What follows belongs to an exercise in optimizing a design on an open flow for small area; a production flow would make more cautious choices.
Function was checked by simulation only, so behaviour that the tests miss may differ from the original.
Not every run is shown, and edits may drop behaviour that the tests do not exercise.
Power figures rest on the tool's default switching activity, not on a simulated workload.

==> design.v <==
module pc_reg(
    input wire                  clk,
    input wire                  rst,
	input wire                  branch_flag_i,
	input wire[31:0]         branch_addr_i,
    output reg[31:0]    pc,   
	output reg                  ce
    );
	always @ (posedge clk) begin
		if (rst == 1'b1) begin
			ce <= 1'b0;    
		end else begin
			ce <= 1'b1;     
		end
	end
    always @ (posedge clk) begin
		if (ce == 1'b0) begin
			pc <= 32'h00000000;    
		end else begin
			if(branch_flag_i == 1'b1) begin
				pc <= branch_addr_i;
			end else begin 
				pc <= pc + 4'h4;       
			end
		end
	end
endmodule
module if_id(
	input wire clk,
	input wire rst,
	input wire[31:0]  if_pc,
	input wire[31:0]      if_inst,
	output reg[31:0]  id_pc,
	output reg[31:0]      id_inst  
);
	always @ (posedge clk) begin
		if (rst == 1'b1) begin
			id_pc <= 32'h00000000;
			id_inst <= 32'h00000000;
	  end else begin
			id_pc <= if_pc;
			id_inst <= if_inst;
		end
	end
endmodule
module id(
	input wire                  rst,
	input wire[31:0]	pc_i,    
	input wire[31:0]        inst_i,  
	input wire[31:0]         reg1_rdata_i,  
	input wire[31:0]         reg2_rdata_i,  
	input wire                  ex_reg_we_i,      
	input wire[31:0]         ex_reg_wdata_i,   
	input wire[4:0]     ex_reg_waddr_i,   
	input wire                  mem_reg_we_i,     
	input wire [31:0]        mem_reg_wdata_i,  
	input wire [4:0]    mem_reg_waddr_i,  
	output reg                  reg1_re_o,     
	output reg                  reg2_re_o,     
	output reg[4:0]     reg1_raddr_o,  
	output reg[4:0]     reg2_raddr_o,  
	output reg[7:0]       aluop_o,       
	output reg[2:0]      alusel_o,      
	output reg[31:0]         s_op1_o,       
	output reg[31:0]         s_op2_o,       
	output reg[4:0]     reg_waddr_o,   
	output reg                  reg_we_o,      
	output reg                  branch_flag_o,   
	output reg[31:0]         branch_addr_o,   
	output reg[31:0]         link_addr_o,     
	output reg[31:0]         mem_offset
);
	wire[6:0] opcode = inst_i[6:0];
	wire[2:0] funct3 = inst_i[14:12];
	wire[6:0] funct7 = inst_i[31:25];
	wire[4:0] rd     = inst_i[11:7];
	wire[4:0] rs1    = inst_i[19:15];
	wire[4:0] rs2    = inst_i[24:20];
	wire[4:0] shamt  = inst_i[24:20];
	wire[31:0] I_imm = {{21{inst_i[31]}},inst_i[31:20]};
	wire[31:0] U_imm = {inst_i[31],inst_i[30:12],12'b0};
	wire[31:0] S_imm = {{21{inst_i[31]}},inst_i[30:25], inst_i[11:7]};
	wire[31:0] B_imm = {{22{inst_i[31]}}, inst_i[7], inst_i[30:25], inst_i[11:8],1'b0};
	wire[31:0] J_imm = {{12{inst_i[31]}}, inst_i[19:12], inst_i[20], inst_i[30:21],1'b0};
	reg[31:0] imm;   
	reg inst_valid;      
	wire[31:0] pc_plus_4;
	wire[31:0] reg1_plus_I_imm;
    wire[31:0] pc_plus_J_imm;
    wire[31:0] pc_plus_B_imm;
	assign pc_plus_4 = pc_i + 4;
    assign reg1_plus_I_imm = s_op1_o + I_imm;
    assign pc_plus_J_imm = pc_i + J_imm;
   	assign pc_plus_B_imm = pc_i + B_imm;
	wire reg1_reg2_eq;
    wire reg1_reg2_ne;
    wire reg1_reg2_lt;
    wire reg1_reg2_ltu;
    wire reg1_reg2_ge;
    wire reg1_reg2_geu;
    assign reg1_reg2_eq  = (s_op1_o == s_op2_o);
    assign reg1_reg2_ne  = (s_op1_o != s_op2_o);
	assign reg1_reg2_lt  = ($signed(s_op1_o) < $signed(s_op2_o));
	assign reg1_reg2_ltu = (s_op1_o < s_op2_o);
	assign reg1_reg2_ge  = ($signed(s_op1_o) >= $signed(s_op2_o));
	assign reg1_reg2_geu = (s_op1_o >= s_op2_o);
	always @ (*) begin	
		if (rst == 1'b1) begin
			alusel_o <= 3'b000; 
			aluop_o <= 0; 
			inst_valid <= 1'b0; 
			reg1_re_o <= 0; 
			reg1_raddr_o <= 5'b00000; 
			reg2_re_o <= 0; 
			reg2_raddr_o <= 5'b00000; 
			reg_we_o <= 0; 
			reg_waddr_o <= 5'b00000; 
			imm <= 0; 
			mem_offset <= 0;
			branch_flag_o <= 0; 
			branch_addr_o <= 0; 
			link_addr_o <= 0;
		end 
		else begin
			alusel_o <= 3'b000; 
			aluop_o <= 0; 
			inst_valid <= 1'b0; 
			reg1_re_o <= 0; 
			reg1_raddr_o <= rs1; 
			reg2_re_o <= 0; 
			reg2_raddr_o <= rs2; 
			reg_we_o <= 0; 
			reg_waddr_o <= rd; 
			imm <= 0; 
			mem_offset <= 0;
			branch_flag_o <= 0; 
			branch_addr_o <= 0; 
			link_addr_o <= 0;
			case (opcode)
				7'b0110111 : begin
			alusel_o <= 3'b100; 
			aluop_o <= 7; 
			inst_valid <= 1'b0; 
			reg1_re_o <= 0; 
			reg1_raddr_o <= 5'b00000; 
			reg2_re_o <= 0; 
			reg2_raddr_o <= 5'b00000; 
			reg_we_o <= 1; 
			reg_waddr_o <= rd; 
			imm <= U_imm; 
			mem_offset <= 0;
				end
				7'b0010111 : begin
			alusel_o <= 3'b100; 
			aluop_o <= 7; 
			inst_valid <= 1'b0; 
			reg1_re_o <= 0; 
			reg1_raddr_o <= 5'b00000; 
			reg2_re_o <= 0; 
			reg2_raddr_o <= 5'b00000; 
			reg_we_o <= 1; 
			reg_waddr_o <= rd; 
			imm <= U_imm; 
			mem_offset <= 0;
				end
				7'b1101111 : begin
			alusel_o <= 3'b110; 
			aluop_o <= 11; 
			inst_valid <= 1'b0; 
			reg1_re_o <= 0; 
			reg1_raddr_o <= 5'b00000; 
			reg2_re_o <= 0; 
			reg2_raddr_o <= 5'b00000; 
			reg_we_o <= 1; 
			reg_waddr_o <= rd; 
			imm <= 0; 
			mem_offset <= 0;
			branch_flag_o <= 1; 
			branch_addr_o <= pc_plus_J_imm; 
			link_addr_o <= pc_plus_4;
				end
				7'b1100111 : begin
			alusel_o <= 3'b110; 
			aluop_o <= 12; 
			inst_valid <= 1'b0; 
			reg1_re_o <= 1; 
			reg1_raddr_o <= rs1; 
			reg2_re_o <= 0; 
			reg2_raddr_o <= 5'b00000; 
			reg_we_o <= 1; 
			reg_waddr_o <= rd; 
			imm <= 0; 
			mem_offset <= 0;
			branch_flag_o <= 1; 
			branch_addr_o <= (reg1_plus_I_imm & (~1)); 
			link_addr_o <= pc_plus_4;
				end
				7'b1100011 : begin
					case (funct3)
						3'b000 : begin
			alusel_o <= 3'b110; 
			aluop_o <= 13; 
			inst_valid <= 1'b0; 
			reg1_re_o <= 1; 
			reg1_raddr_o <= rs1; 
			reg2_re_o <= 1; 
			reg2_raddr_o <= rs2; 
			reg_we_o <= 0; 
			reg_waddr_o <= 5'b00000; 
			imm <= 0; 
			mem_offset <= 0;
							if (reg1_reg2_eq) 
			branch_flag_o <= 1; 
			branch_addr_o <= pc_plus_B_imm; 
			link_addr_o <= 0;
						end
						3'b001 : begin
			alusel_o <= 3'b110; 
			aluop_o <= 14; 
			inst_valid <= 1'b0; 
			reg1_re_o <= 1; 
			reg1_raddr_o <= rs1; 
			reg2_re_o <= 1; 
			reg2_raddr_o <= rs2; 
			reg_we_o <= 0; 
			reg_waddr_o <= 5'b00000; 
			imm <= 0; 
			mem_offset <= 0;
							if (reg1_reg2_ne) 
			branch_flag_o <= 1; 
			branch_addr_o <= pc_plus_B_imm; 
			link_addr_o <= 0;
						end
						3'b100 : begin
			alusel_o <= 3'b110; 
			aluop_o <= 15; 
			inst_valid <= 1'b0; 
			reg1_re_o <= 1; 
			reg1_raddr_o <= rs1; 
			reg2_re_o <= 1; 
			reg2_raddr_o <= rs2; 
			reg_we_o <= 0; 
			reg_waddr_o <= 5'b00000; 
			imm <= 0; 
			mem_offset <= 0;
							if (reg1_reg2_lt) 
			branch_flag_o <= 1; 
			branch_addr_o <= pc_plus_B_imm; 
			link_addr_o <= 0;
						end
						3'b101 : begin
			alusel_o <= 3'b110; 
			aluop_o <= 16; 
			inst_valid <= 1'b0; 
			reg1_re_o <= 1; 
			reg1_raddr_o <= rs1; 
			reg2_re_o <= 1; 
			reg2_raddr_o <= rs2; 
			reg_we_o <= 0; 
			reg_waddr_o <= 5'b00000; 
			imm <= 0; 
			mem_offset <= 0;
							if (reg1_reg2_ge) 
			branch_flag_o <= 1; 
			branch_addr_o <= pc_plus_B_imm; 
			link_addr_o <= 0;
						end
						3'b110 : begin
			alusel_o <= 3'b110; 
			aluop_o <= 17; 
			inst_valid <= 1'b0; 
			reg1_re_o <= 1; 
			reg1_raddr_o <= rs1; 
			reg2_re_o <= 1; 
			reg2_raddr_o <= rs2; 
			reg_we_o <= 0; 
			reg_waddr_o <= 5'b00000; 
			imm <= 0; 
			mem_offset <= 0;
							if (reg1_reg2_ltu) 
			branch_flag_o <= 1; 
			branch_addr_o <= pc_plus_B_imm; 
			link_addr_o <= 0;
						end
						3'b111 : begin
			alusel_o <= 3'b110; 
			aluop_o <= 18; 
			inst_valid <= 1'b0; 
			reg1_re_o <= 1; 
			reg1_raddr_o <= rs1; 
			reg2_re_o <= 1; 
			reg2_raddr_o <= rs2; 
			reg_we_o <= 0; 
			reg_waddr_o <= 5'b00000; 
			imm <= 0; 
			mem_offset <= 0;
							if (reg1_reg2_geu) 
			branch_flag_o <= 1; 
			branch_addr_o <= pc_plus_B_imm; 
			link_addr_o <= 0;
						end
						default : begin
						end
					endcase  
				end
				7'b0010011: begin                        
					case (funct3)
						3'b000 : begin
			alusel_o <= 3'b100; 
			aluop_o <= 7; 
			inst_valid <= 1'b0; 
			reg1_re_o <= 1; 
			reg1_raddr_o <= rs1; 
			reg2_re_o <= 0; 
			reg2_raddr_o <= 5'b00000; 
			reg_we_o <= 1; 
			reg_waddr_o <= rd; 
			imm <= I_imm; 
			mem_offset <= 0;
						end
						3'b010 : begin
			alusel_o <= 3'b100; 
			aluop_o <= 9; 
			inst_valid <= 1'b0; 
			reg1_re_o <= 1; 
			reg1_raddr_o <= rs1; 
			reg2_re_o <= 0; 
			reg2_raddr_o <= 5'b00000; 
			reg_we_o <= 1; 
			reg_waddr_o <= rd; 
			imm <= I_imm; 
			mem_offset <= 0;
						end
						3'b011 : begin
			alusel_o <= 3'b100; 
			aluop_o <= 10; 
			inst_valid <= 1'b0; 
			reg1_re_o <= 1; 
			reg1_raddr_o <= rs1; 
			reg2_re_o <= 0; 
			reg2_raddr_o <= 5'b00000; 
			reg_we_o <= 1; 
			reg_waddr_o <= rd; 
			imm <= I_imm; 
			mem_offset <= 0;
						end
						3'b100 : begin
			alusel_o <= 3'b001; 
			aluop_o <= 3; 
			inst_valid <= 1'b0; 
			reg1_re_o <= 1; 
			reg1_raddr_o <= rs1; 
			reg2_re_o <= 0; 
			reg2_raddr_o <= 5'b00000; 
			reg_we_o <= 1; 
			reg_waddr_o <= rd; 
			imm <= I_imm; 
			mem_offset <= 0;
						end
						3'b110: begin    
			alusel_o <= 3'b001; 
			aluop_o <= 2; 
			inst_valid <= 1'b0; 
			reg1_re_o <= 1; 
			reg1_raddr_o <= rs1; 
			reg2_re_o <= 0; 
			reg2_raddr_o <= 5'b00000; 
			reg_we_o <= 1; 
			reg_waddr_o <= rd; 
			imm <= I_imm; 
			mem_offset <= 0;
						end
						3'b111 : begin
			alusel_o <= 3'b001; 
			aluop_o <= 1; 
			inst_valid <= 1'b0; 
			reg1_re_o <= 1; 
			reg1_raddr_o <= rs1; 
			reg2_re_o <= 0; 
			reg2_raddr_o <= 5'b00000; 
			reg_we_o <= 1; 
			reg_waddr_o <= rd; 
			imm <= I_imm; 
			mem_offset <= 0;
						end
						3'b001 : begin
			alusel_o <= 3'b010; 
			aluop_o <= 4; 
			inst_valid <= 1'b0; 
			reg1_re_o <= 1; 
			reg1_raddr_o <= rs1; 
			reg2_re_o <= 0; 
			reg2_raddr_o <= 5'b00000; 
			reg_we_o <= 1; 
			reg_waddr_o <= rd; 
			imm <= shamt; 
			mem_offset <= 0;
						end
						3'b101 : begin
							case (funct7)
								7'b0000000 : begin
			alusel_o <= 3'b010; 
			aluop_o <= 5; 
			inst_valid <= 1'b0; 
			reg1_re_o <= 1; 
			reg1_raddr_o <= rs1; 
			reg2_re_o <= 0; 
			reg2_raddr_o <= 5'b00000; 
			reg_we_o <= 1; 
			reg_waddr_o <= rd; 
			imm <= shamt; 
			mem_offset <= 0;
								end
								7'b0100000 : begin
			alusel_o <= 3'b010; 
			aluop_o <= 6; 
			inst_valid <= 1'b0; 
			reg1_re_o <= 1; 
			reg1_raddr_o <= rs1; 
			reg2_re_o <= 0; 
			reg2_raddr_o <= 5'b00000; 
			reg_we_o <= 1; 
			reg_waddr_o <= rd; 
			imm <= shamt; 
			mem_offset <= 0;
								end
								default : begin
								end
							endcase   
						end
						default : begin
						end
					endcase  
				end
				7'b0110011: begin
					case (funct3)
						3'b000 : begin
							case (funct7)
								7'b0000000 : begin
			alusel_o <= 3'b100; 
			aluop_o <= 7; 
			inst_valid <= 1'b0; 
			reg1_re_o <= 1; 
			reg1_raddr_o <= rs1; 
			reg2_re_o <= 1; 
			reg2_raddr_o <= rs2; 
			reg_we_o <= 1; 
			reg_waddr_o <= rd; 
			imm <= 0; 
			mem_offset <= 0;
								end
								7'b0100000 : begin
			alusel_o <= 3'b100; 
			aluop_o <= 8; 
			inst_valid <= 1'b0; 
			reg1_re_o <= 1; 
			reg1_raddr_o <= rs1; 
			reg2_re_o <= 1; 
			reg2_raddr_o <= rs2; 
			reg_we_o <= 1; 
			reg_waddr_o <= rd; 
			imm <= 0; 
			mem_offset <= 0;
								end
								default : begin
								end
							endcase  
						end
						3'b001 : begin
			alusel_o <= 3'b010; 
			aluop_o <= 4; 
			inst_valid <= 1'b0; 
			reg1_re_o <= 1; 
			reg1_raddr_o <= rs1; 
			reg2_re_o <= 1; 
			reg2_raddr_o <= rs2; 
			reg_we_o <= 1; 
			reg_waddr_o <= rd; 
			imm <= 0; 
			mem_offset <= 0;
						end
						3'b010 : begin
			alusel_o <= 3'b100; 
			aluop_o <= 9; 
			inst_valid <= 1'b0; 
			reg1_re_o <= 1; 
			reg1_raddr_o <= rs1; 
			reg2_re_o <= 1; 
			reg2_raddr_o <= rs2; 
			reg_we_o <= 1; 
			reg_waddr_o <= rd; 
			imm <= 0; 
			mem_offset <= 0;
						end
						3'b011 : begin
			alusel_o <= 3'b100; 
			aluop_o <= 10; 
			inst_valid <= 1'b0; 
			reg1_re_o <= 1; 
			reg1_raddr_o <= rs1; 
			reg2_re_o <= 1; 
			reg2_raddr_o <= rs2; 
			reg_we_o <= 1; 
			reg_waddr_o <= rd; 
			imm <= 0; 
			mem_offset <= 0;
						end
						3'b100 : begin
			alusel_o <= 3'b001; 
			aluop_o <= 3; 
			inst_valid <= 1'b0; 
			reg1_re_o <= 1; 
			reg1_raddr_o <= rs1; 
			reg2_re_o <= 1; 
			reg2_raddr_o <= rs2; 
			reg_we_o <= 1; 
			reg_waddr_o <= rd; 
			imm <= 0; 
			mem_offset <= 0;
						end
						3'b101 : begin
							case (funct7)
								7'b0000000 : begin
			alusel_o <= 3'b010; 
			aluop_o <= 5; 
			inst_valid <= 1'b0; 
			reg1_re_o <= 1; 
			reg1_raddr_o <= rs1; 
			reg2_re_o <= 1; 
			reg2_raddr_o <= rs2; 
			reg_we_o <= 1; 
			reg_waddr_o <= rd; 
			imm <= 0; 
			mem_offset <= 0;
								end
								7'b0100000 : begin
			alusel_o <= 3'b010; 
			aluop_o <= 6; 
			inst_valid <= 1'b0; 
			reg1_re_o <= 1; 
			reg1_raddr_o <= rs1; 
			reg2_re_o <= 1; 
			reg2_raddr_o <= rs2; 
			reg_we_o <= 1; 
			reg_waddr_o <= rd; 
			imm <= 0; 
			mem_offset <= 0;
								end
								default : begin
								end
							endcase  
						end
						3'b110 : begin
			alusel_o <= 3'b001; 
			aluop_o <= 2; 
			inst_valid <= 1'b0; 
			reg1_re_o <= 1; 
			reg1_raddr_o <= rs1; 
			reg2_re_o <= 1; 
			reg2_raddr_o <= rs2; 
			reg_we_o <= 1; 
			reg_waddr_o <= rd; 
			imm <= 0; 
			mem_offset <= 0;
						end
						3'b111 : begin
			alusel_o <= 3'b001; 
			aluop_o <= 1; 
			inst_valid <= 1'b0; 
			reg1_re_o <= 1; 
			reg1_raddr_o <= rs1; 
			reg2_re_o <= 1; 
			reg2_raddr_o <= rs2; 
			reg_we_o <= 1; 
			reg_waddr_o <= rd; 
			imm <= 0; 
			mem_offset <= 0;
						end
						default : begin
						end
					endcase  
				end
				7'b0000011 : begin
					case (funct3)
						3'b000 : begin
			alusel_o <= 3'b111; 
			aluop_o <= 19; 
			inst_valid <= 1'b0; 
			reg1_re_o <= 1; 
			reg1_raddr_o <= rs1; 
			reg2_re_o <= 0; 
			reg2_raddr_o <= 0; 
			reg_we_o <= 1; 
			reg_waddr_o <= rd; 
			imm <= 0; 
			mem_offset <= I_imm;
						end
						3'b001 : begin
			alusel_o <= 3'b111; 
			aluop_o <= 20; 
			inst_valid <= 1'b0; 
			reg1_re_o <= 1; 
			reg1_raddr_o <= rs1; 
			reg2_re_o <= 0; 
			reg2_raddr_o <= 0; 
			reg_we_o <= 1; 
			reg_waddr_o <= rd; 
			imm <= 0; 
			mem_offset <= I_imm;
						end
						3'b010 : begin
			alusel_o <= 3'b111; 
			aluop_o <= 21; 
			inst_valid <= 1'b0; 
			reg1_re_o <= 1; 
			reg1_raddr_o <= rs1; 
			reg2_re_o <= 0; 
			reg2_raddr_o <= 0; 
			reg_we_o <= 1; 
			reg_waddr_o <= rd; 
			imm <= 0; 
			mem_offset <= I_imm;
						end
						3'b100 : begin
			alusel_o <= 3'b111; 
			aluop_o <= 22; 
			inst_valid <= 1'b0; 
			reg1_re_o <= 1; 
			reg1_raddr_o <= rs1; 
			reg2_re_o <= 0; 
			reg2_raddr_o <= 0; 
			reg_we_o <= 1; 
			reg_waddr_o <= rd; 
			imm <= 0; 
			mem_offset <= I_imm;
						end
						3'b101 : begin
			alusel_o <= 3'b111; 
			aluop_o <= 23; 
			inst_valid <= 1'b0; 
			reg1_re_o <= 1; 
			reg1_raddr_o <= rs1; 
			reg2_re_o <= 0; 
			reg2_raddr_o <= 0; 
			reg_we_o <= 1; 
			reg_waddr_o <= rd; 
			imm <= 0; 
			mem_offset <= I_imm;
						end
						default : begin
						end
					endcase  
				end
				7'b0100011 : begin
					case (funct3)
						3'b000 : begin
			alusel_o <= 3'b111; 
			aluop_o <= 24; 
			inst_valid <= 1'b0; 
			reg1_re_o <= 1; 
			reg1_raddr_o <= rs1; 
			reg2_re_o <= 1; 
			reg2_raddr_o <= rs2; 
			reg_we_o <= 0; 
			reg_waddr_o <= 0; 
			imm <= 0; 
			mem_offset <= S_imm;
						end
						3'b001 : begin
			alusel_o <= 3'b111; 
			aluop_o <= 25; 
			inst_valid <= 1'b0; 
			reg1_re_o <= 1; 
			reg1_raddr_o <= rs1; 
			reg2_re_o <= 1; 
			reg2_raddr_o <= rs2; 
			reg_we_o <= 0; 
			reg_waddr_o <= 0; 
			imm <= 0; 
			mem_offset <= S_imm;
						end
						3'b010 : begin
			alusel_o <= 3'b111; 
			aluop_o <= 26; 
			inst_valid <= 1'b0; 
			reg1_re_o <= 1; 
			reg1_raddr_o <= rs1; 
			reg2_re_o <= 1; 
			reg2_raddr_o <= rs2; 
			reg_we_o <= 0; 
			reg_waddr_o <= 0; 
			imm <= 0; 
			mem_offset <= S_imm;
						end
						default : begin
						end
					endcase  
				end
				default : begin
				end
			endcase   
		end   
	end   
	always @ (*) begin
		if(rst == 1'b1) begin 
			s_op1_o <= 32'h00000000; 
		end 
		else if((reg1_re_o == 1'b1) && (ex_reg_we_i == 1'b1) && (ex_reg_waddr_i == reg1_raddr_o) && (reg1_raddr_o != 5'b00000)) begin 
			s_op1_o <= ex_reg_wdata_i; 
		end 
		else if((reg1_re_o == 1'b1) && (mem_reg_we_i == 1'b1) && (mem_reg_waddr_i == reg1_raddr_o) && (reg1_raddr_o != 5'b00000)) begin 
			s_op1_o <= mem_reg_wdata_i; 
		end 
		else if(reg1_re_o == 1'b1) begin 
			s_op1_o <= reg1_rdata_i; 
		end 
		else if((reg1_re_o == 1'b0) && (opcode == 7'b0010111)) begin 
			s_op1_o <= pc_i; 
		end 
		else begin 
			s_op1_o <= 32'h00000000; 
		end
	end
	always @ (*) begin
		if(rst == 1'b1) begin 
			s_op2_o <= 32'h00000000; 
		end 
		else if((reg2_re_o == 1'b1) && (ex_reg_we_i == 1'b1) && (ex_reg_waddr_i == reg2_raddr_o) && (reg2_raddr_o != 5'b00000)) begin 
			s_op2_o <= ex_reg_wdata_i; 
		end 
		else if((reg2_re_o == 1'b1) && (mem_reg_we_i == 1'b1) && (mem_reg_waddr_i == reg2_raddr_o) && (reg2_raddr_o != 5'b00000)) begin 
			s_op2_o <= mem_reg_wdata_i; 
		end 
		else if(reg2_re_o == 1'b1) begin 
			s_op2_o <= reg2_rdata_i; 
		end 
		else if(reg2_re_o == 1'b0) begin 
			s_op2_o <= imm; 
		end 
		else begin 
			s_op2_o <= 32'h00000000; 
		end
	end
endmodule
module regs(
	input wire clk,
	input wire rst,
	input wire               we,      
	input wire[4:0]  waddr,   
	input wire[31:0]      wdata,   
	input wire               re1,     
	input wire[4:0]  raddr1,  
	output reg[31:0]      rdata1,  
	input wire               re2,     
	input wire[4:0]	 raddr2,  
	output reg[31:0]      rdata2   
);
reg[31:0]  regs[0:32-1];
always @ (posedge clk) begin
	if (rst == 1'b0) begin
		if((we == 1'b1) && (waddr != 5'h0)) begin
			regs[waddr] <= wdata;
		end
	end
end
always @ (*) begin
	if(rst == 1'b1) begin
		rdata1 <= 32'h00000000;
	end else if(raddr1 == 5'h0) begin  
	  	rdata1 <= 32'h00000000;    
	end else if((raddr1 == waddr) && (we == 1'b1) && (re1 == 1'b1)) begin
		rdata1 <= wdata;    
	end else if(re1 == 1'b1) begin
	    rdata1 <= regs[raddr1];
	end else begin
	    rdata1 <= 32'h00000000;
	end
end
always @ (*) begin
	if(rst == 1'b1) begin
		rdata2 <= 32'h00000000;
	end else if(raddr2 == 5'h0) begin
	  	rdata2 <= 32'h00000000;
	end else if((raddr2 == waddr) && (we == 1'b1) && (re2 == 1'b1)) begin
	  	rdata2 <= wdata;
	end else if(re2 == 1'b1) begin
	    rdata2 <= regs[raddr2];
	end else begin
	    rdata2 <= 32'h00000000;
	end
end
endmodule
module id_ex(
	input wire clk,
	input wire rst,
	input wire[7:0]         id_aluop,
	input wire[2:0]        id_alusel,
	input wire[31:0]           id_s_op1,
	input wire[31:0]           id_s_op2,
	input wire[4:0]       id_reg_waddr,
	input wire                    id_reg_we,	
	input wire[31:0]           id_link_addr,
	input wire[31:0]           id_mem_offset,
	output reg[7:0]         ex_aluop,
	output reg[2:0]        ex_alusel,
	output reg[31:0]           ex_s_op1,
	output reg[31:0]           ex_s_op2,
	output reg[4:0]       ex_reg_waddr,
	output reg                    ex_reg_we,
	output reg[31:0]           ex_link_addr,
	output reg[31:0]           ex_mem_offset
);
	always @ (posedge clk) begin
		if (rst == 1'b1) begin
			ex_aluop <= 0;
			ex_alusel <= 3'b000;
			ex_s_op1 <= 32'h00000000;
			ex_s_op2 <= 32'h00000000;
			ex_reg_waddr <= 5'b00000;
			ex_reg_we <= 1'b0;
			ex_link_addr <= 32'h00000000;
			ex_mem_offset <= 32'h00000000;
		end 
		else begin	
			ex_aluop <= id_aluop;
			ex_alusel <= id_alusel;
			ex_s_op1 <= id_s_op1;
			ex_s_op2 <= id_s_op2;
			ex_reg_waddr <= id_reg_waddr;
			ex_reg_we <= id_reg_we;	
			ex_link_addr <= id_link_addr;
			ex_mem_offset <= id_mem_offset;
		end
	end
endmodule
module ex(
	input wire rst,
	input wire[7:0]       aluop_i,
	input wire[2:0]      alusel_i,
	input wire[31:0]         s_op1_i,
	input wire[31:0]         s_op2_i,
	input wire[4:0]     reg_waddr_i,
	input wire                  reg_we_i,
	input wire[31:0]         link_addr_i,  
	input wire[31:0]         mem_offset,
	output reg[4:0]     reg_waddr_o,
	output reg                  reg_we_o,
	output reg[31:0]         reg_wdata_o,
	output wire[7:0]      aluop_o,
	output reg[31:0]         mem_addr_o,
	output wire[31:0]        rt_data_o
);
	reg[31:0] logic_out;
	reg[31:0] shift_out;
	reg[31:0] arith_out;
	reg[31:0] mem_out;
	assign aluop_o = aluop_i;
	assign rt_data_o = s_op2_i;
	always @ (*) begin
		if((rst == 1'b1) || (alusel_i != 3'b001)) begin
			logic_out <= 32'h00000000;
		end 
		else begin
			case (aluop_i)
				3: begin
					logic_out <= s_op1_i ^ s_op2_i;
				end
				2 : begin
					logic_out <= s_op1_i | s_op2_i;
				end
				1 : begin
					logic_out <= s_op1_i & s_op2_i;
				end
				default: begin
					logic_out <= 32'h00000000;
				end
			endcase 
		end     
	end  
	always @ (*) begin
		if((rst == 1'b1) || (alusel_i != 3'b010)) begin
			shift_out = 32'h00000000;
		end else begin
			case (aluop_i)
				4 : begin
					shift_out <= s_op1_i << s_op2_i[4:0];
				end
				5 : begin
					shift_out <= s_op1_i >> s_op2_i[4:0];
				end
				6 : begin   
					shift_out <= ({32{s_op1_i[31]}} << (6'd32 - {1'b0, s_op2_i[4:0]})) | (s_op1_i >> s_op2_i[4:0]);
					end
				default : begin
					shift_out <= 32'h00000000;
				end
			endcase  
		end  
	end  
	always @ (*) begin
		if((rst == 1'b1) || (alusel_i != 3'b100)) begin
			arith_out <= 32'h00000000;
		end else begin
			case (aluop_i)
				7 : begin
					arith_out <= s_op1_i + s_op2_i;
				end
				8 : begin
					arith_out <= s_op1_i - s_op2_i;
				end
				9 : begin
					arith_out <= $signed(s_op1_i) < $signed(s_op2_i);
				end
				10 : begin
					arith_out <= s_op1_i < s_op2_i;
				end
				default : begin
					arith_out <= 32'h00000000;
				end
			endcase  
		end  
	end  
	always @ (*) begin
		if((rst == 1'b1) || (alusel_i != 3'b111)) begin
			mem_out <= 32'h00000000;
		end else begin
			mem_out <= s_op1_i + mem_offset;
		end  
	end  
	always @ (*) begin
		reg_waddr_o <= reg_waddr_i;	 	 	
		reg_we_o <= reg_we_i;
		mem_addr_o <= 0;
		case (alusel_i) 
			3'b001:	begin
				reg_wdata_o <= logic_out;
			end
			3'b010 : begin
				reg_wdata_o <= shift_out;
			end
			3'b100 : begin
				reg_wdata_o <= arith_out;
			end
			3'b110 : begin
				reg_wdata_o <= link_addr_i;
			end
			3'b111 : begin
				reg_wdata_o <= 0;
				mem_addr_o <= mem_out;
			end
			default: begin
				reg_wdata_o <= 32'h00000000;
			end
		endcase
	end	
endmodule
module ex_mem(
	input wire clk,
	input wire rst,
	input wire[4:0]    ex_reg_waddr,
	input wire                 ex_reg_we,
	input wire[31:0]        ex_reg_wdata,
	input wire[7:0]      ex_aluop, 
	input wire[31:0]        ex_mem_addr,
	input wire[31:0]        ex_rt_data,
	output reg[4:0]    mem_reg_waddr,
	output reg                 mem_reg_we,
	output reg[31:0]        mem_reg_wdata,
	output reg[7:0]      mem_aluop, 
	output reg[31:0]        mem_mem_addr,
	output reg[31:0]        mem_rt_data
);
	always @ (posedge clk) begin
		if(rst == 1'b1) begin
			mem_reg_waddr <= 5'b00000;
			mem_reg_we    <= 1'b0;
			mem_reg_wdata <= 32'h00000000;	
			mem_aluop     <= 0;
			mem_mem_addr  <= 32'h00000000;
			mem_rt_data   <= 32'h00000000;
		end else begin
			mem_reg_waddr <= ex_reg_waddr;
			mem_reg_we    <= ex_reg_we;
			mem_reg_wdata <= ex_reg_wdata;	
			mem_aluop     <= ex_aluop;
			mem_mem_addr  <= ex_mem_addr;
			mem_rt_data   <= ex_rt_data;
		end
	end   
endmodule
module mem(
	input wire rst,
	input wire[4:0]   reg_waddr_i,
	input wire                reg_we_i,
	input wire[31:0]       reg_wdata_i,
	input wire[7:0]     aluop_i,
	input wire[31:0]       mem_addr_i,
	input wire[31:0]       rt_data_i,
	input wire[31:0]       mem_data_i ,
	output reg[4:0]   reg_waddr_o,
	output reg                reg_we_o,
	output reg[31:0]       reg_wdata_o,
	output reg[31:0]       mem_addr_o,
	output reg                mem_we_o,
	output reg[3:0]           mem_sel_o,
	output reg[31:0]       mem_data_o,
	output reg                mem_ce_o
);
always @ (*) begin
	if(rst == 1'b1) begin
		reg_waddr_o <= 5'b00000;
		reg_we_o <= 1'b0;
		reg_wdata_o <= 32'h00000000;
		mem_sel_o <= 4'b0000; 
		mem_we_o <= 1'b0; 
		mem_addr_o <= 32'h00000000; 
		mem_data_o <= 32'h00000000;
		mem_ce_o <= 1'b0;
	end else begin
		reg_waddr_o <= reg_waddr_i;
		reg_we_o <= reg_we_i;
		reg_wdata_o <= reg_wdata_i;   
		mem_sel_o <= 4'b1111;        
		mem_we_o <= 1'b0; 
		mem_addr_o <= 32'h00000000; 
		mem_data_o <= 32'h00000000;
		mem_ce_o <= 1'b0;
		case(aluop_i)
			19: begin
				mem_addr_o <= mem_addr_i;
				mem_we_o <= 1'b0;
				mem_ce_o <= 1'b1;
				case (mem_addr_i[1:0])
					2'b00   : reg_wdata_o <= {{24{mem_data_i[7]}}, mem_data_i[7:0]};
					2'b01   : reg_wdata_o <= {{24{mem_data_i[15]}}, mem_data_i[15:8]};
					2'b10   : reg_wdata_o <= {{24{mem_data_i[23]}}, mem_data_i[23:16]};
					2'b11   : reg_wdata_o <= {{24{mem_data_i[31]}}, mem_data_i[31:24]};
					default : reg_wdata_o <= 0;
				endcase 
			end
			20 : begin
				mem_addr_o <= mem_addr_i;
				mem_we_o <= 1'b0;
				mem_ce_o <= 1'b1;
				case (mem_addr_i[1:0])
					2'b00   : reg_wdata_o <= {{16{mem_data_i[15]}}, mem_data_i[15:0]};
					2'b10   : reg_wdata_o <= {{16{mem_data_i[31]}}, mem_data_i[31:16]};
					default : reg_wdata_o <= 0;
				endcase 
			end
			21 : begin
				mem_addr_o <= mem_addr_i;
				mem_we_o <= 1'b0;
				mem_ce_o <= 1'b1;
				case (mem_addr_i[1:0])
					2'b00   : reg_wdata_o <= mem_data_i;
					default : reg_wdata_o <= 0;
				endcase 
			end
			22 : begin
				mem_addr_o <= mem_addr_i;
				mem_we_o <= 1'b0;
				mem_ce_o <= 1'b1;
				case (mem_addr_i[1:0])
					2'b00   : reg_wdata_o <= {{24{1'b0}}, mem_data_i[7:0]};
					2'b01   : reg_wdata_o <= {{24{1'b0}}, mem_data_i[15:8]};
					2'b10   : reg_wdata_o <= {{24{1'b0}}, mem_data_i[23:16]};
					2'b11   : reg_wdata_o <= {{24{1'b0}}, mem_data_i[31:24]};
					default : reg_wdata_o <= 0;
				endcase 
			end
			23 : begin
				mem_addr_o <= mem_addr_i;
				mem_we_o <= 1'b0;
				mem_ce_o <= 1'b1;
				case (mem_addr_i[1:0])
					2'b00   : reg_wdata_o <= {{16{1'b0}}, mem_data_i[15:0]};
					2'b10   : reg_wdata_o <= {{16{1'b0}}, mem_data_i[31:16]};
					default : reg_wdata_o <= 0;
				endcase 
			end
			24 : begin
				mem_addr_o <= mem_addr_i;
				mem_we_o <= 1'b1;
				mem_ce_o <= 1'b1;
				mem_data_o <= {4{rt_data_i[7:0]}};
				case (mem_addr_i[1:0])
					2'b00   : mem_sel_o <= 4'b0001;
					2'b01   : mem_sel_o <= 4'b0010;
					2'b10   : mem_sel_o <= 4'b0100;
					2'b11   : mem_sel_o <= 4'b1000;
					default : mem_sel_o <= 4'b0000;
				endcase 
			end
			25 : begin
				mem_addr_o <= mem_addr_i;
				mem_we_o <= 1'b1;
				mem_ce_o <= 1'b1;
				mem_data_o <= {2{rt_data_i[15:0]}};
				case (mem_addr_i[1:0])
					2'b00   : mem_sel_o <= 4'b0011;
					2'b10   : mem_sel_o <= 4'b1100;
					default : mem_sel_o <= 4'b0000;
				endcase 
			end
			26 : begin
				mem_addr_o <= mem_addr_i;
				mem_we_o <= 1'b1;
				mem_ce_o <= 1'b1;
				mem_data_o <= rt_data_i;
				case (mem_addr_i[1:0])
					2'b00   : mem_sel_o <= 4'b1111;
					default : mem_sel_o <= 4'b0000;
				endcase 
			end
			default : begin
			end
		endcase		
	end  
end   
endmodule
module mem_wb(
	input wire clk,
	input wire rst,
	input wire[4:0]    mem_reg_waddr,
	input wire                 mem_reg_we,
	input wire[31:0]        mem_reg_wdata, 	
	output reg[4:0]    wb_reg_waddr,
	output reg                 wb_reg_we,
	output reg[31:0]        wb_reg_wdata
);
always @ (posedge clk) begin
	if(rst == 1'b1) begin
		wb_reg_waddr <= 5'b00000;
		wb_reg_we    <= 1'b0;
		wb_reg_wdata <= 32'h00000000;	
	end else begin
		wb_reg_waddr <= mem_reg_waddr;
		wb_reg_we    <= mem_reg_we;
		wb_reg_wdata <= mem_reg_wdata;			
	end
end   
endmodule
module eriscv(
	input wire clk,
	input wire rst,
	input wire[31:0]   rom_data_i,   
	output wire[31:0]  rom_addr_o,   
	output wire           rom_ce_o,     
	input wire[31:0]   ram_data_i,
	output wire[31:0]  ram_addr_o,
	output wire[31:0]  ram_data_o,
	output wire           ram_we_o,
	output wire[3:0]      ram_sel_o,
	output wire[3:0]      ram_ce_o
);
	wire[31:0]  pc;
	wire[31:0]  id_pc_i;
	wire[31:0]      id_inst_i;
	wire[7:0]     id_aluop_o;
	wire[2:0]    id_alusel_o;
	wire[31:0]       id_s_op1_o;
	wire[31:0]       id_s_op2_o;
	wire                id_reg_we_o;
	wire[4:0]   id_reg_waddr_o;
	wire                id_branch_flag_o;
	wire[31:0]       id_branch_addr_o;
	wire[31:0]       id_link_addr_o;
	wire[31:0]       id_mem_offset_o;
	wire[7:0]     ex_aluop_i;
	wire[2:0]    ex_alusel_i;
	wire[31:0]       ex_s_op1_i;
	wire[31:0]       ex_s_op2_i;
	wire                ex_reg_we_i;
	wire[4:0]   ex_reg_waddr_i;
	wire[31:0]       ex_link_addr_i;
	wire[31:0]       ex_mem_offset_i;
	wire                ex_reg_we_o;
	wire[4:0]   ex_reg_waddr_o;
	wire[31:0]       ex_reg_wdata_o;
	wire[7:0]     ex_aluop_o;
	wire[31:0]       ex_mem_addr_o;
	wire[31:0]       ex_rt_data_o;
	wire                mem_reg_we_i;
	wire[4:0]   mem_reg_waddr_i;
	wire[31:0]       mem_reg_wdata_i;
	wire[31:0]       mem_rt_data_i;
	wire[7:0]     mem_aluop_i;
	wire[31:0]       mem_mem_addr_i;
	wire                mem_reg_we_o;
	wire[4:0]   mem_reg_waddr_o;
	wire[31:0]       mem_reg_wdata_o;
	wire                wb_reg_we_i;
	wire[4:0]   wb_reg_waddr_i;
	wire[31:0]       wb_reg_wdata_i;
	wire                reg1_re;
	wire                reg2_re;
	wire[31:0]       reg1_rdata;
	wire[31:0]       reg2_rdata;
	wire[4:0]   reg1_raddr;
	wire[4:0]   reg2_raddr;
	pc_reg pc_reg0(
		.clk(clk),
		.rst(rst),
		.branch_flag_i(id_branch_flag_o),
		.branch_addr_i(id_branch_addr_o),
		.pc(pc),
		.ce(rom_ce_o)		
	);
	assign rom_addr_o = pc;
	assign ram_ce_o[3:1] = 3'b000;
	if_id if_id0(
		.clk(clk),
		.rst(rst),
		.if_pc(pc),
		.if_inst(rom_data_i),
		.id_pc(id_pc_i),
		.id_inst(id_inst_i)      	
	);
	id id0(
		.rst(rst),
		.pc_i(id_pc_i),
		.inst_i(id_inst_i),
		.reg1_rdata_i(reg1_rdata),
		.reg2_rdata_i(reg2_rdata),
		.ex_reg_we_i(ex_reg_we_o),
		.ex_reg_wdata_i(ex_reg_wdata_o),
		.ex_reg_waddr_i(ex_reg_waddr_o),
		.mem_reg_we_i(mem_reg_we_o),
		.mem_reg_wdata_i(mem_reg_wdata_o),
		.mem_reg_waddr_i(mem_reg_waddr_o),
		.reg1_re_o(reg1_re),
		.reg2_re_o(reg2_re),
		.reg1_raddr_o(reg1_raddr),
		.reg2_raddr_o(reg2_raddr), 
		.aluop_o(id_aluop_o),
		.alusel_o(id_alusel_o),
		.s_op1_o(id_s_op1_o),
		.s_op2_o(id_s_op2_o),
		.reg_waddr_o(id_reg_waddr_o),
		.reg_we_o(id_reg_we_o),
		.branch_flag_o(id_branch_flag_o),
		.branch_addr_o(id_branch_addr_o),
		.link_addr_o(id_link_addr_o),
		.mem_offset(id_mem_offset_o)
	);
	regs regs1(
		.clk(clk),
		.rst(rst),
		.we(wb_reg_we_i),
		.waddr(wb_reg_waddr_i),
		.wdata(wb_reg_wdata_i),
		.re1(reg1_re),
		.raddr1(reg1_raddr),
		.rdata1(reg1_rdata),
		.re2(reg2_re),
		.raddr2(reg2_raddr),
		.rdata2(reg2_rdata)
	);
	id_ex id_ex0(
		.clk(clk),
		.rst(rst),
		.id_aluop(id_aluop_o),
		.id_alusel(id_alusel_o),
		.id_s_op1(id_s_op1_o),
		.id_s_op2(id_s_op2_o),
		.id_reg_waddr(id_reg_waddr_o),
		.id_reg_we(id_reg_we_o),
		.id_link_addr(id_link_addr_o),
		.id_mem_offset(id_mem_offset_o),
		.ex_aluop(ex_aluop_i),
		.ex_alusel(ex_alusel_i),
		.ex_s_op1(ex_s_op1_i),
		.ex_s_op2(ex_s_op2_i),
		.ex_reg_waddr(ex_reg_waddr_i),
		.ex_reg_we(ex_reg_we_i),
		.ex_link_addr(ex_link_addr_i),
		.ex_mem_offset(ex_mem_offset_i)
	);		
	ex ex0(
		.rst(rst),
		.aluop_i(ex_aluop_i),
		.alusel_i(ex_alusel_i),
		.s_op1_i(ex_s_op1_i),
		.s_op2_i(ex_s_op2_i),
		.reg_waddr_i(ex_reg_waddr_i),
		.reg_we_i(ex_reg_we_i),
		.link_addr_i(ex_link_addr_i),
		.mem_offset(ex_mem_offset_i),
		.reg_waddr_o(ex_reg_waddr_o),
		.reg_we_o(ex_reg_we_o),
		.reg_wdata_o(ex_reg_wdata_o),
		.aluop_o(ex_aluop_o),
		.mem_addr_o(ex_mem_addr_o),
		.rt_data_o(ex_rt_data_o)
	);
	ex_mem ex_mem0(
		.clk(clk),
		.rst(rst),
		.ex_reg_waddr(ex_reg_waddr_o),
		.ex_reg_we(ex_reg_we_o),
		.ex_reg_wdata(ex_reg_wdata_o),
		.ex_aluop(ex_aluop_o),
		.ex_mem_addr(ex_mem_addr_o),
		.ex_rt_data(ex_rt_data_o),
		.mem_reg_waddr(mem_reg_waddr_i),
		.mem_reg_we(mem_reg_we_i),
		.mem_reg_wdata(mem_reg_wdata_i),
		.mem_aluop(mem_aluop_i),
		.mem_mem_addr(mem_mem_addr_i),
		.mem_rt_data(mem_rt_data_i)
	);
	mem mem0(
		.rst(rst),
		.reg_waddr_i(mem_reg_waddr_i),
		.reg_we_i(mem_reg_we_i),
		.reg_wdata_i(mem_reg_wdata_i),
		.aluop_i(mem_aluop_i),
		.mem_addr_i(mem_mem_addr_i),
		.rt_data_i(mem_rt_data_i),
		.mem_data_i(ram_data_i),
		.reg_waddr_o(mem_reg_waddr_o),
		.reg_we_o(mem_reg_we_o),
		.reg_wdata_o(mem_reg_wdata_o),
		.mem_addr_o(ram_addr_o),
		.mem_we_o(ram_we_o),
		.mem_sel_o(ram_sel_o),
		.mem_data_o(ram_data_o),
		.mem_ce_o(ram_ce_o[0])
	);
	mem_wb mem_wb0(
		.clk(clk),
		.rst(rst),
		.mem_reg_waddr(mem_reg_waddr_o),
		.mem_reg_we(mem_reg_we_o),
		.mem_reg_wdata(mem_reg_wdata_o),
		.wb_reg_waddr(wb_reg_waddr_i),
		.wb_reg_we(wb_reg_we_i),
		.wb_reg_wdata(wb_reg_wdata_i)
	);
endmodule
==> run.sh <==
#!/bin/bash
# synth_recipe.tcl (not shown) runs the flow's synth.tcl, then flattens the netlist and writes it again
# the make line also repeats each setting of config.mk as NAME=value (left out here)
make -C /OpenROAD-flow-scripts/flow DESIGN_CONFIG=/design/flow/config.mk WORK_HOME=/design/flow/orfs CLKGATE_MAP_FILE= SYNTH_SCRIPT=/design/flow/synth_recipe.tcl finish
==> config.mk <==
export PLATFORM = sky130hd
export DESIGN_NAME = eriscv
export DESIGN_NICKNAME = eriscv
export VERILOG_FILES = /design/flow/design.v
export SDC_FILE = /design/flow/constraint.sdc
export NUM_CORES = 4
export LEC_CHECK = 0
export CAP_MARGIN = 20
export CORE_MARGIN = 2
export CORE_UTILIZATION = 40
export SLEW_MARGIN = 20
==> constraint.sdc <==
create_clock -name core_clock -period 10.0 [get_ports {clk}]
set_input_delay 2.0000 -clock core_clock [delete_from_list [all_inputs] [get_ports {clk}]]
set_output_delay 2.0000 -clock core_clock [all_outputs]
set_load 0.01 [all_outputs]
==> impl_metrics.csv, run 1 <==
group,metric,value,unit
sta,fmax,0.109,GHz
finish,drive_gt1_share,10.1,%
place,hpwlAfterDp,283000,um
sta,worstMarginPinSlew,1320,ps
critical_path,cp-start-kind,"flip-flop",
power,power_leakage,33.0,nW
critical_path,path_buf_inv,5,
finish,final_net_count,9192,
critical_path,crit_path_end_kind,"flip-flop",
drt,antenna_left,0,
sta,tns,0,ps
grt,overflow,0,
clocking,h-tree-depth,4,
clocking,cts_buffer_depth,3,
synth,ys_seq_elements,1388,
sta,hold_slack,492,ps
die,rows,167,
power,powerDensity,141,nW/um2
clocking,cts_resized,0,
clocking,holdBufCountCts,0,
critical_path,crit_arrival,9940,ps
die,dieArea,212000,um2
worst_hold_path,holdCritPathClass,"flip-flop to flip-flop",
die,ioPinCount,172,
clocking,insertion_delay,880,ps
die,core,207000,um2
sta,rsz0062_at_grt,"no",
synth,synth_commonest_cells,"nand2_1, edfxtp_1, a21oi_1, nor2_1, clkbuf_1",
synth,syn-cell-area,83300,um2
synth,synth_area_leaders,"edfxtp_1, dfxtp_1, nand2_1",
clocking,cts_buffers,161,
drt,first_iter_violations,12900,
finish,area_growth_syn_to_layout,14.3,%
die,fp.dieH,460,um
finish,largest-register,"regs1.regs",
synth,yosysSeqAreaShare,45.6,%
sta,finalMaxSlewViolations,0,
clocking,cts_tree,"done",
sta,finalHoldViolCount,0,
critical_path,slowest_delay,1010,ps
critical_path,cp_max_fo,49,
run_status,status,"complete, no violations",
synth,synth_edf_count,1024,
critical_path,crit_slowest_cell,"o311ai_0",
synth,synthFlopType,"edfxtp_1",
grt,grt_start_max_net_pins,148,
synth,netlist_instances,8854,
sta,fin_crit,9180,ps
grt,grt_pass1_wl,590000,um
sta,fin_crit_sh,91.8,%
drt,wire_per_inst,36.0,um
synth,syn_avg_cell_area,9.41,um2
grt,grt_pass1_vias,75100,
power,irDropWorstVdd,0.000222,V
die,dieWidth,460,um
clocking,cts_setup_buffers,0,
synth,synth.most_common_cell,"nand2_1",
critical_path,critPathKind,"flip-flop to flip-flop",
synth,synth_top_area_cell,"edfxtp_1",
critical_path,crit_required,10760,ps
synth,yosysUniqueCellTypes,100,
sta,slew_headroom,12.1,%
drt,viasPerCell,6.85,
job,maxCapViolCount,0,
drt,drc,0,
clocking,cts.sinks,1388,
critical_path,path_delay_family,"simple AND/OR/NAND/NOR gates",
synth,yosys.area.top_type_share,36.9,%
clocking,clkSlewWorstSetupHoldPaths,60,ps
place,gp_congestion,1.07,
synth,async_flop_share,0,%
synth,yosys_warnings,9,
grt,antenna_found_initial,51,
clocking,cts_root_buf,"clkbuf_16",
finish,largest_reg_flops,1024,
die,start_util,40.2,%
drt,first_pass_iters,12,
grt,grtUsageTotal,39.1,%
sta,skew,50.2,ps
sta,setup_violations,0,
place,port_buffers,168,
run 1: path summary, 6_finish.rpt:
kind	startpoint	endpoint	slack, ps	cells after the start
max reg2reg	if_id0.id_inst[3]$_SDFF_PP0_	pc_reg0.pc[27]$_SDFF_PN0_	820	27
max	if_id0.id_inst[3]$_SDFF_PP0_	pc_reg0.pc[27]$_SDFF_PN0_	820	27
min reg2reg	ex_mem0.mem_reg_we$_SDFF_PP0_	mem_wb0.wb_reg_we$_SDFF_PP0_	490	2
min	ex_mem0.mem_reg_we$_SDFF_PP0_	mem_wb0.wb_reg_we$_SDFF_PP0_	490	2
run 1: placed cells by master (no fill, tap or decap), drive strengths merged, types with 132 or more instances in the layout:
master and instances:
nand4 133, clkbuf 197, inv 180, o21ai 406
nand2 1153, ha 236, mux2i 184, buf 381
a21oi 662, a211oi 325, nor2 611, clkdlybuf4s50 167
and3 258, nand3 398, nor2b 172, dfxtp 364
a221oi 132, edfxtp 1024, nor3 192
run 1: through the flow:
| step | worst slack, ps | area, um2 | instances | power, mW | util (%) |
|---|---|---|---|---|---|
| after global routing | 663 | 95200 | 11800 | 13.7 | 46.0 |
| after floorplan | 1900 | 83500 | 8888 | 6.87 | - |
| after global placement | 617 | 89600 | 11500 | 7.34 | 43.3 |
| after detailed placement | 826 | 89700 | 11500 | 7.34 | 43.3 |
| after CTS | 1200 | 95100 | 11800 | 13.4 | 45.9 |
| final | 821 | 95200 | 11800 | 13.4 | 46.0 |
run 1: tightest hold or removal path: cells and delay by family (launching register included):
kind | cells | cell delay [ps]
simple gates | 1 | 90
flops | 1 | 310
buf+inv | 1 | 60
run 1: cell families (layout without fill, tap and decap cells):
family / after synthesis / count (layout) / share of synthesized area, %
and+or+nand+nor: 3278 / 3278 / 18.7
AOI/OAI and AO/OA: 2576 / 2576 / 20.7
DFF: 1388 / 1388 / 45.6
buffers and inverters: 887 / 1016 / 4.15
muxes: 328 / 328 / 5.41
adders and majority gates: 242 / 242 / 3.69
xor gates and xnor gates: 154 / 154 / 1.62
other: 1 / 68 / 0.00450
run 1: power breakdown:
group | switching, mW | total [mW] | internal, mW
Clock | 2.65 | 6.15 | 3.50
Combinational | 0.791 | 1.14 | 0.345
Sequential | 0.0242 | 6.14 | 6.12
Total | 3.46 | 13.4 | 9.96
run 1: area by class of cell:
| type | instances | area, um2 |
|---|---|---|
| Fill cell | 19500 | 112000 |
| Clock inverter | 99 | 1060 |
| Clock buffer | 197 | 4340 |
| Timing Repair Buffer | 548 | 5040 |
| Sequential cell | 1388 | 38100 |
| Antenna cell | 33 | 82.6 |
| Inverter | 172 | 653 |
| Multi-Input combinational cell | 6613 | 42500 |
| Tap cell | 2788 | 3490 |
run 1: routing by layer:
layer | wire length (um) | part of all wire (%) | track usage (%) | vias to the layer above
li1 | - | - | - | 33600
met1 | 151000 | 35 | 46.5 | 39700
met2 | 185000 | 43 | 58.8 | 6116
met3 | 50200 | 12 | 11.4 | 1591
met4 | 40500 | 9.5 | 31.3 | 36
met5 | 231 | 0.054 | 0 | -
Run 1, placement density heat map:
Bar = 100 um. The die is cut into 23 by 23 equal tiles; white is low, dark blue is high, 0 to 100% covered.
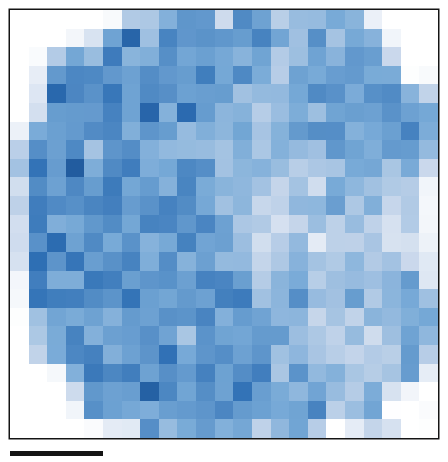
- mean over tiles: 43%
- tiles over 75% full: 1.3%
- nearly empty tiles: 7.8%
- fullest tile: 82%

Run 1, met1 routing:
Bar = 100 um. Supply wires on this layer in grey. Cells faint in the background.
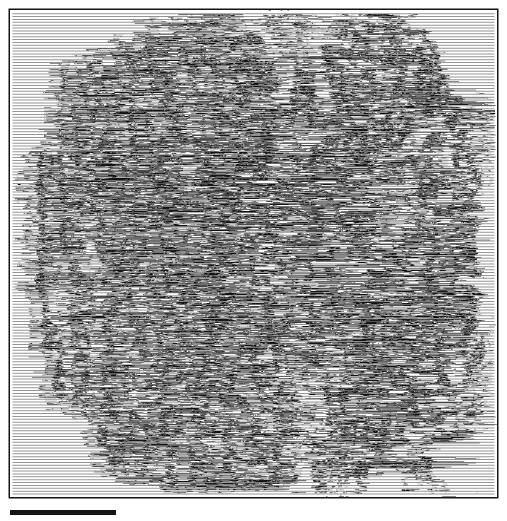
- nets with wire on the layer: 8,626
- main direction: horizontal
- share of all routed wire: 35%
- longest straight run: 100 um

Run 1, routing view:
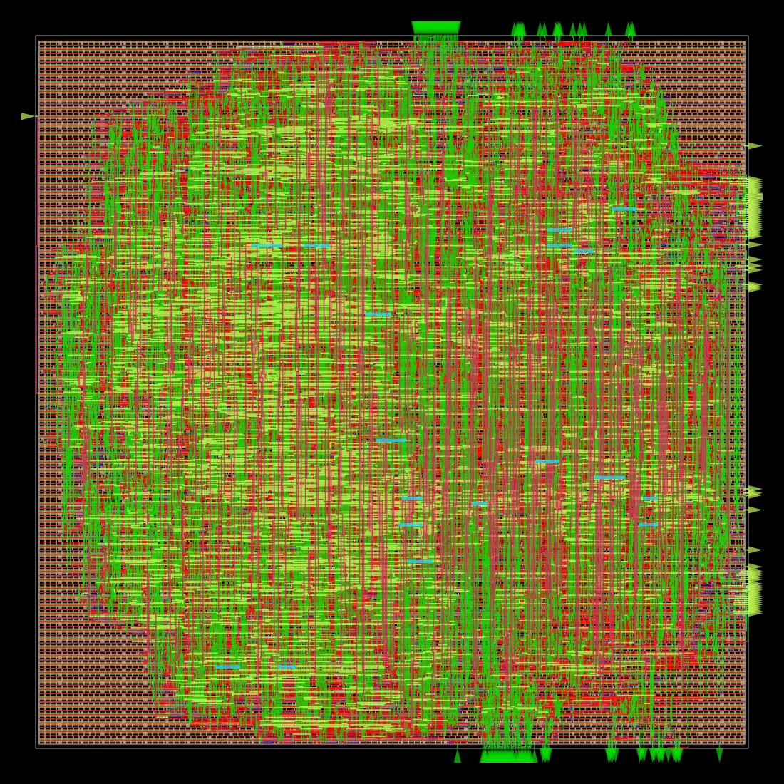
met2 routed WL: 185,000 um
Top Metal Used: met5
wire length on met3: 50,200 um
via count: 81.0k
routed wire length: 427,000 um

## Run 2: files that changed since run 1, shown whole
==> design.v <==
module eriscv(
	input  wire        clk,
	input  wire        rst,
	input  wire [31:0] rom_data_i,
	output wire [31:0] rom_addr_o,
	output wire        rom_ce_o,
	input  wire [31:0] ram_data_i,
	output wire [31:0] ram_addr_o,
	output wire [31:0] ram_data_o,
	output wire        ram_we_o,
	output wire [3:0]  ram_sel_o,
	output wire [3:0]  ram_ce_o
);
	genvar gi, gb, gg;
	reg         ce;
	reg  [31:1] pc;           
	wire        taken;
	wire [31:0] target;
	always @(posedge clk) ce <= ~rst;
	wire [31:2] pc_inc;
	inc30 u_inc(.a(pc[31:2]), .y(pc_inc));
	wire        tk = ce & taken;
	wire        nt = ce & ~taken;
	wire [31:1] pc_seq = {pc_inc, pc[1]};
	wire [31:1] pc_nx;
	generate
		for (gb = 1; gb < 32; gb = gb + 1) begin : g_pc
			ao22 u(.a1(tk), .a2(target[gb]), .b1(nt), .b2(pc_seq[gb]), .x(pc_nx[gb]));
		end
	endgenerate
	always @(posedge clk) pc <= pc_nx;
	assign rom_ce_o   = ce;
	assign rom_addr_o = {pc, 1'b0};
	reg  [31:1] d_pc;
	reg  [31:2] d_ins;
	reg         d_v;         
	always @(posedge clk) begin
		d_pc  <= pc;
		d_ins <= rom_data_i[31:2];
		d_v   <= ~rst & rom_data_i[1] & rom_data_i[0];
	end
	wire [31:0] ins = {d_ins, 2'b11};
	wire [4:0]  opc = ins[6:2];
	wire [2:0]  f3  = ins[14:12];
	wire [6:0]  f7  = ins[31:25];
	wire [4:0]  rd  = ins[11:7];
	wire [4:0]  rs1 = ins[19:15];
	wire [4:0]  rs2 = ins[24:20];
	wire [31:0] pcd = {d_pc, 1'b0};
	wire f7ok = (f7 == 7'b0000000) | (f7 == 7'b0100000);
	wire is_lui   = d_v & (opc == 5'b01101);
	wire is_auipc = d_v & (opc == 5'b00101);
	wire is_jal   = d_v & (opc == 5'b11011);
	wire is_jalr  = d_v & (opc == 5'b11001);
	wire is_br    = d_v & (opc == 5'b11000) & (f3[2:1] != 2'b01);
	wire is_opimm = d_v & (opc == 5'b00100) & ((f3 != 3'b101) | f7ok);
	wire is_op    = d_v & (opc == 5'b01100) & (((f3 != 3'b000) & (f3 != 3'b101)) | f7ok);
	wire is_load  = d_v & (opc == 5'b00000) & ((f3 == 3'b000) | (f3 == 3'b001) | (f3 == 3'b010) |
	                                           (f3 == 3'b100) | (f3 == 3'b101));
	wire is_store = d_v & (opc == 5'b01000) & ((f3 == 3'b000) | (f3 == 3'b001) | (f3 == 3'b010));
	wire is_alu   = is_op | is_opimm;
	wire d_we = (is_lui | is_auipc | is_jal | is_jalr | is_alu | is_load) & (rd != 5'd0);
	reg  [31:0] e_a, e_b;
	reg  [2:0]  e_f3;
	reg         e_alt;
	reg  [4:0]  e_rd;
	reg         e_we, e_mem, e_st;
	reg  [31:0] m_res, m_sd;
	reg  [2:0]  m_f3;
	reg  [4:0]  m_rd;
	reg         m_we, m_mem, m_st;
	wire [31:0] e_res;
	wire [31:0] m_val;
	wire e_ld   = e_mem & ~e_st;
	wire ex_m1  = e_we & (e_rd == rs1);
	wire me_m1  = m_we & (m_rd == rs1);
	wire ex_m2  = e_we & (e_rd == rs2);
	wire me_m2  = m_we & (m_rd == rs2);
	wire rf_1   = ~ex_m1 & ~me_m1;
	wire rf_2   = ~ex_m2 & ~me_m2;
	wire [32:0] s1, s2;
	assign s1[0]  = ex_m1 & ~e_ld;
	assign s2[0]  = ex_m2 & ~e_ld;
	assign s1[32] = ~ex_m1 & me_m1;
	assign s2[32] = ~ex_m2 & me_m2;
	reg  [991:0] rfq;            
	wire         wen = m_we & ~rst;
	generate
		for (gi = 1; gi < 32; gi = gi + 1) begin : g_rf
			assign s1[gi] = rf_1 & (rs1 == gi);
			assign s2[gi] = rf_2 & (rs2 == gi);
			wire we_r  = wen & (m_rd == gi);
			wire we_rn = ~we_r;
			wire [31:0] nx;
			for (gb = 0; gb < 32; gb = gb + 1) begin : g_b
				ao22 u_h(.a1(rfq[32*(gi-1)+gb]), .a2(we_rn), .b1(we_r), .b2(m_val[gb]), .x(nx[gb]));
			end
			always @(posedge clk) rfq[32*(gi-1) +: 32] <= nx;
		end
	endgenerate
	wire [31:0] r1, r2;
	generate
		for (gb = 0; gb < 32; gb = gb + 1) begin : g_rd
			wire [32:0] d;
			assign d[0]  = e_res[gb];
			assign d[32] = m_val[gb];
			for (gi = 1; gi < 32; gi = gi + 1) begin : g_d
				assign d[gi] = rfq[32*(gi-1)+gb];
			end
			wire [10:0] y1, y2;
			for (gg = 0; gg < 11; gg = gg + 1) begin : g_g
				aoi222 u1(.a0(s1[3*gg]), .b0(d[3*gg]), .a1(s1[3*gg+1]), .b1(d[3*gg+1]),
				          .a2(s1[3*gg+2]), .b2(d[3*gg+2]), .y(y1[gg]));
				aoi222 u2(.a0(s2[3*gg]), .b0(d[3*gg]), .a1(s2[3*gg+1]), .b1(d[3*gg+1]),
				          .a2(s2[3*gg+2]), .b2(d[3*gg+2]), .y(y2[gg]));
			end
			nand11 n1(.a(y1), .y(r1[gb]));
			nand11 n2(.a(y2), .y(r2[gb]));
		end
	endgenerate
	wire eq, ltu, lt;
	cmp32 u_cmp(.a(r1), .b(r2), .eq(eq), .ltu(ltu), .lt(lt));
	wire cond = (f3[2] ? (f3[1] ? ltu : lt) : eq) ^ f3[0];
	assign taken = is_jal | is_jalr | (is_br & cond);
	wire        b_pc = is_jal | is_br;
	wire        b_r1 = ~b_pc;
	wire [31:0] base;
	generate
		for (gb = 0; gb < 32; gb = gb + 1) begin : g_base
			ao22 u(.a1(b_pc), .a2(pcd[gb]), .b1(b_r1), .b2(r1[gb]), .x(base[gb]));
		end
	endgenerate
	wire o_j = is_jal;
	wire o_b = is_br;
	wire o_s = is_store;
	wire o_i = ~(is_jal | is_br | is_store);
	wire [31:0] offs;
	assign offs[0]     = (o_s & ins[7]) | (o_i & ins[20]);
	assign offs[4:1]   = ({4{o_j | o_i}} & ins[24:21]) | ({4{o_b | o_s}} & ins[11:8]);
	assign offs[10:5]  = ins[30:25];
	assign offs[11]    = (o_j & ins[20]) | (o_b & ins[7]) | ((o_s | o_i) & ins[31]);
	assign offs[19:12] = ({8{o_j}} & ins[19:12]) | ({8{~o_j}} & {8{ins[31]}});
	assign offs[31:20] = {12{ins[31]}};
	wire [31:0] t_p, t_g;
	wire        t_co;
	bk32 u_tadd(.a(base), .b(offs), .cin(1'b0), .s(target), .cout(t_co), .p(t_p), .g(t_g));
	wire        d_shl = is_alu & (f3 == 3'b001);
	wire        a_t   = is_load | is_store;
	wire        a_pc  = is_auipc | is_jal | is_jalr;
	wire        a_r1  = is_alu & ~d_shl;
	wire [31:0] d_a;
	generate
		for (gb = 0; gb < 32; gb = gb + 1) begin : g_da
			ao2222 u(.a0(a_t), .b0(target[gb]), .a1(a_pc), .b1(pcd[gb]),
			         .a2(a_r1), .b2(r1[gb]), .a3(d_shl), .b3(r1[31-gb]), .x(d_a[gb]));
		end
	endgenerate
	wire st_b = is_store & (f3[1:0] == 2'b00);
	wire st_h = is_store & (f3[1:0] == 2'b01);
	wire b_r2 = is_op | is_br | (is_store & f3[1]);    
	wire b_r2h = b_r2 | st_h;                           
	wire b_u  = is_lui | is_auipc;
	wire b_i  = ~(is_op | is_br | is_store | is_lui | is_auipc | is_jal | is_jalr);
	wire b_4  = is_jal | is_jalr;
	wire [31:0] d_b;
	generate
		for (gb = 0; gb < 8; gb = gb + 1) begin : g_db0
			if (gb == 2) begin : g4
				ao222 u(.a0(is_op | is_br | is_store), .b0(r2[gb]), .a1(b_i), .b1(ins[20+gb]),
				        .a2(b_4), .b2(1'b1), .x(d_b[gb]));
			end else begin : gn
				ao22 u(.a1(is_op | is_br | is_store), .a2(r2[gb]), .b1(b_i), .b2(ins[20+gb]), .x(d_b[gb]));
			end
		end
		for (gb = 8; gb < 11; gb = gb + 1) begin : g_db1
			ao222 u(.a0(b_r2h), .b0(r2[gb]), .a1(st_b), .b1(r2[gb-8]), .a2(b_i), .b2(ins[20+gb]), .x(d_b[gb]));
		end
		begin : g_db11
			ao222 u(.a0(b_r2h), .b0(r2[11]), .a1(st_b), .b1(r2[3]), .a2(b_i), .b2(ins[31]), .x(d_b[11]));
		end
		for (gb = 12; gb < 16; gb = gb + 1) begin : g_db2
			ao2222 u(.a0(b_r2h), .b0(r2[gb]), .a1(st_b), .b1(r2[gb-8]), .a2(b_u), .b2(ins[gb]),
			         .a3(b_i), .b3(ins[31]), .x(d_b[gb]));
		end
		for (gb = 16; gb < 24; gb = gb + 1) begin : g_db3
			ao2222 u(.a0(b_r2), .b0(r2[gb]), .a1(st_b | st_h), .b1(r2[gb-16]), .a2(b_u), .b2(ins[gb]),
			         .a3(b_i), .b3(ins[31]), .x(d_b[gb]));
		end
		for (gb = 24; gb < 32; gb = gb + 1) begin : g_db4
			ao22222 u(.a0(b_r2), .b0(r2[gb]), .a1(st_b), .b1(r2[gb-24]), .a2(st_h), .b2(r2[gb-16]),
			          .a3(b_u), .b3(ins[gb]), .a4(b_i), .b4(ins[31]), .x(d_b[gb]));
		end
	endgenerate
	wire [2:0]  d_f3  = (is_alu | is_load | is_store) ? f3 : 3'b000;
	wire        d_alt = ins[30] & ((is_op & (f3 == 3'b000)) | (is_alu & (f3 == 3'b101)));
	always @(posedge clk) begin
		e_a   <= d_a;
		e_b   <= d_b;
		e_f3  <= d_f3;
		e_alt <= d_alt;
		e_rd  <= rd;
		if (rst) begin
			e_we  <= 1'b0;
			e_mem <= 1'b0;
			e_st  <= 1'b0;
		end else begin
			e_we  <= d_we;
			e_mem <= is_load | is_store;
			e_st  <= is_store;
		end
	end
	ex_alu u_alu(.a(e_a), .b(e_b), .f3(e_f3), .alt(e_alt), .pass(e_mem), .y(e_res));
	always @(posedge clk) begin
		m_res <= e_res;
		m_sd  <= e_b;
		m_f3  <= e_f3;
		m_rd  <= e_rd;
		if (rst) begin
			m_we  <= 1'b0;
			m_mem <= 1'b0;
			m_st  <= 1'b0;
		end else begin
			m_we  <= e_we;
			m_mem <= e_mem;
			m_st  <= e_st;
		end
	end
	wire [1:0] ma = m_res[1:0];
	assign ram_ce_o   = {3'b000, m_mem & ~rst};
	assign ram_we_o   = m_st;
	assign ram_addr_o = m_res;
	assign ram_data_o = m_sd;
	reg [3:0] sel;
	always @(*) begin
		case (m_f3[1:0])
			2'b00:   sel = 4'b0001 << ma;
			2'b01:   sel = ma[0] ? 4'b0000 : (ma[1] ? 4'b1100 : 4'b0011);
			2'b10:   sel = (ma == 2'b00) ? 4'b1111 : 4'b0000;
			default: sel = 4'b0000;
		endcase
	end
	assign ram_sel_o = sel;
	wire ml   = m_mem & ~m_st;
	wire lb   = ml & (m_f3[1:0] == 2'b00);
	wire lh   = ml & (m_f3[1:0] == 2'b01);
	wire lw   = ml & (m_f3[1:0] == 2'b10);
	wire nl   = ~ml;
	wire a00  = (ma == 2'b00);
	wire a01  = (ma == 2'b01);
	wire a10  = (ma == 2'b10);
	wire a11  = (ma == 2'b11);
	wire sb0  = (lb | lh | lw) & a00;
	wire sb1  = lb & a01;
	wire sb2  = (lb | lh) & a10;
	wire sb3  = lb & a11;
	wire sh0  = (lh | lw) & a00;
	wire sh1  = lh & a10;
	wire sw   = lw & a00;
	wire sgn  = ~m_f3[2] & (lb ? (ma[1] ? (ma[0] ? ram_data_i[31] : ram_data_i[23])
	                                    : (ma[0] ? ram_data_i[15] : ram_data_i[7]))
	                           : (ma[1] ? ram_data_i[31] : ram_data_i[15]));
	wire sx1  = lb;                        
	wire sx2  = lb | (lh & ~ma[0]);         
	generate
		for (gb = 0; gb < 8; gb = gb + 1) begin : g_ld0
			ao22222 u(.a0(sb0), .b0(ram_data_i[gb]), .a1(sb1), .b1(ram_data_i[gb+8]),
			          .a2(sb2), .b2(ram_data_i[gb+16]), .a3(sb3), .b3(ram_data_i[gb+24]),
			          .a4(nl), .b4(m_res[gb]), .x(m_val[gb]));
		end
		for (gb = 8; gb < 16; gb = gb + 1) begin : g_ld1
			ao2222 u(.a0(sh0), .b0(ram_data_i[gb]), .a1(sh1), .b1(ram_data_i[gb+16]),
			         .a2(sx1), .b2(sgn), .a3(nl), .b3(m_res[gb]), .x(m_val[gb]));
		end
		for (gb = 16; gb < 32; gb = gb + 1) begin : g_ld2
			ao222 u(.a0(sw), .b0(ram_data_i[gb]), .a1(sx2), .b1(sgn), .a2(nl), .b2(m_res[gb]), .x(m_val[gb]));
		end
	endgenerate
endmodule
module ex_alu(input [31:0] a, input [31:0] b, input [2:0] f3, input alt, input pass,
              output [31:0] y);
	wire sub  = (f3 == 3'b000) ? alt : (f3[2:1] == 2'b01);
	wire np   = ~pass;
	wire ssum = np & (f3 == 3'b000);
	wire sx   = np & (f3 == 3'b100 | f3 == 3'b110);
	wire sg   = np & (f3 == 3'b111 | f3 == 3'b110);
	wire ssr  = np & (f3 == 3'b101);
	wire ssl  = np & (f3 == 3'b001);
	wire sslt = np & (f3 == 3'b010);
	wire sltu = np & (f3 == 3'b011);
	wire [31:0] bx = b ^ {32{sub}};
	wire [31:0] s, p, g;
	wire        co;
	bk32 u_add(.a(a), .b(bx), .cin(sub), .s(s), .cout(co), .p(p), .g(g));
	wire        ltu = ~co;
	wire        lt  = (a[31] ^ b[31]) ? a[31] : s[31];
	wire [31:0] shr;
	sh32 u_sh(.x(a), .n(b[4:0]), .fill(alt & a[31]), .y(shr));
	wire c0 = (sslt & lt) | (sltu & ltu);
	genvar i;
	generate
		for (i = 0; i < 32; i = i + 1) begin : g_y
			wire t;
			ao222222 u(.a0(ssum), .b0(s[i]), .a1(sx), .b1(p[i]), .a2(sg), .b2(g[i]),
			           .a3(ssr), .b3(shr[i]), .a4(ssl), .b4(shr[31-i]), .a5(pass), .b5(a[i]), .x(t));
			if (i == 0) begin : g0
				assign y[i] = t | c0;
			end else begin : gn
				assign y[i] = t;
			end
		end
	endgenerate
endmodule
module sh32(input [31:0] x, input [4:0] n, input fill, output [31:0] y);
	wire [3:0] s1 = 4'b0001 << n[1:0];
	wire [3:0] s2 = 4'b0001 << n[3:2];
	wire       n4n = ~n[4];
	wire [34:0] xe = {{3{fill}}, x};
	wire [31:0] y1, y2;
	wire [43:0] y1e = {{12{fill}}, y1};
	wire [47:0] y2e = {{16{fill}}, y2};
	genvar i;
	generate
		for (i = 0; i < 32; i = i + 1) begin : g
			ao2222 u1(.a0(s1[0]), .b0(xe[i]), .a1(s1[1]), .b1(xe[i+1]),
			          .a2(s1[2]), .b2(xe[i+2]), .a3(s1[3]), .b3(xe[i+3]), .x(y1[i]));
			ao2222 u2(.a0(s2[0]), .b0(y1e[i]), .a1(s2[1]), .b1(y1e[i+4]),
			          .a2(s2[2]), .b2(y1e[i+8]), .a3(s2[3]), .b3(y1e[i+12]), .x(y2[i]));
			ao22 u3(.a1(n4n), .a2(y2e[i]), .b1(n[4]), .b2(y2e[i+16]), .x(y[i]));
		end
	endgenerate
endmodule
module inc30(input [29:0] a, output [29:0] y);
	wire [30:0] c;
	assign c[0] = 1'b1;
	genvar i;
	generate
		for (i = 0; i < 30; i = i + 1) begin : g
			assign y[i]   = a[i] ^ c[i];
			assign c[i+1] = a[i] & c[i];
		end
	endgenerate
endmodule
module bk32(input [31:0] a, input [31:0] b, input cin, output [31:0] s, output cout,
            output [31:0] p, output [31:0] g);
	wire w1, w2, w4, w5, w7, w8, w10, w11, w13, w14, w16, w17, w19, w20, w22, w23, w25, w26, w28, w29, w31, w32, w34, w35, w37, w38, w40, w41, w43, w44, w46, w47, w49, w50, w52, w53, w55, w56, w58, w59, w61, w62, w64, w65, w67, w68, w70, w71, w73, w74, w76, w77, w79, w80, w82, w83, w85, w86, w88, w89, w91, w92, w94, w95, w97, w99, w101, w103, w105, w107, w109, w111, w113, w115, w117, w119, w121, w123, w125, w127, w129, w131, w133, w135, w137, w139, w141, w143, w145, w147, w149, w151, w153, w155, w157, w159, w161, w163, w165, w167, w169, w171, w173, w175, w177, w179, w181, w183, w185, w187, w189, w191, w193, w195, w197, w199, w201, w203, w205, w207, w209, w211, w213, w215, w217, w219, w221, w223, w225, w227, w229, w231, w233, w235, w237, w239, w241, w243, w245, w247, w249, w251, w253, w255, w257, w259, w261, w263, w265, w267, w269, w271, w273, w275, w277, w279, w281, w283;
	ha u3(.a(a[0]), .b(b[0]), .s(w2), .c(w1));
	ha u6(.a(a[1]), .b(b[1]), .s(w5), .c(w4));
	ha u9(.a(a[2]), .b(b[2]), .s(w8), .c(w7));
	ha u12(.a(a[3]), .b(b[3]), .s(w11), .c(w10));
	ha u15(.a(a[4]), .b(b[4]), .s(w14), .c(w13));
	ha u18(.a(a[5]), .b(b[5]), .s(w17), .c(w16));
	ha u21(.a(a[6]), .b(b[6]), .s(w20), .c(w19));
	ha u24(.a(a[7]), .b(b[7]), .s(w23), .c(w22));
	ha u27(.a(a[8]), .b(b[8]), .s(w26), .c(w25));
	ha u30(.a(a[9]), .b(b[9]), .s(w29), .c(w28));
	ha u33(.a(a[10]), .b(b[10]), .s(w32), .c(w31));
	ha u36(.a(a[11]), .b(b[11]), .s(w35), .c(w34));
	ha u39(.a(a[12]), .b(b[12]), .s(w38), .c(w37));
	ha u42(.a(a[13]), .b(b[13]), .s(w41), .c(w40));
	ha u45(.a(a[14]), .b(b[14]), .s(w44), .c(w43));
	ha u48(.a(a[15]), .b(b[15]), .s(w47), .c(w46));
	ha u51(.a(a[16]), .b(b[16]), .s(w50), .c(w49));
	ha u54(.a(a[17]), .b(b[17]), .s(w53), .c(w52));
	ha u57(.a(a[18]), .b(b[18]), .s(w56), .c(w55));
	ha u60(.a(a[19]), .b(b[19]), .s(w59), .c(w58));
	ha u63(.a(a[20]), .b(b[20]), .s(w62), .c(w61));
	ha u66(.a(a[21]), .b(b[21]), .s(w65), .c(w64));
	ha u69(.a(a[22]), .b(b[22]), .s(w68), .c(w67));
	ha u72(.a(a[23]), .b(b[23]), .s(w71), .c(w70));
	ha u75(.a(a[24]), .b(b[24]), .s(w74), .c(w73));
	ha u78(.a(a[25]), .b(b[25]), .s(w77), .c(w76));
	ha u81(.a(a[26]), .b(b[26]), .s(w80), .c(w79));
	ha u84(.a(a[27]), .b(b[27]), .s(w83), .c(w82));
	ha u87(.a(a[28]), .b(b[28]), .s(w86), .c(w85));
	ha u90(.a(a[29]), .b(b[29]), .s(w89), .c(w88));
	ha u93(.a(a[30]), .b(b[30]), .s(w92), .c(w91));
	ha u96(.a(a[31]), .b(b[31]), .s(w95), .c(w94));
	a21o u98(.a1(w2), .a2(cin), .b1(w1), .x(w97));
	a21oi u100(.a1(w5), .a2(w97), .b1(w4), .y(w99));
	a21oi u102(.a1(w11), .a2(w7), .b1(w10), .y(w101));
	nand2 u104(.a(w11), .b(w8), .y(w103));
	a21oi u106(.a1(w17), .a2(w13), .b1(w16), .y(w105));
	nand2 u108(.a(w17), .b(w14), .y(w107));
	a21oi u110(.a1(w23), .a2(w19), .b1(w22), .y(w109));
	nand2 u112(.a(w23), .b(w20), .y(w111));
	a21oi u114(.a1(w29), .a2(w25), .b1(w28), .y(w113));
	nand2 u116(.a(w29), .b(w26), .y(w115));
	a21oi u118(.a1(w35), .a2(w31), .b1(w34), .y(w117));
	nand2 u120(.a(w35), .b(w32), .y(w119));
	a21oi u122(.a1(w41), .a2(w37), .b1(w40), .y(w121));
	nand2 u124(.a(w41), .b(w38), .y(w123));
	a21oi u126(.a1(w47), .a2(w43), .b1(w46), .y(w125));
	nand2 u128(.a(w47), .b(w44), .y(w127));
	a21oi u130(.a1(w53), .a2(w49), .b1(w52), .y(w129));
	nand2 u132(.a(w53), .b(w50), .y(w131));
	a21oi u134(.a1(w59), .a2(w55), .b1(w58), .y(w133));
	nand2 u136(.a(w59), .b(w56), .y(w135));
	a21oi u138(.a1(w65), .a2(w61), .b1(w64), .y(w137));
	nand2 u140(.a(w65), .b(w62), .y(w139));
	a21oi u142(.a1(w71), .a2(w67), .b1(w70), .y(w141));
	nand2 u144(.a(w71), .b(w68), .y(w143));
	a21oi u146(.a1(w77), .a2(w73), .b1(w76), .y(w145));
	nand2 u148(.a(w77), .b(w74), .y(w147));
	a21oi u150(.a1(w83), .a2(w79), .b1(w82), .y(w149));
	nand2 u152(.a(w83), .b(w80), .y(w151));
	a21oi u154(.a1(w89), .a2(w85), .b1(w88), .y(w153));
	nand2 u156(.a(w89), .b(w86), .y(w155));
	a21oi u158(.a1(w95), .a2(w91), .b1(w94), .y(w157));
	nand2 u160(.a(w95), .b(w92), .y(w159));
	o21ai u162(.a1(w103), .a2(w99), .b1(w101), .y(w161));
	o21ai u164(.a1(w111), .a2(w105), .b1(w109), .y(w163));
	nor2 u166(.a(w111), .b(w107), .y(w165));
	o21ai u168(.a1(w119), .a2(w113), .b1(w117), .y(w167));
	nor2 u170(.a(w119), .b(w115), .y(w169));
	o21ai u172(.a1(w127), .a2(w121), .b1(w125), .y(w171));
	nor2 u174(.a(w127), .b(w123), .y(w173));
	o21ai u176(.a1(w135), .a2(w129), .b1(w133), .y(w175));
	nor2 u178(.a(w135), .b(w131), .y(w177));
	o21ai u180(.a1(w143), .a2(w137), .b1(w141), .y(w179));
	nor2 u182(.a(w143), .b(w139), .y(w181));
	o21ai u184(.a1(w151), .a2(w145), .b1(w149), .y(w183));
	nor2 u186(.a(w151), .b(w147), .y(w185));
	o21ai u188(.a1(w159), .a2(w153), .b1(w157), .y(w187));
	nor2 u190(.a(w159), .b(w155), .y(w189));
	a21oi u192(.a1(w165), .a2(w161), .b1(w163), .y(w191));
	a21oi u194(.a1(w173), .a2(w167), .b1(w171), .y(w193));
	nand2 u196(.a(w173), .b(w169), .y(w195));
	a21oi u198(.a1(w181), .a2(w175), .b1(w179), .y(w197));
	nand2 u200(.a(w181), .b(w177), .y(w199));
	a21oi u202(.a1(w189), .a2(w183), .b1(w187), .y(w201));
	nand2 u204(.a(w189), .b(w185), .y(w203));
	o21ai u206(.a1(w195), .a2(w191), .b1(w193), .y(w205));
	o21ai u208(.a1(w203), .a2(w197), .b1(w201), .y(w207));
	nor2 u210(.a(w203), .b(w199), .y(w209));
	a21oi u212(.a1(w209), .a2(w205), .b1(w207), .y(w211));
	inv u214(.a(w205), .y(w213));
	o21ai u216(.a1(w199), .a2(w213), .b1(w197), .y(w215));
	inv u218(.a(w191), .y(w217));
	a21oi u220(.a1(w169), .a2(w217), .b1(w167), .y(w219));
	a21oi u222(.a1(w177), .a2(w205), .b1(w175), .y(w221));
	a21oi u224(.a1(w185), .a2(w215), .b1(w183), .y(w223));
	inv u226(.a(w161), .y(w225));
	o21ai u228(.a1(w107), .a2(w225), .b1(w105), .y(w227));
	o21ai u230(.a1(w115), .a2(w191), .b1(w113), .y(w229));
	o21ai u232(.a1(w123), .a2(w219), .b1(w121), .y(w231));
	inv u234(.a(w205), .y(w233));
	o21ai u236(.a1(w131), .a2(w233), .b1(w129), .y(w235));
	o21ai u238(.a1(w139), .a2(w221), .b1(w137), .y(w237));
	inv u240(.a(w215), .y(w239));
	o21ai u242(.a1(w147), .a2(w239), .b1(w145), .y(w241));
	o21ai u244(.a1(w155), .a2(w223), .b1(w153), .y(w243));
	inv u246(.a(w99), .y(w245));
	a21oi u248(.a1(w8), .a2(w245), .b1(w7), .y(w247));
	a21oi u250(.a1(w14), .a2(w161), .b1(w13), .y(w249));
	a21oi u252(.a1(w20), .a2(w227), .b1(w19), .y(w251));
	inv u254(.a(w191), .y(w253));
	a21oi u256(.a1(w26), .a2(w253), .b1(w25), .y(w255));
	a21oi u258(.a1(w32), .a2(w229), .b1(w31), .y(w257));
	inv u260(.a(w219), .y(w259));
	a21oi u262(.a1(w38), .a2(w259), .b1(w37), .y(w261));
	a21oi u264(.a1(w44), .a2(w231), .b1(w43), .y(w263));
	a21oi u266(.a1(w50), .a2(w205), .b1(w49), .y(w265));
	a21oi u268(.a1(w56), .a2(w235), .b1(w55), .y(w267));
	inv u270(.a(w221), .y(w269));
	a21oi u272(.a1(w62), .a2(w269), .b1(w61), .y(w271));
	a21oi u274(.a1(w68), .a2(w237), .b1(w67), .y(w273));
	a21oi u276(.a1(w74), .a2(w215), .b1(w73), .y(w275));
	a21oi u278(.a1(w80), .a2(w241), .b1(w79), .y(w277));
	inv u280(.a(w223), .y(w279));
	a21oi u282(.a1(w86), .a2(w279), .b1(w85), .y(w281));
	a21oi u284(.a1(w92), .a2(w243), .b1(w91), .y(w283));
	xor2 u285(.a(w2), .b(cin), .x(s[0]));
	xor2 u286(.a(w5), .b(w97), .x(s[1]));
	xnor2 u287(.a(w8), .b(w99), .x(s[2]));
	xnor2 u288(.a(w11), .b(w247), .x(s[3]));
	xor2 u289(.a(w14), .b(w161), .x(s[4]));
	xnor2 u290(.a(w17), .b(w249), .x(s[5]));
	xor2 u291(.a(w20), .b(w227), .x(s[6]));
	xnor2 u292(.a(w23), .b(w251), .x(s[7]));
	xnor2 u293(.a(w26), .b(w191), .x(s[8]));
	xnor2 u294(.a(w29), .b(w255), .x(s[9]));
	xor2 u295(.a(w32), .b(w229), .x(s[10]));
	xnor2 u296(.a(w35), .b(w257), .x(s[11]));
	xnor2 u297(.a(w38), .b(w219), .x(s[12]));
	xnor2 u298(.a(w41), .b(w261), .x(s[13]));
	xor2 u299(.a(w44), .b(w231), .x(s[14]));
	xnor2 u300(.a(w47), .b(w263), .x(s[15]));
	xor2 u301(.a(w50), .b(w205), .x(s[16]));
	xnor2 u302(.a(w53), .b(w265), .x(s[17]));
	xor2 u303(.a(w56), .b(w235), .x(s[18]));
	xnor2 u304(.a(w59), .b(w267), .x(s[19]));
	xnor2 u305(.a(w62), .b(w221), .x(s[20]));
	xnor2 u306(.a(w65), .b(w271), .x(s[21]));
	xor2 u307(.a(w68), .b(w237), .x(s[22]));
	xnor2 u308(.a(w71), .b(w273), .x(s[23]));
	xor2 u309(.a(w74), .b(w215), .x(s[24]));
	xnor2 u310(.a(w77), .b(w275), .x(s[25]));
	xor2 u311(.a(w80), .b(w241), .x(s[26]));
	xnor2 u312(.a(w83), .b(w277), .x(s[27]));
	xnor2 u313(.a(w86), .b(w223), .x(s[28]));
	xnor2 u314(.a(w89), .b(w281), .x(s[29]));
	xor2 u315(.a(w92), .b(w243), .x(s[30]));
	xnor2 u316(.a(w95), .b(w283), .x(s[31]));
	assign cout = ~w211;
	assign p = {w95, w92, w89, w86, w83, w80, w77, w74, w71, w68, w65, w62, w59, w56, w53, w50, w47, w44, w41, w38, w35, w32, w29, w26, w23, w20, w17, w14, w11, w8, w5, w2};
	assign g = {w94, w91, w88, w85, w82, w79, w76, w73, w70, w67, w64, w61, w58, w55, w52, w49, w46, w43, w40, w37, w34, w31, w28, w25, w22, w19, w16, w13, w10, w7, w4, w1};
endmodule
module cmp32(input [31:0] a, input [31:0] b, output eq, output ltu, output lt);
	function [1:0] tree(input [31:0] l0, input [31:0] e0);
		reg [31:0] L, E;
		integer i, l;
		begin
			L = l0; E = e0;
			for (l = 1; l < 32; l = l * 2)
				for (i = 2*l-1; i < 32; i = i + 2*l) begin
					L[i] = L[i] | (E[i] & L[i-l]);
					E[i] = E[i] & E[i-l];
				end
			tree = {L[31], E[31]};
		end
	endfunction
	wire [31:0] e0 = ~(a ^ b);
	wire [31:0] lu = ~a & b;
	wire [31:0] ls = {a[31] & ~b[31], lu[30:0]};
	wire [1:0]  tu = tree(lu, e0);
	wire [1:0]  ts = tree(ls, e0);
	assign eq  = tu[0];
	assign ltu = tu[1];
	assign lt  = ts[1];
endmodule
module ao22(input a1, input a2, input b1, input b2, output x);
	assign x = (a1 & a2) | (b1 & b2);
endmodule
module ao222(input a0, input b0, input a1, input b1, input a2, input b2, output x);
	assign x = (a0 & b0) | (a1 & b1) | (a2 & b2);
endmodule
module ao2222(input a0, input b0, input a1, input b1, input a2, input b2,
              input a3, input b3, output x);
	assign x = (a0 & b0) | (a1 & b1) | (a2 & b2) | (a3 & b3);
endmodule
module ao22222(input a0, input b0, input a1, input b1, input a2, input b2,
               input a3, input b3, input a4, input b4, output x);
	assign x = (a0 & b0) | (a1 & b1) | (a2 & b2) | (a3 & b3) | (a4 & b4);
endmodule
module ao222222(input a0, input b0, input a1, input b1, input a2, input b2,
                input a3, input b3, input a4, input b4, input a5, input b5, output x);
	wire y0, y1;
	aoi222 u0(.a0(a0), .b0(b0), .a1(a1), .b1(b1), .a2(a2), .b2(b2), .y(y0));
	aoi222 u1(.a0(a3), .b0(b3), .a1(a4), .b1(b4), .a2(a5), .b2(b5), .y(y1));
	nand2 u2(.a(y0), .b(y1), .y(x));
endmodule
module nand2(input a, input b, output y);
	assign y = ~(a & b);
endmodule
module aoi222(input a0, input b0, input a1, input b1, input a2, input b2, output y);
	assign y = ~((a0 & b0) | (a1 & b1) | (a2 & b2));
endmodule
module nand11(input [10:0] a, output y);
	assign y = ~&a;
endmodule
module ha(input a, input b, output s, output c);
	assign s = a ^ b;
	assign c = a & b;
endmodule
module a21o(input a1, input a2, input b1, output x);
	assign x = (a1 & a2) | b1;
endmodule
module a21oi(input a1, input a2, input b1, output y);
	assign y = ~((a1 & a2) | b1);
endmodule
module o21ai(input a1, input a2, input b1, output y);
	assign y = ~((a1 | a2) & b1);
endmodule
module nor2(input a, input b, output y);
	assign y = ~(a | b);
endmodule
module inv(input a, output y);
	assign y = ~a;
endmodule
module xor2(input a, input b, output x);
	assign x = a ^ b;
endmodule
module xnor2(input a, input b, output x);
	assign x = ~(a ^ b);
endmodule
==> config.mk <==
export PLATFORM = sky130hd
export DESIGN_NAME = eriscv
export DESIGN_NICKNAME = eriscv
export VERILOG_FILES = /design/flow/design.v
export SDC_FILE = /design/flow/constraint.sdc
export NUM_CORES = 4
export LEC_CHECK = 0
export CAP_MARGIN = 10
export CORE_MARGIN = 2
export CORE_UTILIZATION = 55
export CTS_CLUSTER_DIAMETER = 100
export CTS_CLUSTER_SIZE = 25
export SLEW_MARGIN = 10
export SYNTH_HIERARCHICAL = 1
export SYNTH_MINIMUM_KEEP_SIZE = 0
Run 2, placement density heat map:
Bar = 100 um. The die is cut into 32 by 32 equal tiles; white is low, dark blue is high, 0 to 100% covered.
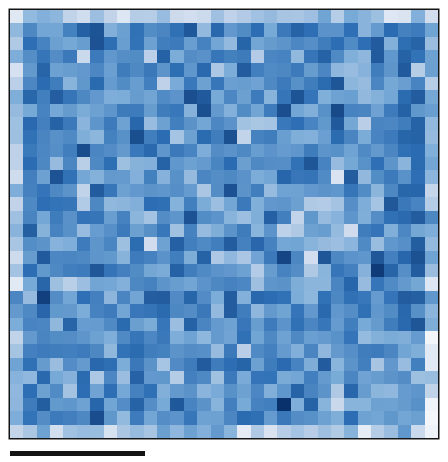
- mean over tiles: 58%
- tiles over 75% full: 13%
- fullest tile: 99%

Run 2, met1 routing:
Bar = 100 um. Supply wires on this layer in grey. Cells faint in the background.
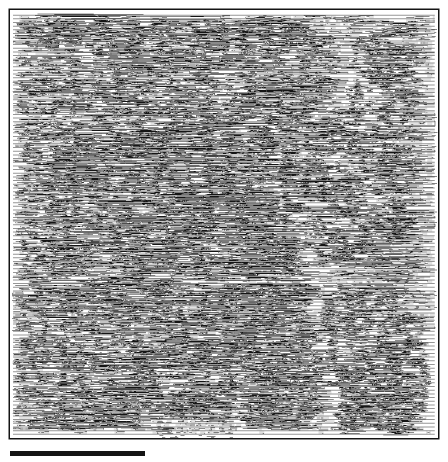
- wire length on this layer: 87.2 mm
- nets with wire on the layer: 5,077

==> impl_metrics.csv, run 2 <==
group,metric,value,unit
sta,finalMaxSlewViolations,2,
sta,fin_ws,1160,ps
worst_hold_path,holdCritPathClass,"flip-flop to flip-flop",
sta,setup_violations,0,
critical_path,crit_required,10630,ps
sta,tns,0,ps
sta,fin_crit,8840,ps
critical_path,cp_max_fo,12,
sta,fin_crit_sh,88.4,%
critical_path,path_buf_inv,2,
sta,worstMarginPinSlew,1510,ps
critical_path,crit_arrival,9470,ps
drt,antenna_left,0,
clocking,h-tree-depth,2,
finish,area_growth_syn_to_layout,10.8,%
critical_path,critPathKind,"flip-flop to flip-flop",
clocking,cts_root_buf,"clkbuf_16",
critical_path,path_delay_family,"compound AO/OA/AOI/OAI gates",
clocking,insertion_delay,750,ps
die,core,96700,um2
grt,antenna_found_initial,13,
critical_path,cp-start-kind,"flip-flop",
drt,drc,0,
finish,final_net_count,5302,
drt,first_iter_violations,12500,
synth,syn_avg_cell_area,11.1,um2
synth,netlist_instances,4844,
clocking,cts_setup_buffers,0,
synth,syn-cell-area,53800,um2
die,rows,114,
run_status,status,"finished with violations",
critical_path,slowest_delay,570,ps
power,power_leakage,22.5,nW
grt,overflow,0,
die,ioPinCount,172,
place,gp_congestion,0.998,
clocking,cts_tree,"done",
finish,fin_cells,6407,
job,maxCapViolCount,1,
critical_path,worstReg2RegEnd,"e_a[31]$_DFF_P_",
place,dpl_worst_slack,1430,ps
sta,slew_headroom,-1.59,%
drt,viasPerCell,8.42,
critical_path,r2r_start,"e_f3[0]$_SDFF_PN0_",
worst_hold_path,min-delay-start,"pc[9]$_DFF_P_",
power,finalPower,8.39,mW
sta,fmax,0.113,GHz
die,fp.dieH,317,um
finish,fin_area,59600,um2
place,dp_cells,6328,
place,placed_area,58000,um2
power,irDropWorstVdd,0.000162,V
drt,vias,53900,
clocking,cts.sinks,1237,
drt,first_pass_iters,15,
finish,largest-register,"rfq",
clocking,cts_buffer_depth,3,
finish,layout_commonest_cell,"dfxtp_1",
finish,fin_util,61.6,%
critical_path,crit_path_end_kind,"flip-flop",
synth,yosys_warnings,8,
grt,grt_pass1_wl,358000,um
worst_hold_path,hold_depth,0,
run_status,so.violations,"capacitance limit",
finish,largest_reg_flops,992,
die,start_util,55.6,%
die,dieWidth,317,um
grt,grt_pass1_vias,49900,
clocking,clkSlewWorstSetupHoldPaths,110,ps
die,dieArea,100000,um2
place,hpwlAfterDp,154000,um
finish,drive_gt1_share,9.05,%
critical_path,crit_slowest_cell,"o21ai_1",
clocking,cts_resized,0,
clocking,cts_buffers,57,
worst_hold_path,holdPathEnd,"d_pc[9]$_DFF_P_",
sta,finalHoldViolCount,0,
finish,layout_common_cells,"dfxtp_1, a22o_1, a222oi_1",
grt,grt_start_max_net_pins,47,
sta,skew,44.4,ps
critical_path,rrSetupSlack,1160,ps
critical_path,rr_worst_depth,35,
clocking,holdBufCountCts,0,
place,port_buffers,167,
sta,rsz0062_at_grt,"no",
sta,hold_slack,374,ps
drt,wirelength,256000,um
power,powerDensity,141,nW/um2
Run 2, routing view:
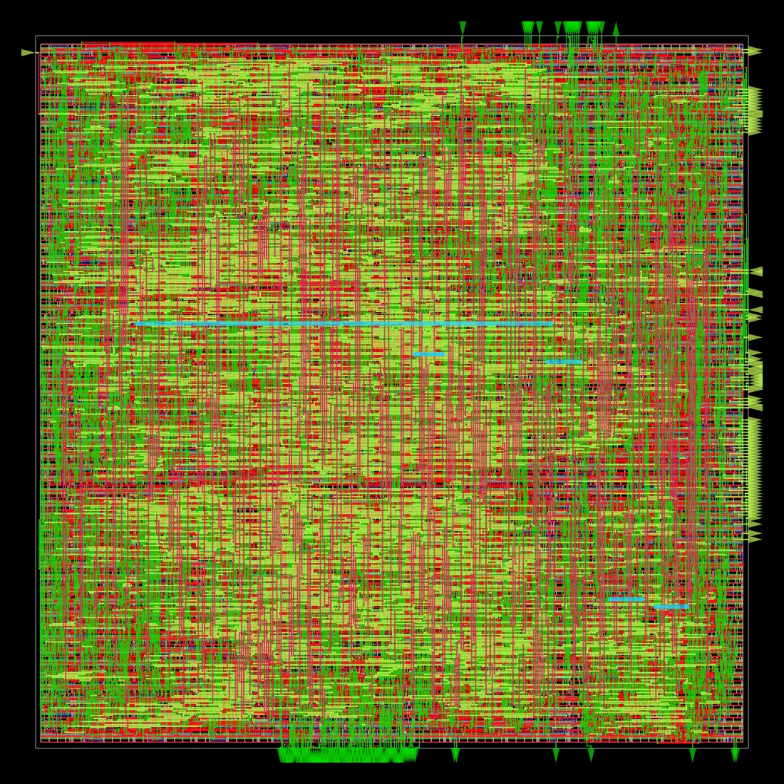
GRT Overall Usage: 48.8%
wire length on met3: 42,400 um
met2 routed WL: 103,000 um
Routed wire per std cell: 40.0 um

[run 2: power breakdown]
part	total (mW)	internal, mW	switching [mW]
combinational	0.599	0.176	0.423
clock	2.74	1.07	1.66
sequential	5.05	4.98	0.0739
[run 2: how the worst max path moves through the flow]
stage	from	to	slack, ps	cells after the start
6_report	e_f3[0]$_SDFF_PN0_	e_a[31]$_DFF_P_	1160	35
5_1_grt	e_f3[0]$_SDFF_PN0_	e_a[31]$_DFF_P_	710	35
4_1_cts	e_f3[0]$_SDFF_PN0_	e_a[31]$_DFF_P_	1450	35
3_5_place_dp	e_f3[0]$_SDFF_PN0_	e_a[31]$_DFF_P_	1430	35
3_3_place_gp	e_f3[0]$_SDFF_PN0_	e_a[31]$_DFF_P_	1710	35
2_1_floorplan	e_f3[0]$_SDFF_PN0_	pc[10]$_DFF_P_	2470	34
[run 2: worst register-to-register path: cells and delay by family (launching register included)]
| family | cells | cell delay [ps] |
|---|---|---|
| adders and majority gates | 3 | 890 |
| xor gates and xnor gates | 3 | 390 |
| and+or+nand+nor | 4 | 920 |
| buffers and inverters | 2 | 230 |
| DFF | 1 | 450 |
| AOI/OAI and AO/OA | 23 | 5900 |
[run 2: layout make-up]
class                      instances  area [um2]
clock buffer                      58        1430
clock inverter                     8         136
sequential                      1237       24800
multi-input combinational       3350       28100
antenna                           13        32.5
inverter                         108         405
timing repair buffer             357        3100
fill                            8103       37100
tap                             1276        1600
[run 2: metal layers]
metal / vias to the layer above / global-route usage [%] / wire length [um]
met2: 4948 / 67.8 / 103000
met1: 25900 / 58.7 / 87200
li1: 21800 / - / -
met5: - / 1.42 / 236
met3: 1217 / 21.5 / 42400
met4: 10 / 37.9 / 23900
==> run 3: changes to the inputs <==
==> flow/run.sh (new file) <==
#!/bin/bash
# The standard layout, with the port buffers made from the smallest buffer cell
# (sky130_fd_sc_hd__buf_1) instead of the one buffer_ports picks by default.
set -euo pipefail
bash standard.sh "BUFFER_PORTS_ARGS=-buffer_cell sky130_fd_sc_hd__buf_1" finish > orfs_make.log 2>&1
==> standard.sh (new file) <==
#!/bin/bash
# synth_recipe.tcl (not shown) runs the flow's synth.tcl, then flattens the netlist and writes it again
# the make line also repeats each setting of config.mk as NAME=value (left out here)
make -C /OpenROAD-flow-scripts/flow DESIGN_CONFIG=/design/flow/config.mk WORK_HOME=/design/flow/orfs CLKGATE_MAP_FILE= SYNTH_SCRIPT=/design/flow/synth_recipe.tcl "${@:-finish}"
removed: run.sh
Run 3, placement density heat map:
Bar = 100 um. The die is cut into 32 by 32 equal tiles; white is low, dark blue is high, 0 to 100% covered.
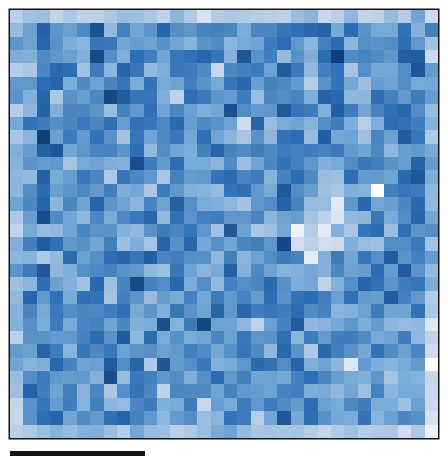
- nearly empty tiles: 0.20%
- fullest tile: 95%
- tiles over 75% full: 11%
- mean over tiles: 57%

Run 3, wires at chosen ports, followed through buffers:
Bar = 100 um.
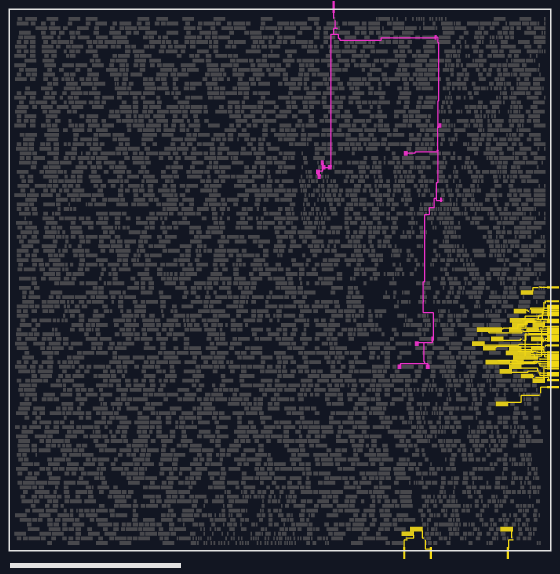
- ram_data_o: yellow (bits 32; direction output; edge 29 east, 3 south; end cells 32; buffers 32; wire 605 um)
- rst: magenta (bits 1; direction input; edge north; end cells 13; buffers 2; wire 443 um)

==> impl_metrics.csv, run 3 <==
group,metric,value,unit
run_status,status,"complete, no violations",
grt,met3_usage,19.5,%
critical_path,crit_path_end_kind,"flip-flop",
die,ioPinCount,172,
clocking,insertion_delay,740,ps
clocking,cts_root_buf,"clkbuf_16",
clocking,cts_tree,"done",
clocking,cts.sinks,1237,
finish,final_net_count,5298,
critical_path,worstReg2RegEnd,"e_a[31]$_DFF_P_",
critical_path,crit_arrival,9740,ps
synth,yosys_warnings,8,
finish,fin_area,58500,um2
grt,grt_pass1_wl,353000,um
sta,finalMaxSlewViolations,0,
clocking,clkSlewWorstSetupHoldPaths,100,ps
die,rows,114,
place,dpl_worst_slack,1190,ps
critical_path,r2r_start,"e_f3[0]$_SDFF_PN0_",
critical_path,rr_worst_depth,35,
grt,grt_busiest_layer,"met2",
job,maxCapViolCount,0,
grt,use_met2,69.1,%
clocking,h-tree-depth,2,
power,irDropWorstVdd,0.000130,V
power,finalPower,8.35,mW
synth,syn_avg_cell_area,11.1,um2
drt,first_iter_violations,12100,
sta,worstMarginPinSlew,1240,ps
sta,fin_ws,866,ps
sta,rsz0062_at_grt,"no",
power,powerDensity,143,nW/um2
finish,area_growth_syn_to_layout,8.85,%
clocking,cts_buffer_depth,3,
die,start_util,55.6,%
worst_hold_path,holdCritPathClass,"flip-flop to flip-flop",
grt,antenna_found_initial,11,
clocking,cts_buffers,57,
sta,finalHoldViolCount,0,
sta,fin_crit_sh,91.3,%
critical_path,cp-start-kind,"flip-flop",
critical_path,crit_start,"e_f3[0]$_SDFF_PN0_",
place,hpwlAfterDp,154000,um
finish,largest_reg_flops,992,
sta,hold_slack,370,ps
die,dieWidth,317,um
critical_path,cp_max_fo,20,
synth,netlist_instances,4844,
sta,fmax,0.109,GHz
drt,wire_per_inst,39.6,um
drt,viasPerCell,8.37,
grt,overflow,0,
critical_path,rrSetupSlack,870,ps
clocking,holdBufCountCts,0,
place,gp_congestion,1.01,
clocking,cts_resized,0,
finish,largest-register,"rfq",
finish,layout_common_cells,"dfxtp_1, a22o_1, a222oi_1",
power,power_leakage,22.0,nW
grt,grt_start_max_net_pins,47,
die,dieArea,100000,um2
clocking,cts_setup_buffers,0,
grt,grt_pass1_vias,48700,
finish,layout_commonest_cell,"dfxtp_1",
drt,drc,0,
finish,drive_gt1_share,9.03,%
critical_path,crit_end,"e_a[31]$_DFF_P_",
sta,fin_crit,9130,ps
sta,skew,46.5,ps
critical_path,crit_required,10610,ps
die,fp.dieH,317,um
drt,first_pass_iters,14,
critical_path,critPathKind,"flip-flop to flip-flop",
sta,slew_headroom,17.1,%
grt,met1_usage,57.7,%
critical_path,slowest_delay,620,ps
die,core,96700,um2
sta,tns,0,ps
synth,syn-cell-area,53800,um2
drt,antenna_left,0,
critical_path,crit_slowest_cell,"o21bai_4",
place,placed_area,56900,um2
sta,setup_violations,0,
place,port_buffers,167,
Run 3, routing view:
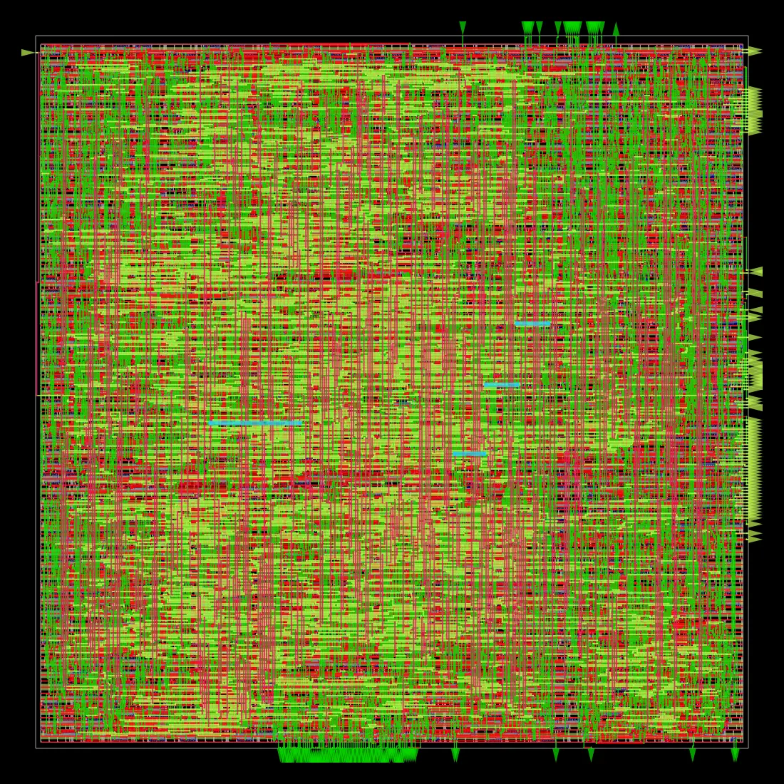
wire length on met3: 39,800 um
via count: 53.6k
GRT Overall Usage: 48.2%
routed wire length: 254,000 um
met1 wire length: 86,400 um

[run 3: through the flow]
step           cells  util, %
2_1_floorplan   4851        -
3_3_place_gp    6324     58.9
3_5_place_dp    6324     58.9
4_1_cts         6390     60.5
5_1_grt         6393     60.5
6_report        6400     60.5
[run 3: final cells by class]
type	count	area, um2
fill	8300	38200
multi-input combinational	3350	28100
sequential	1237	24800
timing repair buffer	353	2020
tap	1276	1600
clock buffer	59	1460
inverter	108	405
clock inverter	7	116
antenna	10	25.0
[run 3: report_power, final]
part           internal [mW]  switching, mW  total, mW
combinational          0.133          0.422      0.556
clock                   1.06           1.68       2.74
sequential              4.98         0.0714       5.05
total                   6.17           2.17       8.35
[run 3: worst min-delay path by stage]
stage / startpoint / endpoint / cells past startpoint
6_report: e_b[14]$_DFF_P_ / m_sd[14]$_DFF_P_ / 0
5_1_grt: e_b[14]$_DFF_P_ / m_sd[14]$_DFF_P_ / 0
4_1_cts: e_b[14]$_DFF_P_ / m_sd[14]$_DFF_P_ / 0
3_5_place_dp: e_b[14]$_DFF_P_ / m_sd[14]$_DFF_P_ / 0
3_3_place_gp: pc[13]$_DFF_P_ / d_pc[13]$_DFF_P_ / 0
2_1_floorplan: d_ins[8]$_DFF_P_ / e_rd[1]$_DFF_P_ / 0
[run 3: per-layer routing]
metal / part of all wire, % / routed length, um
met5: 0.032 / 80
met1: 34 / 86400
met3: 16 / 39800
met4: 9.4 / 24000
met2: 41 / 103000
[run 3: critical path: cells and delay by family, from the launching register on]
family                     cells  cell delay (ps)
and+or+nand+nor                4             1050
AOI/OAI and AO/OA             23             5940
adders and majority gates      3              910
buffers and inverters          2              210
DFF                            1              460
xor gates and xnor gates       3              420
==> run 4: changes to the inputs <==
--- a/design.v
+++ b/design.v
@@ -87,8 +87,17 @@
 	wire         wen = m_we & ~rst;
+	wire [3:0] l1 = 4'b0001 << rs1[1:0];
+	wire [3:0] l2 = 4'b0001 << rs2[1:0];
+	wire [3:0] wl = 4'b0001 << m_rd[1:0];
+	wire [7:0] h1 = {8{rf_1}} & (8'b00000001 << rs1[4:2]);
+	wire [7:0] h2 = {8{rf_2}} & (8'b00000001 << rs2[4:2]);
+	wire [7:0] hw = {8{wen}}  & (8'b00000001 << m_rd[4:2]);
+	wire [3:0] l1n = ~l1, l2n = ~l2, wln = ~wl;
+	wire [7:0] h1n = ~h1, h2n = ~h2, hwn = ~hw;
 	generate
 		for (gi = 1; gi < 32; gi = gi + 1) begin : g_rf
-			assign s1[gi] = rf_1 & (rs1 == gi);
-			assign s2[gi] = rf_2 & (rs2 == gi);
-			wire we_r  = wen & (m_rd == gi);
-			wire we_rn = ~we_r;
+			wire we_r, we_rn;
+			nor2  u_s1(.a(l1n[gi % 4]), .b(h1n[gi / 4]), .y(s1[gi]));
+			nor2  u_s2(.a(l2n[gi % 4]), .b(h2n[gi / 4]), .y(s2[gi]));
+			nor2  u_w(.a(wln[gi % 4]), .b(hwn[gi / 4]), .y(we_r));
+			nand2 u_wn(.a(wl[gi % 4]), .b(hw[gi / 4]), .y(we_rn));
 			wire [31:0] nx;
Run 4, met1 routing:
Bar = 100 um. Supply wires on this layer in grey. Cells faint in the background.
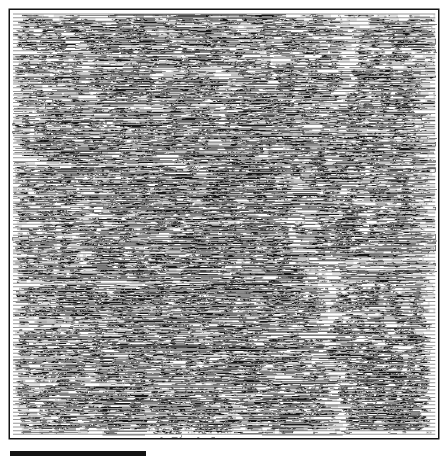
- nets with wire on the layer: 5,046
- wire length on this layer: 86.1 mm
- longest straight run: 119 um
- main direction: horizontal
- share of all routed wire: 34%

Run 4, sizing map:
Bar = 100 um.
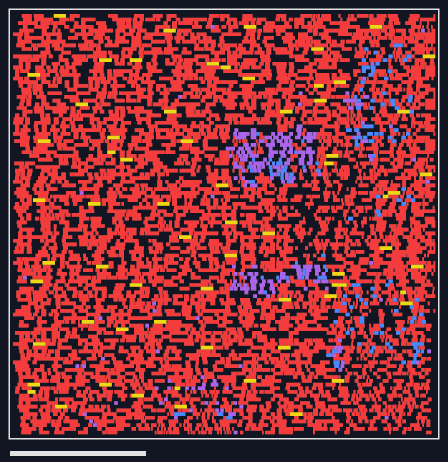
- x1 and smaller: red (cells 4,642)
- x3 and x4: purple (cells 241)
- x2: blue (cells 156)
- x6 and larger: yellow (cells 66)

==> impl_metrics.csv, run 4 <==
group,metric,value,unit
run_status,status,"complete, no violations",
critical_path,cp-start-kind,"flip-flop",
power,sw_frac_of_total,26.1,%
place,gp_congestion,0.999,
synth,yosys_warnings,8,
critical_path,crit_start,"e_f3[0]$_SDFF_PN0_",
critical_path,crit_required,10610,ps
die,core,96600,um2
sta,finalHoldViolCount,0,
sta,finalMaxSlewViolations,0,
job,maxCapViolCount,0,
power,power_frac_comb,6.7,%
finish,n_fill_cell,8232,
drt,drc,0,
sta,worstMarginPinSlew,1370,ps
grt,grt_start_max_net_pins,47,
sta,fin_crit_sh,90.5,%
grt,grt_pass1_wl,349000,um
synth,syn-cell-area,53500,um2
power,irDropWorstVdd,0.000141,V
drt,first_iter_violations,11700,
critical_path,crit_arrival,9660,ps
power,clkPwrFrac,32.7,%
clocking,insertion_delay,770,ps
die,dieWidth,316,um
grt,antenna_found_initial,9,
finish,layout_commonest_cell,"dfxtp_1",
drt,wirelength,251000,um
synth,syn_avg_cell_area,11.1,um2
sta,hold_slack,366,ps
clocking,cts.sinks,1237,
finish,largest-register,"rfq",
place,port_buffers,167,
finish,final_net_count,5290,
grt,grtUsageTotal,47.8,%
sta,setup_violations,0,
drt,first_pass_iters,15,
critical_path,rrSetupSlack,950,ps
clocking,cts_tree,"done",
critical_path,crit_path_end_kind,"flip-flop",
worst_hold_path,hold_depth,0,
die,fp.dieH,316,um
sta,rsz0062_at_grt,"no",
clocking,cts_buffer_depth,3,
power,p_sw,2.18,mW
sta,skew,56.6,ps
critical_path,critPathKind,"flip-flop to flip-flop",
sta,fmax,0.111,GHz
power,p_int,6.16,mW
worst_hold_path,min-delay-start,"pc[6]$_DFF_P_",
clocking,cts_buffers,57,
clocking,cts_root_buf,"clkbuf_16",
die,rows,114,
power,power_frac_seq,60.6,%
power,power_leakage,21.9,nW
critical_path,r2r_start,"e_f3[0]$_SDFF_PN0_",
critical_path,worstReg2RegEnd,"e_a[31]$_DFF_P_",
drt,antenna_left,0,
worst_hold_path,holdPathEnd,"d_pc[6]$_DFF_P_",
sta,fin_crit,9050,ps
drt,wire_per_inst,39.3,um
finish,largest_reg_flops,992,
critical_path,crit_slowest_cell,"o21ai_1",
place,hpwlAfterDp,152000,um
sta,tns,0,ps
die,ioPinCount,172,
grt,overflow,0,
finish,area_growth_syn_to_layout,9.13,%
Run 4, placement density heat map:
Bar = 100 um. The die is cut into 32 by 32 equal tiles; white is low, dark blue is high, 0 to 100% covered.
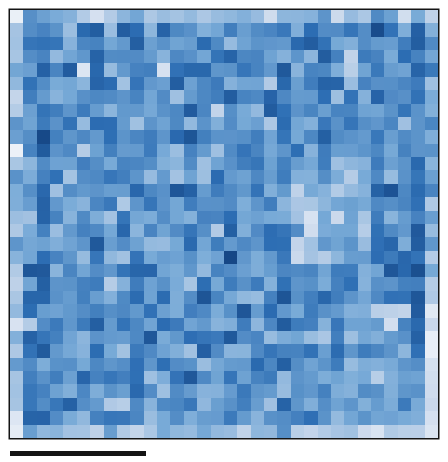
- fullest tile: 91%
- tiles over 75% full: 11%
- mean over tiles: 57%

-- run 4: layer usage --
layer	GRT usage [%]	wire length [um]	vias up	share of wire, %
met1	57.8	86100	25400	34
met3	17.4	38800	1125	15
met2	69.4	103000	4576	41
met4	35.5	22200	12	8.8
li1	-	-	21700	-
met5	1.56	230	-	0.092
-- run 4: worst max-delay path: cells and delay by family, from the launching register on --
kind / cells / cell delay (ps)
xor gates and xnor gates: 3 / 390
buffers and inverters: 2 / 220
adders and majority gates: 3 / 930
DFF: 1 / 480
AOI/OAI and AO/OA: 23 / 5960
and+or+nand+nor: 4 / 900
-- run 4: power by group through the flow --
stage	Sequential [mW]	Clock [mW]	Combinational [mW]
finish	5.05	2.73	0.559
detailed placement	5.16	0	0.530
global route	5.05	2.89	0.569
global placement	5.16	0	0.528
floorplan	5.13	0	0.305
CTS	5.05	2.73	0.531
-- run 4: final cells by class --
type | instances | area (um2) | share of cell area [%]
tap | 1276 | 1600 | 2.74
multi-input combinational | 3359 | 28000 | 48.1
inverter | 99 | 372 | 0.637
timing repair buffer | 345 | 1980 | 3.39
clock buffer | 57 | 1430 | 2.45
clock inverter | 8 | 136 | 0.234
sequential | 1237 | 24800 | 42.5
antenna | 6 | 15.0 | 0.0257
-- run 4: worst max path at each step --
stage / end / depth (start not counted)
final: e_a[31]$_DFF_P_ / 35
after global routing: e_a[31]$_DFF_P_ / 35
after CTS: e_a[31]$_DFF_P_ / 35
after detailed placement: e_a[31]$_DFF_P_ / 35
after global placement: e_a[31]$_DFF_P_ / 35
after floorplan: pc[10]$_DFF_P_ / 34
-- run 4: stage by stage --
step                      utilization, %  cell area (um2)  setup WS, ps  power (mW)  std cells
after floorplan                        -            53500          2480        5.44       4822
after global placement              58.8            56700          1490        5.69       6315
after detailed placement            58.8            56700          1260        5.69       6315
after CTS                           60.4            58300          1190        8.31       6380
after global routing                60.4            58300           657        8.51       6381
final                               60.4            58300           955        8.34       6387
==> run 5: changes to the inputs <==
--- a/config.mk
+++ b/config.mk
@@ -9,3 +9,3 @@
 export CORE_MARGIN = 2
-export CORE_UTILIZATION = 55
+export CORE_UTILIZATION = 65
 export CTS_CLUSTER_DIAMETER = 100
Run 5, placement density heat map:
Bar = 100 um. The die is cut into 29 by 29 equal tiles; white is low, dark blue is high, 0 to 100% covered.
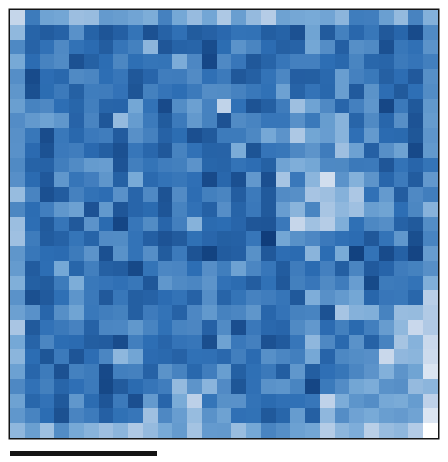
- nearly empty tiles: 0.10%
- emptiest ninth of the die: south-east
- fullest tile: 95%
- mean over tiles: 67%
- tiles over 75% full: 33%

Run 5, met1 routing:
Bar = 100 um. Supply wires on this layer in grey. Cells faint in the background.
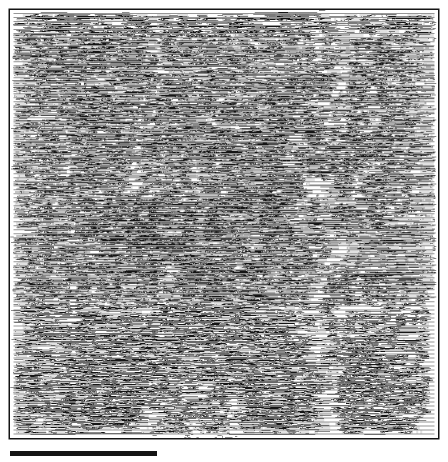
- longest straight run: 108 um
- main direction: horizontal
- nets with wire on the layer: 5,039
- share of all routed wire: 32%

==> impl_metrics.csv, run 5 <==
group,metric,value,unit
run_status,status,"complete, no violations",
place,gp_congestion,1.05,
power,power_frac_comb,6.8,%
sta,finalHoldViolCount,0,
die,dieWidth,291,um
clocking,insertion_delay,740,ps
drt,vias,54800,
sta,fmax,0.113,GHz
place,dp_cells,6096,
sta,rsz0062_at_grt,"no",
sta,skew,53.7,ps
synth,netlist_instances,4815,
die,start_util,65.4,%
worst_hold_path,holdCritPathClass,"flip-flop to flip-flop",
power,power_frac_seq,60.8,%
place,dpl_worst_slack,1410,ps
finish,area_growth_syn_to_layout,8.22,%
power,p_sw,2.15,mW
worst_hold_path,min-delay-start,"pc[13]$_DFF_P_",
die,dieArea,84500,um2
drt,antenna_left,0,
sta,fin_ws,1160,ps
power,irDropWorstVdd,0.000182,V
drt,viasPerCell,8.87,
die,ioPinCount,172,
critical_path,crit_path_end_kind,"flip-flop",
clocking,clkSlewWorstSetupHoldPaths,90,ps
finish,final_net_count,5276,
critical_path,slowest_delay,810,ps
synth,syn_avg_cell_area,11.1,um2
grt,grt_pass1_vias,49700,
sta,setup_violations,0,
drt,wirelength,247000,um
sta,tns,0,ps
critical_path,critPathKind,"flip-flop to flip-flop",
clocking,cts_tree,"done",
grt,antenna_found_initial,27,
finish,largest-register,"rfq",
clocking,cts.sinks,1237,
power,finalPower,8.31,mW
critical_path,cp_max_fo,31,
finish,layout_commonest_cell,"dfxtp_1",
finish,largest_reg_flops,992,
critical_path,r2r_start,"e_f3[0]$_SDFF_PN0_",
critical_path,crit_required,10590,ps
clocking,h-tree-depth,2,
power,p_int,6.16,mW
power,clkPwrFrac,32.3,%
critical_path,crit_arrival,9430,ps
critical_path,rr_worst_depth,30,
sta,hold_slack,376,ps
worst_hold_path,holdPathEnd,"d_pc[13]$_DFF_P_",
sta,slew_headroom,12.3,%
place,port_buffers,167,
critical_path,crit_slowest_cell,"or3_1",
finish,drive_gt1_share,9.09,%
drt,first_iter_violations,15000,
place,hpwlAfterDp,151000,um
grt,grt_pass1_wl,350000,um
clocking,holdBufCountCts,0,
die,core,81700,um2
job,maxCapViolCount,0,
critical_path,worstReg2RegEnd,"e_a[31]$_DFF_P_",
grt,grt_start_max_net_pins,47,
synth,syn-cell-area,53500,um2
sta,worstMarginPinSlew,1310,ps
die,rows,105,
clocking,cts_buffers,57,
clocking,cts_setup_buffers,0,
finish,layout_common_cells,"dfxtp_1, a22o_1, a222oi_1",
sta,fin_crit_sh,88.4,%
drt,first_pass_iters,17,
finish,fin_area,57800,um2
die,fp.dieH,291,um
sta,finalMaxSlewViolations,0,
finish,fin_cells,6179,
critical_path,path_common_cell,"a21oi_2",
sta,fin_crit,8840,ps
power,power_leakage,21.8,nW
drt,drc,0,
power,sw_frac_of_total,25.9,%
clocking,cts_resized,0,
critical_path,rrSetupSlack,1160,ps
worst_hold_path,hold_depth,0,
finish,fin_util,70.8,%
grt,overflow,0,
clocking,cts_root_buf,"clkbuf_16",
critical_path,cp-start-kind,"flip-flop",
synth,yosys_warnings,8,
power,powerDensity,144,nW/um2
place,placed_area,56300,um2
clocking,cts_buffer_depth,3,
Run 5, routing view:
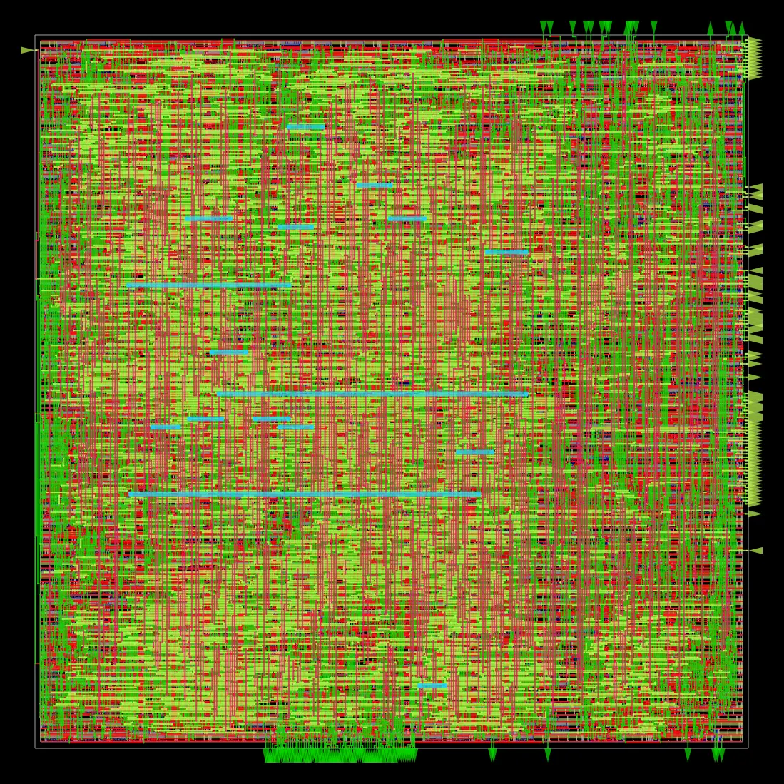
GRT Overall Usage: 55.6%
wire length on met3: 45,600 um
Routed wire per std cell: 40.0 um
met2 routed WL: 95,900 um

## run 5: cell types whose count changed in the layout (fill, tap and decap cells not counted), moves of 12 or more
| cell | previous run | this run |
|---|---|---|
| nor2_2 | 39 | 69 |
| diode_2 | 6 | 18 |
| nor2_4 | 59 | 29 |
| buf_4 | 177 | 164 |
| nand2_1 | 252 | 237 |
| nand2_2 | 0 | 15 |
## run 5: worst max-delay path by stage
stage                      endpoint                from  cells past startpoint  slack, ps
finish              e_a[31]$_DFF_P_  e_f3[0]$_SDFF_PN0_                     30       1160
CTS                 e_a[31]$_DFF_P_  e_f3[0]$_SDFF_PN0_                     35       1430
global placement    e_a[31]$_DFF_P_  e_f3[0]$_SDFF_PN0_                     35       1640
global route        e_a[31]$_DFF_P_  e_f3[0]$_SDFF_PN0_                     35        790
floorplan            pc[10]$_DFF_P_  e_f3[0]$_SDFF_PN0_                     34       2480
detailed placement  e_a[31]$_DFF_P_  e_f3[0]$_SDFF_PN0_                     35       1410
## run 5: final cells by class
cell class,instances,area (um2)
antenna,18,45.0
clock buffer,58,1440
clock inverter,7,97.6
fill,6269,23900
inverter,99,372
multi-input combinational,3359,27900
sequential,1237,24800
tap,1070,1340
timing repair buffer,331,1860
## run 5: worst max-delay path, delay by kind of cell, from the launching register on
| family | cells | cell delay, ps |
|---|---|---|
| AOI/OAI and AO/OA | 14 | 4030 |
| and+or+nand+nor | 8 | 2470 |
| buffers and inverters | 3 | 680 |
| adders and majority gates | 2 | 650 |
| DFF | 1 | 470 |
| xor gates and xnor gates | 3 | 430 |
## run 5: power by group through the flow
stage / combinational [mW] / clock [mW] / sequential, mW
floorplan: 0.305 / 0 / 5.13
global placement: 0.519 / 0 / 5.16
detailed placement: 0.524 / 0 / 5.16
CTS: 0.526 / 2.64 / 5.05
global route: 0.572 / 2.81 / 5.06
finish: 0.568 / 2.69 / 5.05
## run 5: metal layers
layer	vias to the layer above	track usage (%)	wire, um
met5	-	2.89	506
met4	32	41.1	25600
met3	1596	27.8	45600
met2	5668	76.8	95900
met1	25800	65.7	79400
li1	21700	-	-

==> layout pictures side by side <==
Wires at chosen ports, followed through buffers.
Bar = 100 um.
Plate I
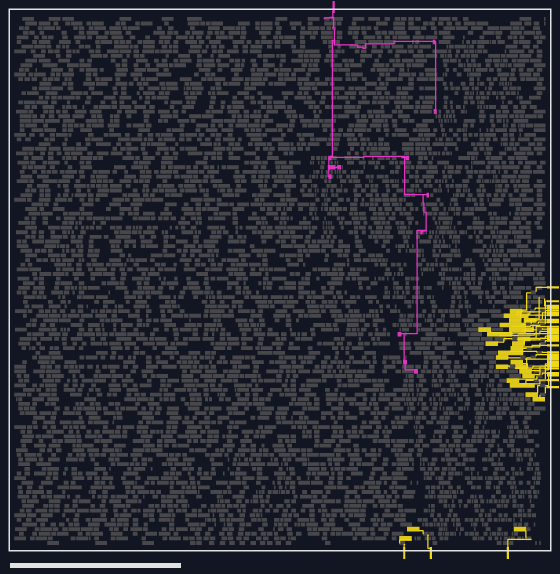
Plate II
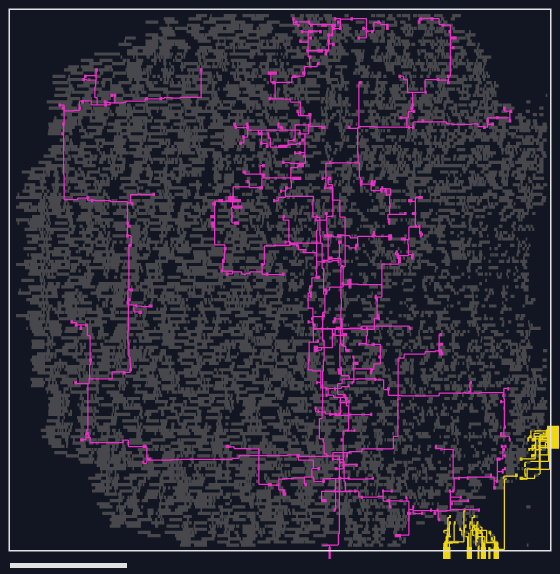
| from | picture |
|---|---|
| run 2 | Plate I |
| run 1 | Plate II |
- most cells: Plate II
- largest die: Plate II


==> notes/layouts.md <==
Pictures saved along the way, in no particular order.

Sizing map.
Bar = 100 um.
(a)
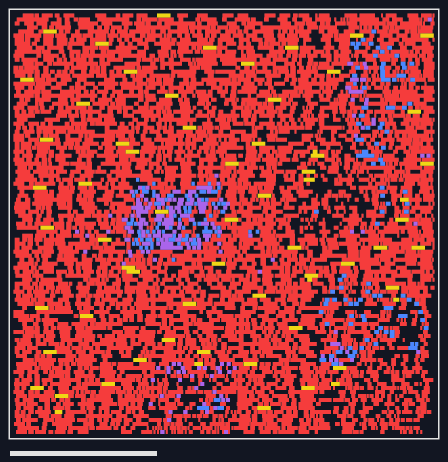
(b)
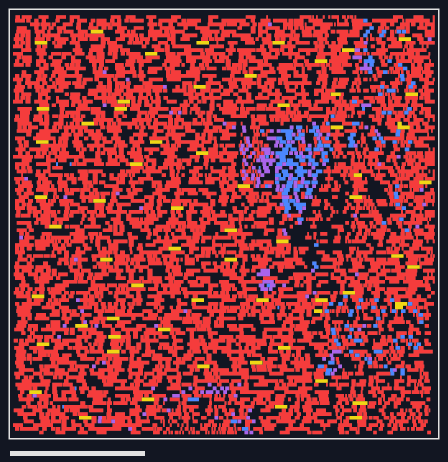
(b) -> run 3
(a) -> run 5
Of these, largest die: (b)

Key to (b):
- x6 and larger: yellow (cells 64)
- x2: blue (cells 192)
- x3 and x4: purple (cells 206)
- x1 and smaller: red (cells 4,652)

-- afterwards: timing with drivers on the ports --
How much do the figures lean on ideal ports? The routed layouts below were timed once more, with nothing changed but the port constraints. Step 1 sets driving cells, clkbuf_16 on the clock port and buf_2 on the other inputs (assumed; they add their load-dependent delay and slew). Step 2, shift: input delay + t, output delay - t, t = (earliest + latest rising clock arrival at the registers) / 2. This alone moves slack from input paths to output paths. Three values: ideal ports, drivers, drivers and shift; two values: the first two.
run	t (ns)	setup slack, ns	hold slack, ns	worst slew at a driven data input, ns
run 1	0.940	0.821 / 0.821 / 0.624	0.492 / 0.492 / 0.492	0.05
run 2	0.802	1.156 / 1.156 / 1.156	0.374 / 0.374 / 0.374	0.05
run 3	0.798	0.866 / 0.866 / 0.866	0.370 / 0.370 / 0.370	0.04
run 4	0.815	0.955 / 0.955 / 0.955	0.366 / 0.366 / 0.366	0.03
run 5	0.794	1.159 / 1.159 / 1.159	0.376 / 0.376 / 0.376	0.05
The setup slack of run 1, which loses most, moves by 0.000 ns with the drivers and by -0.197 ns with both steps.
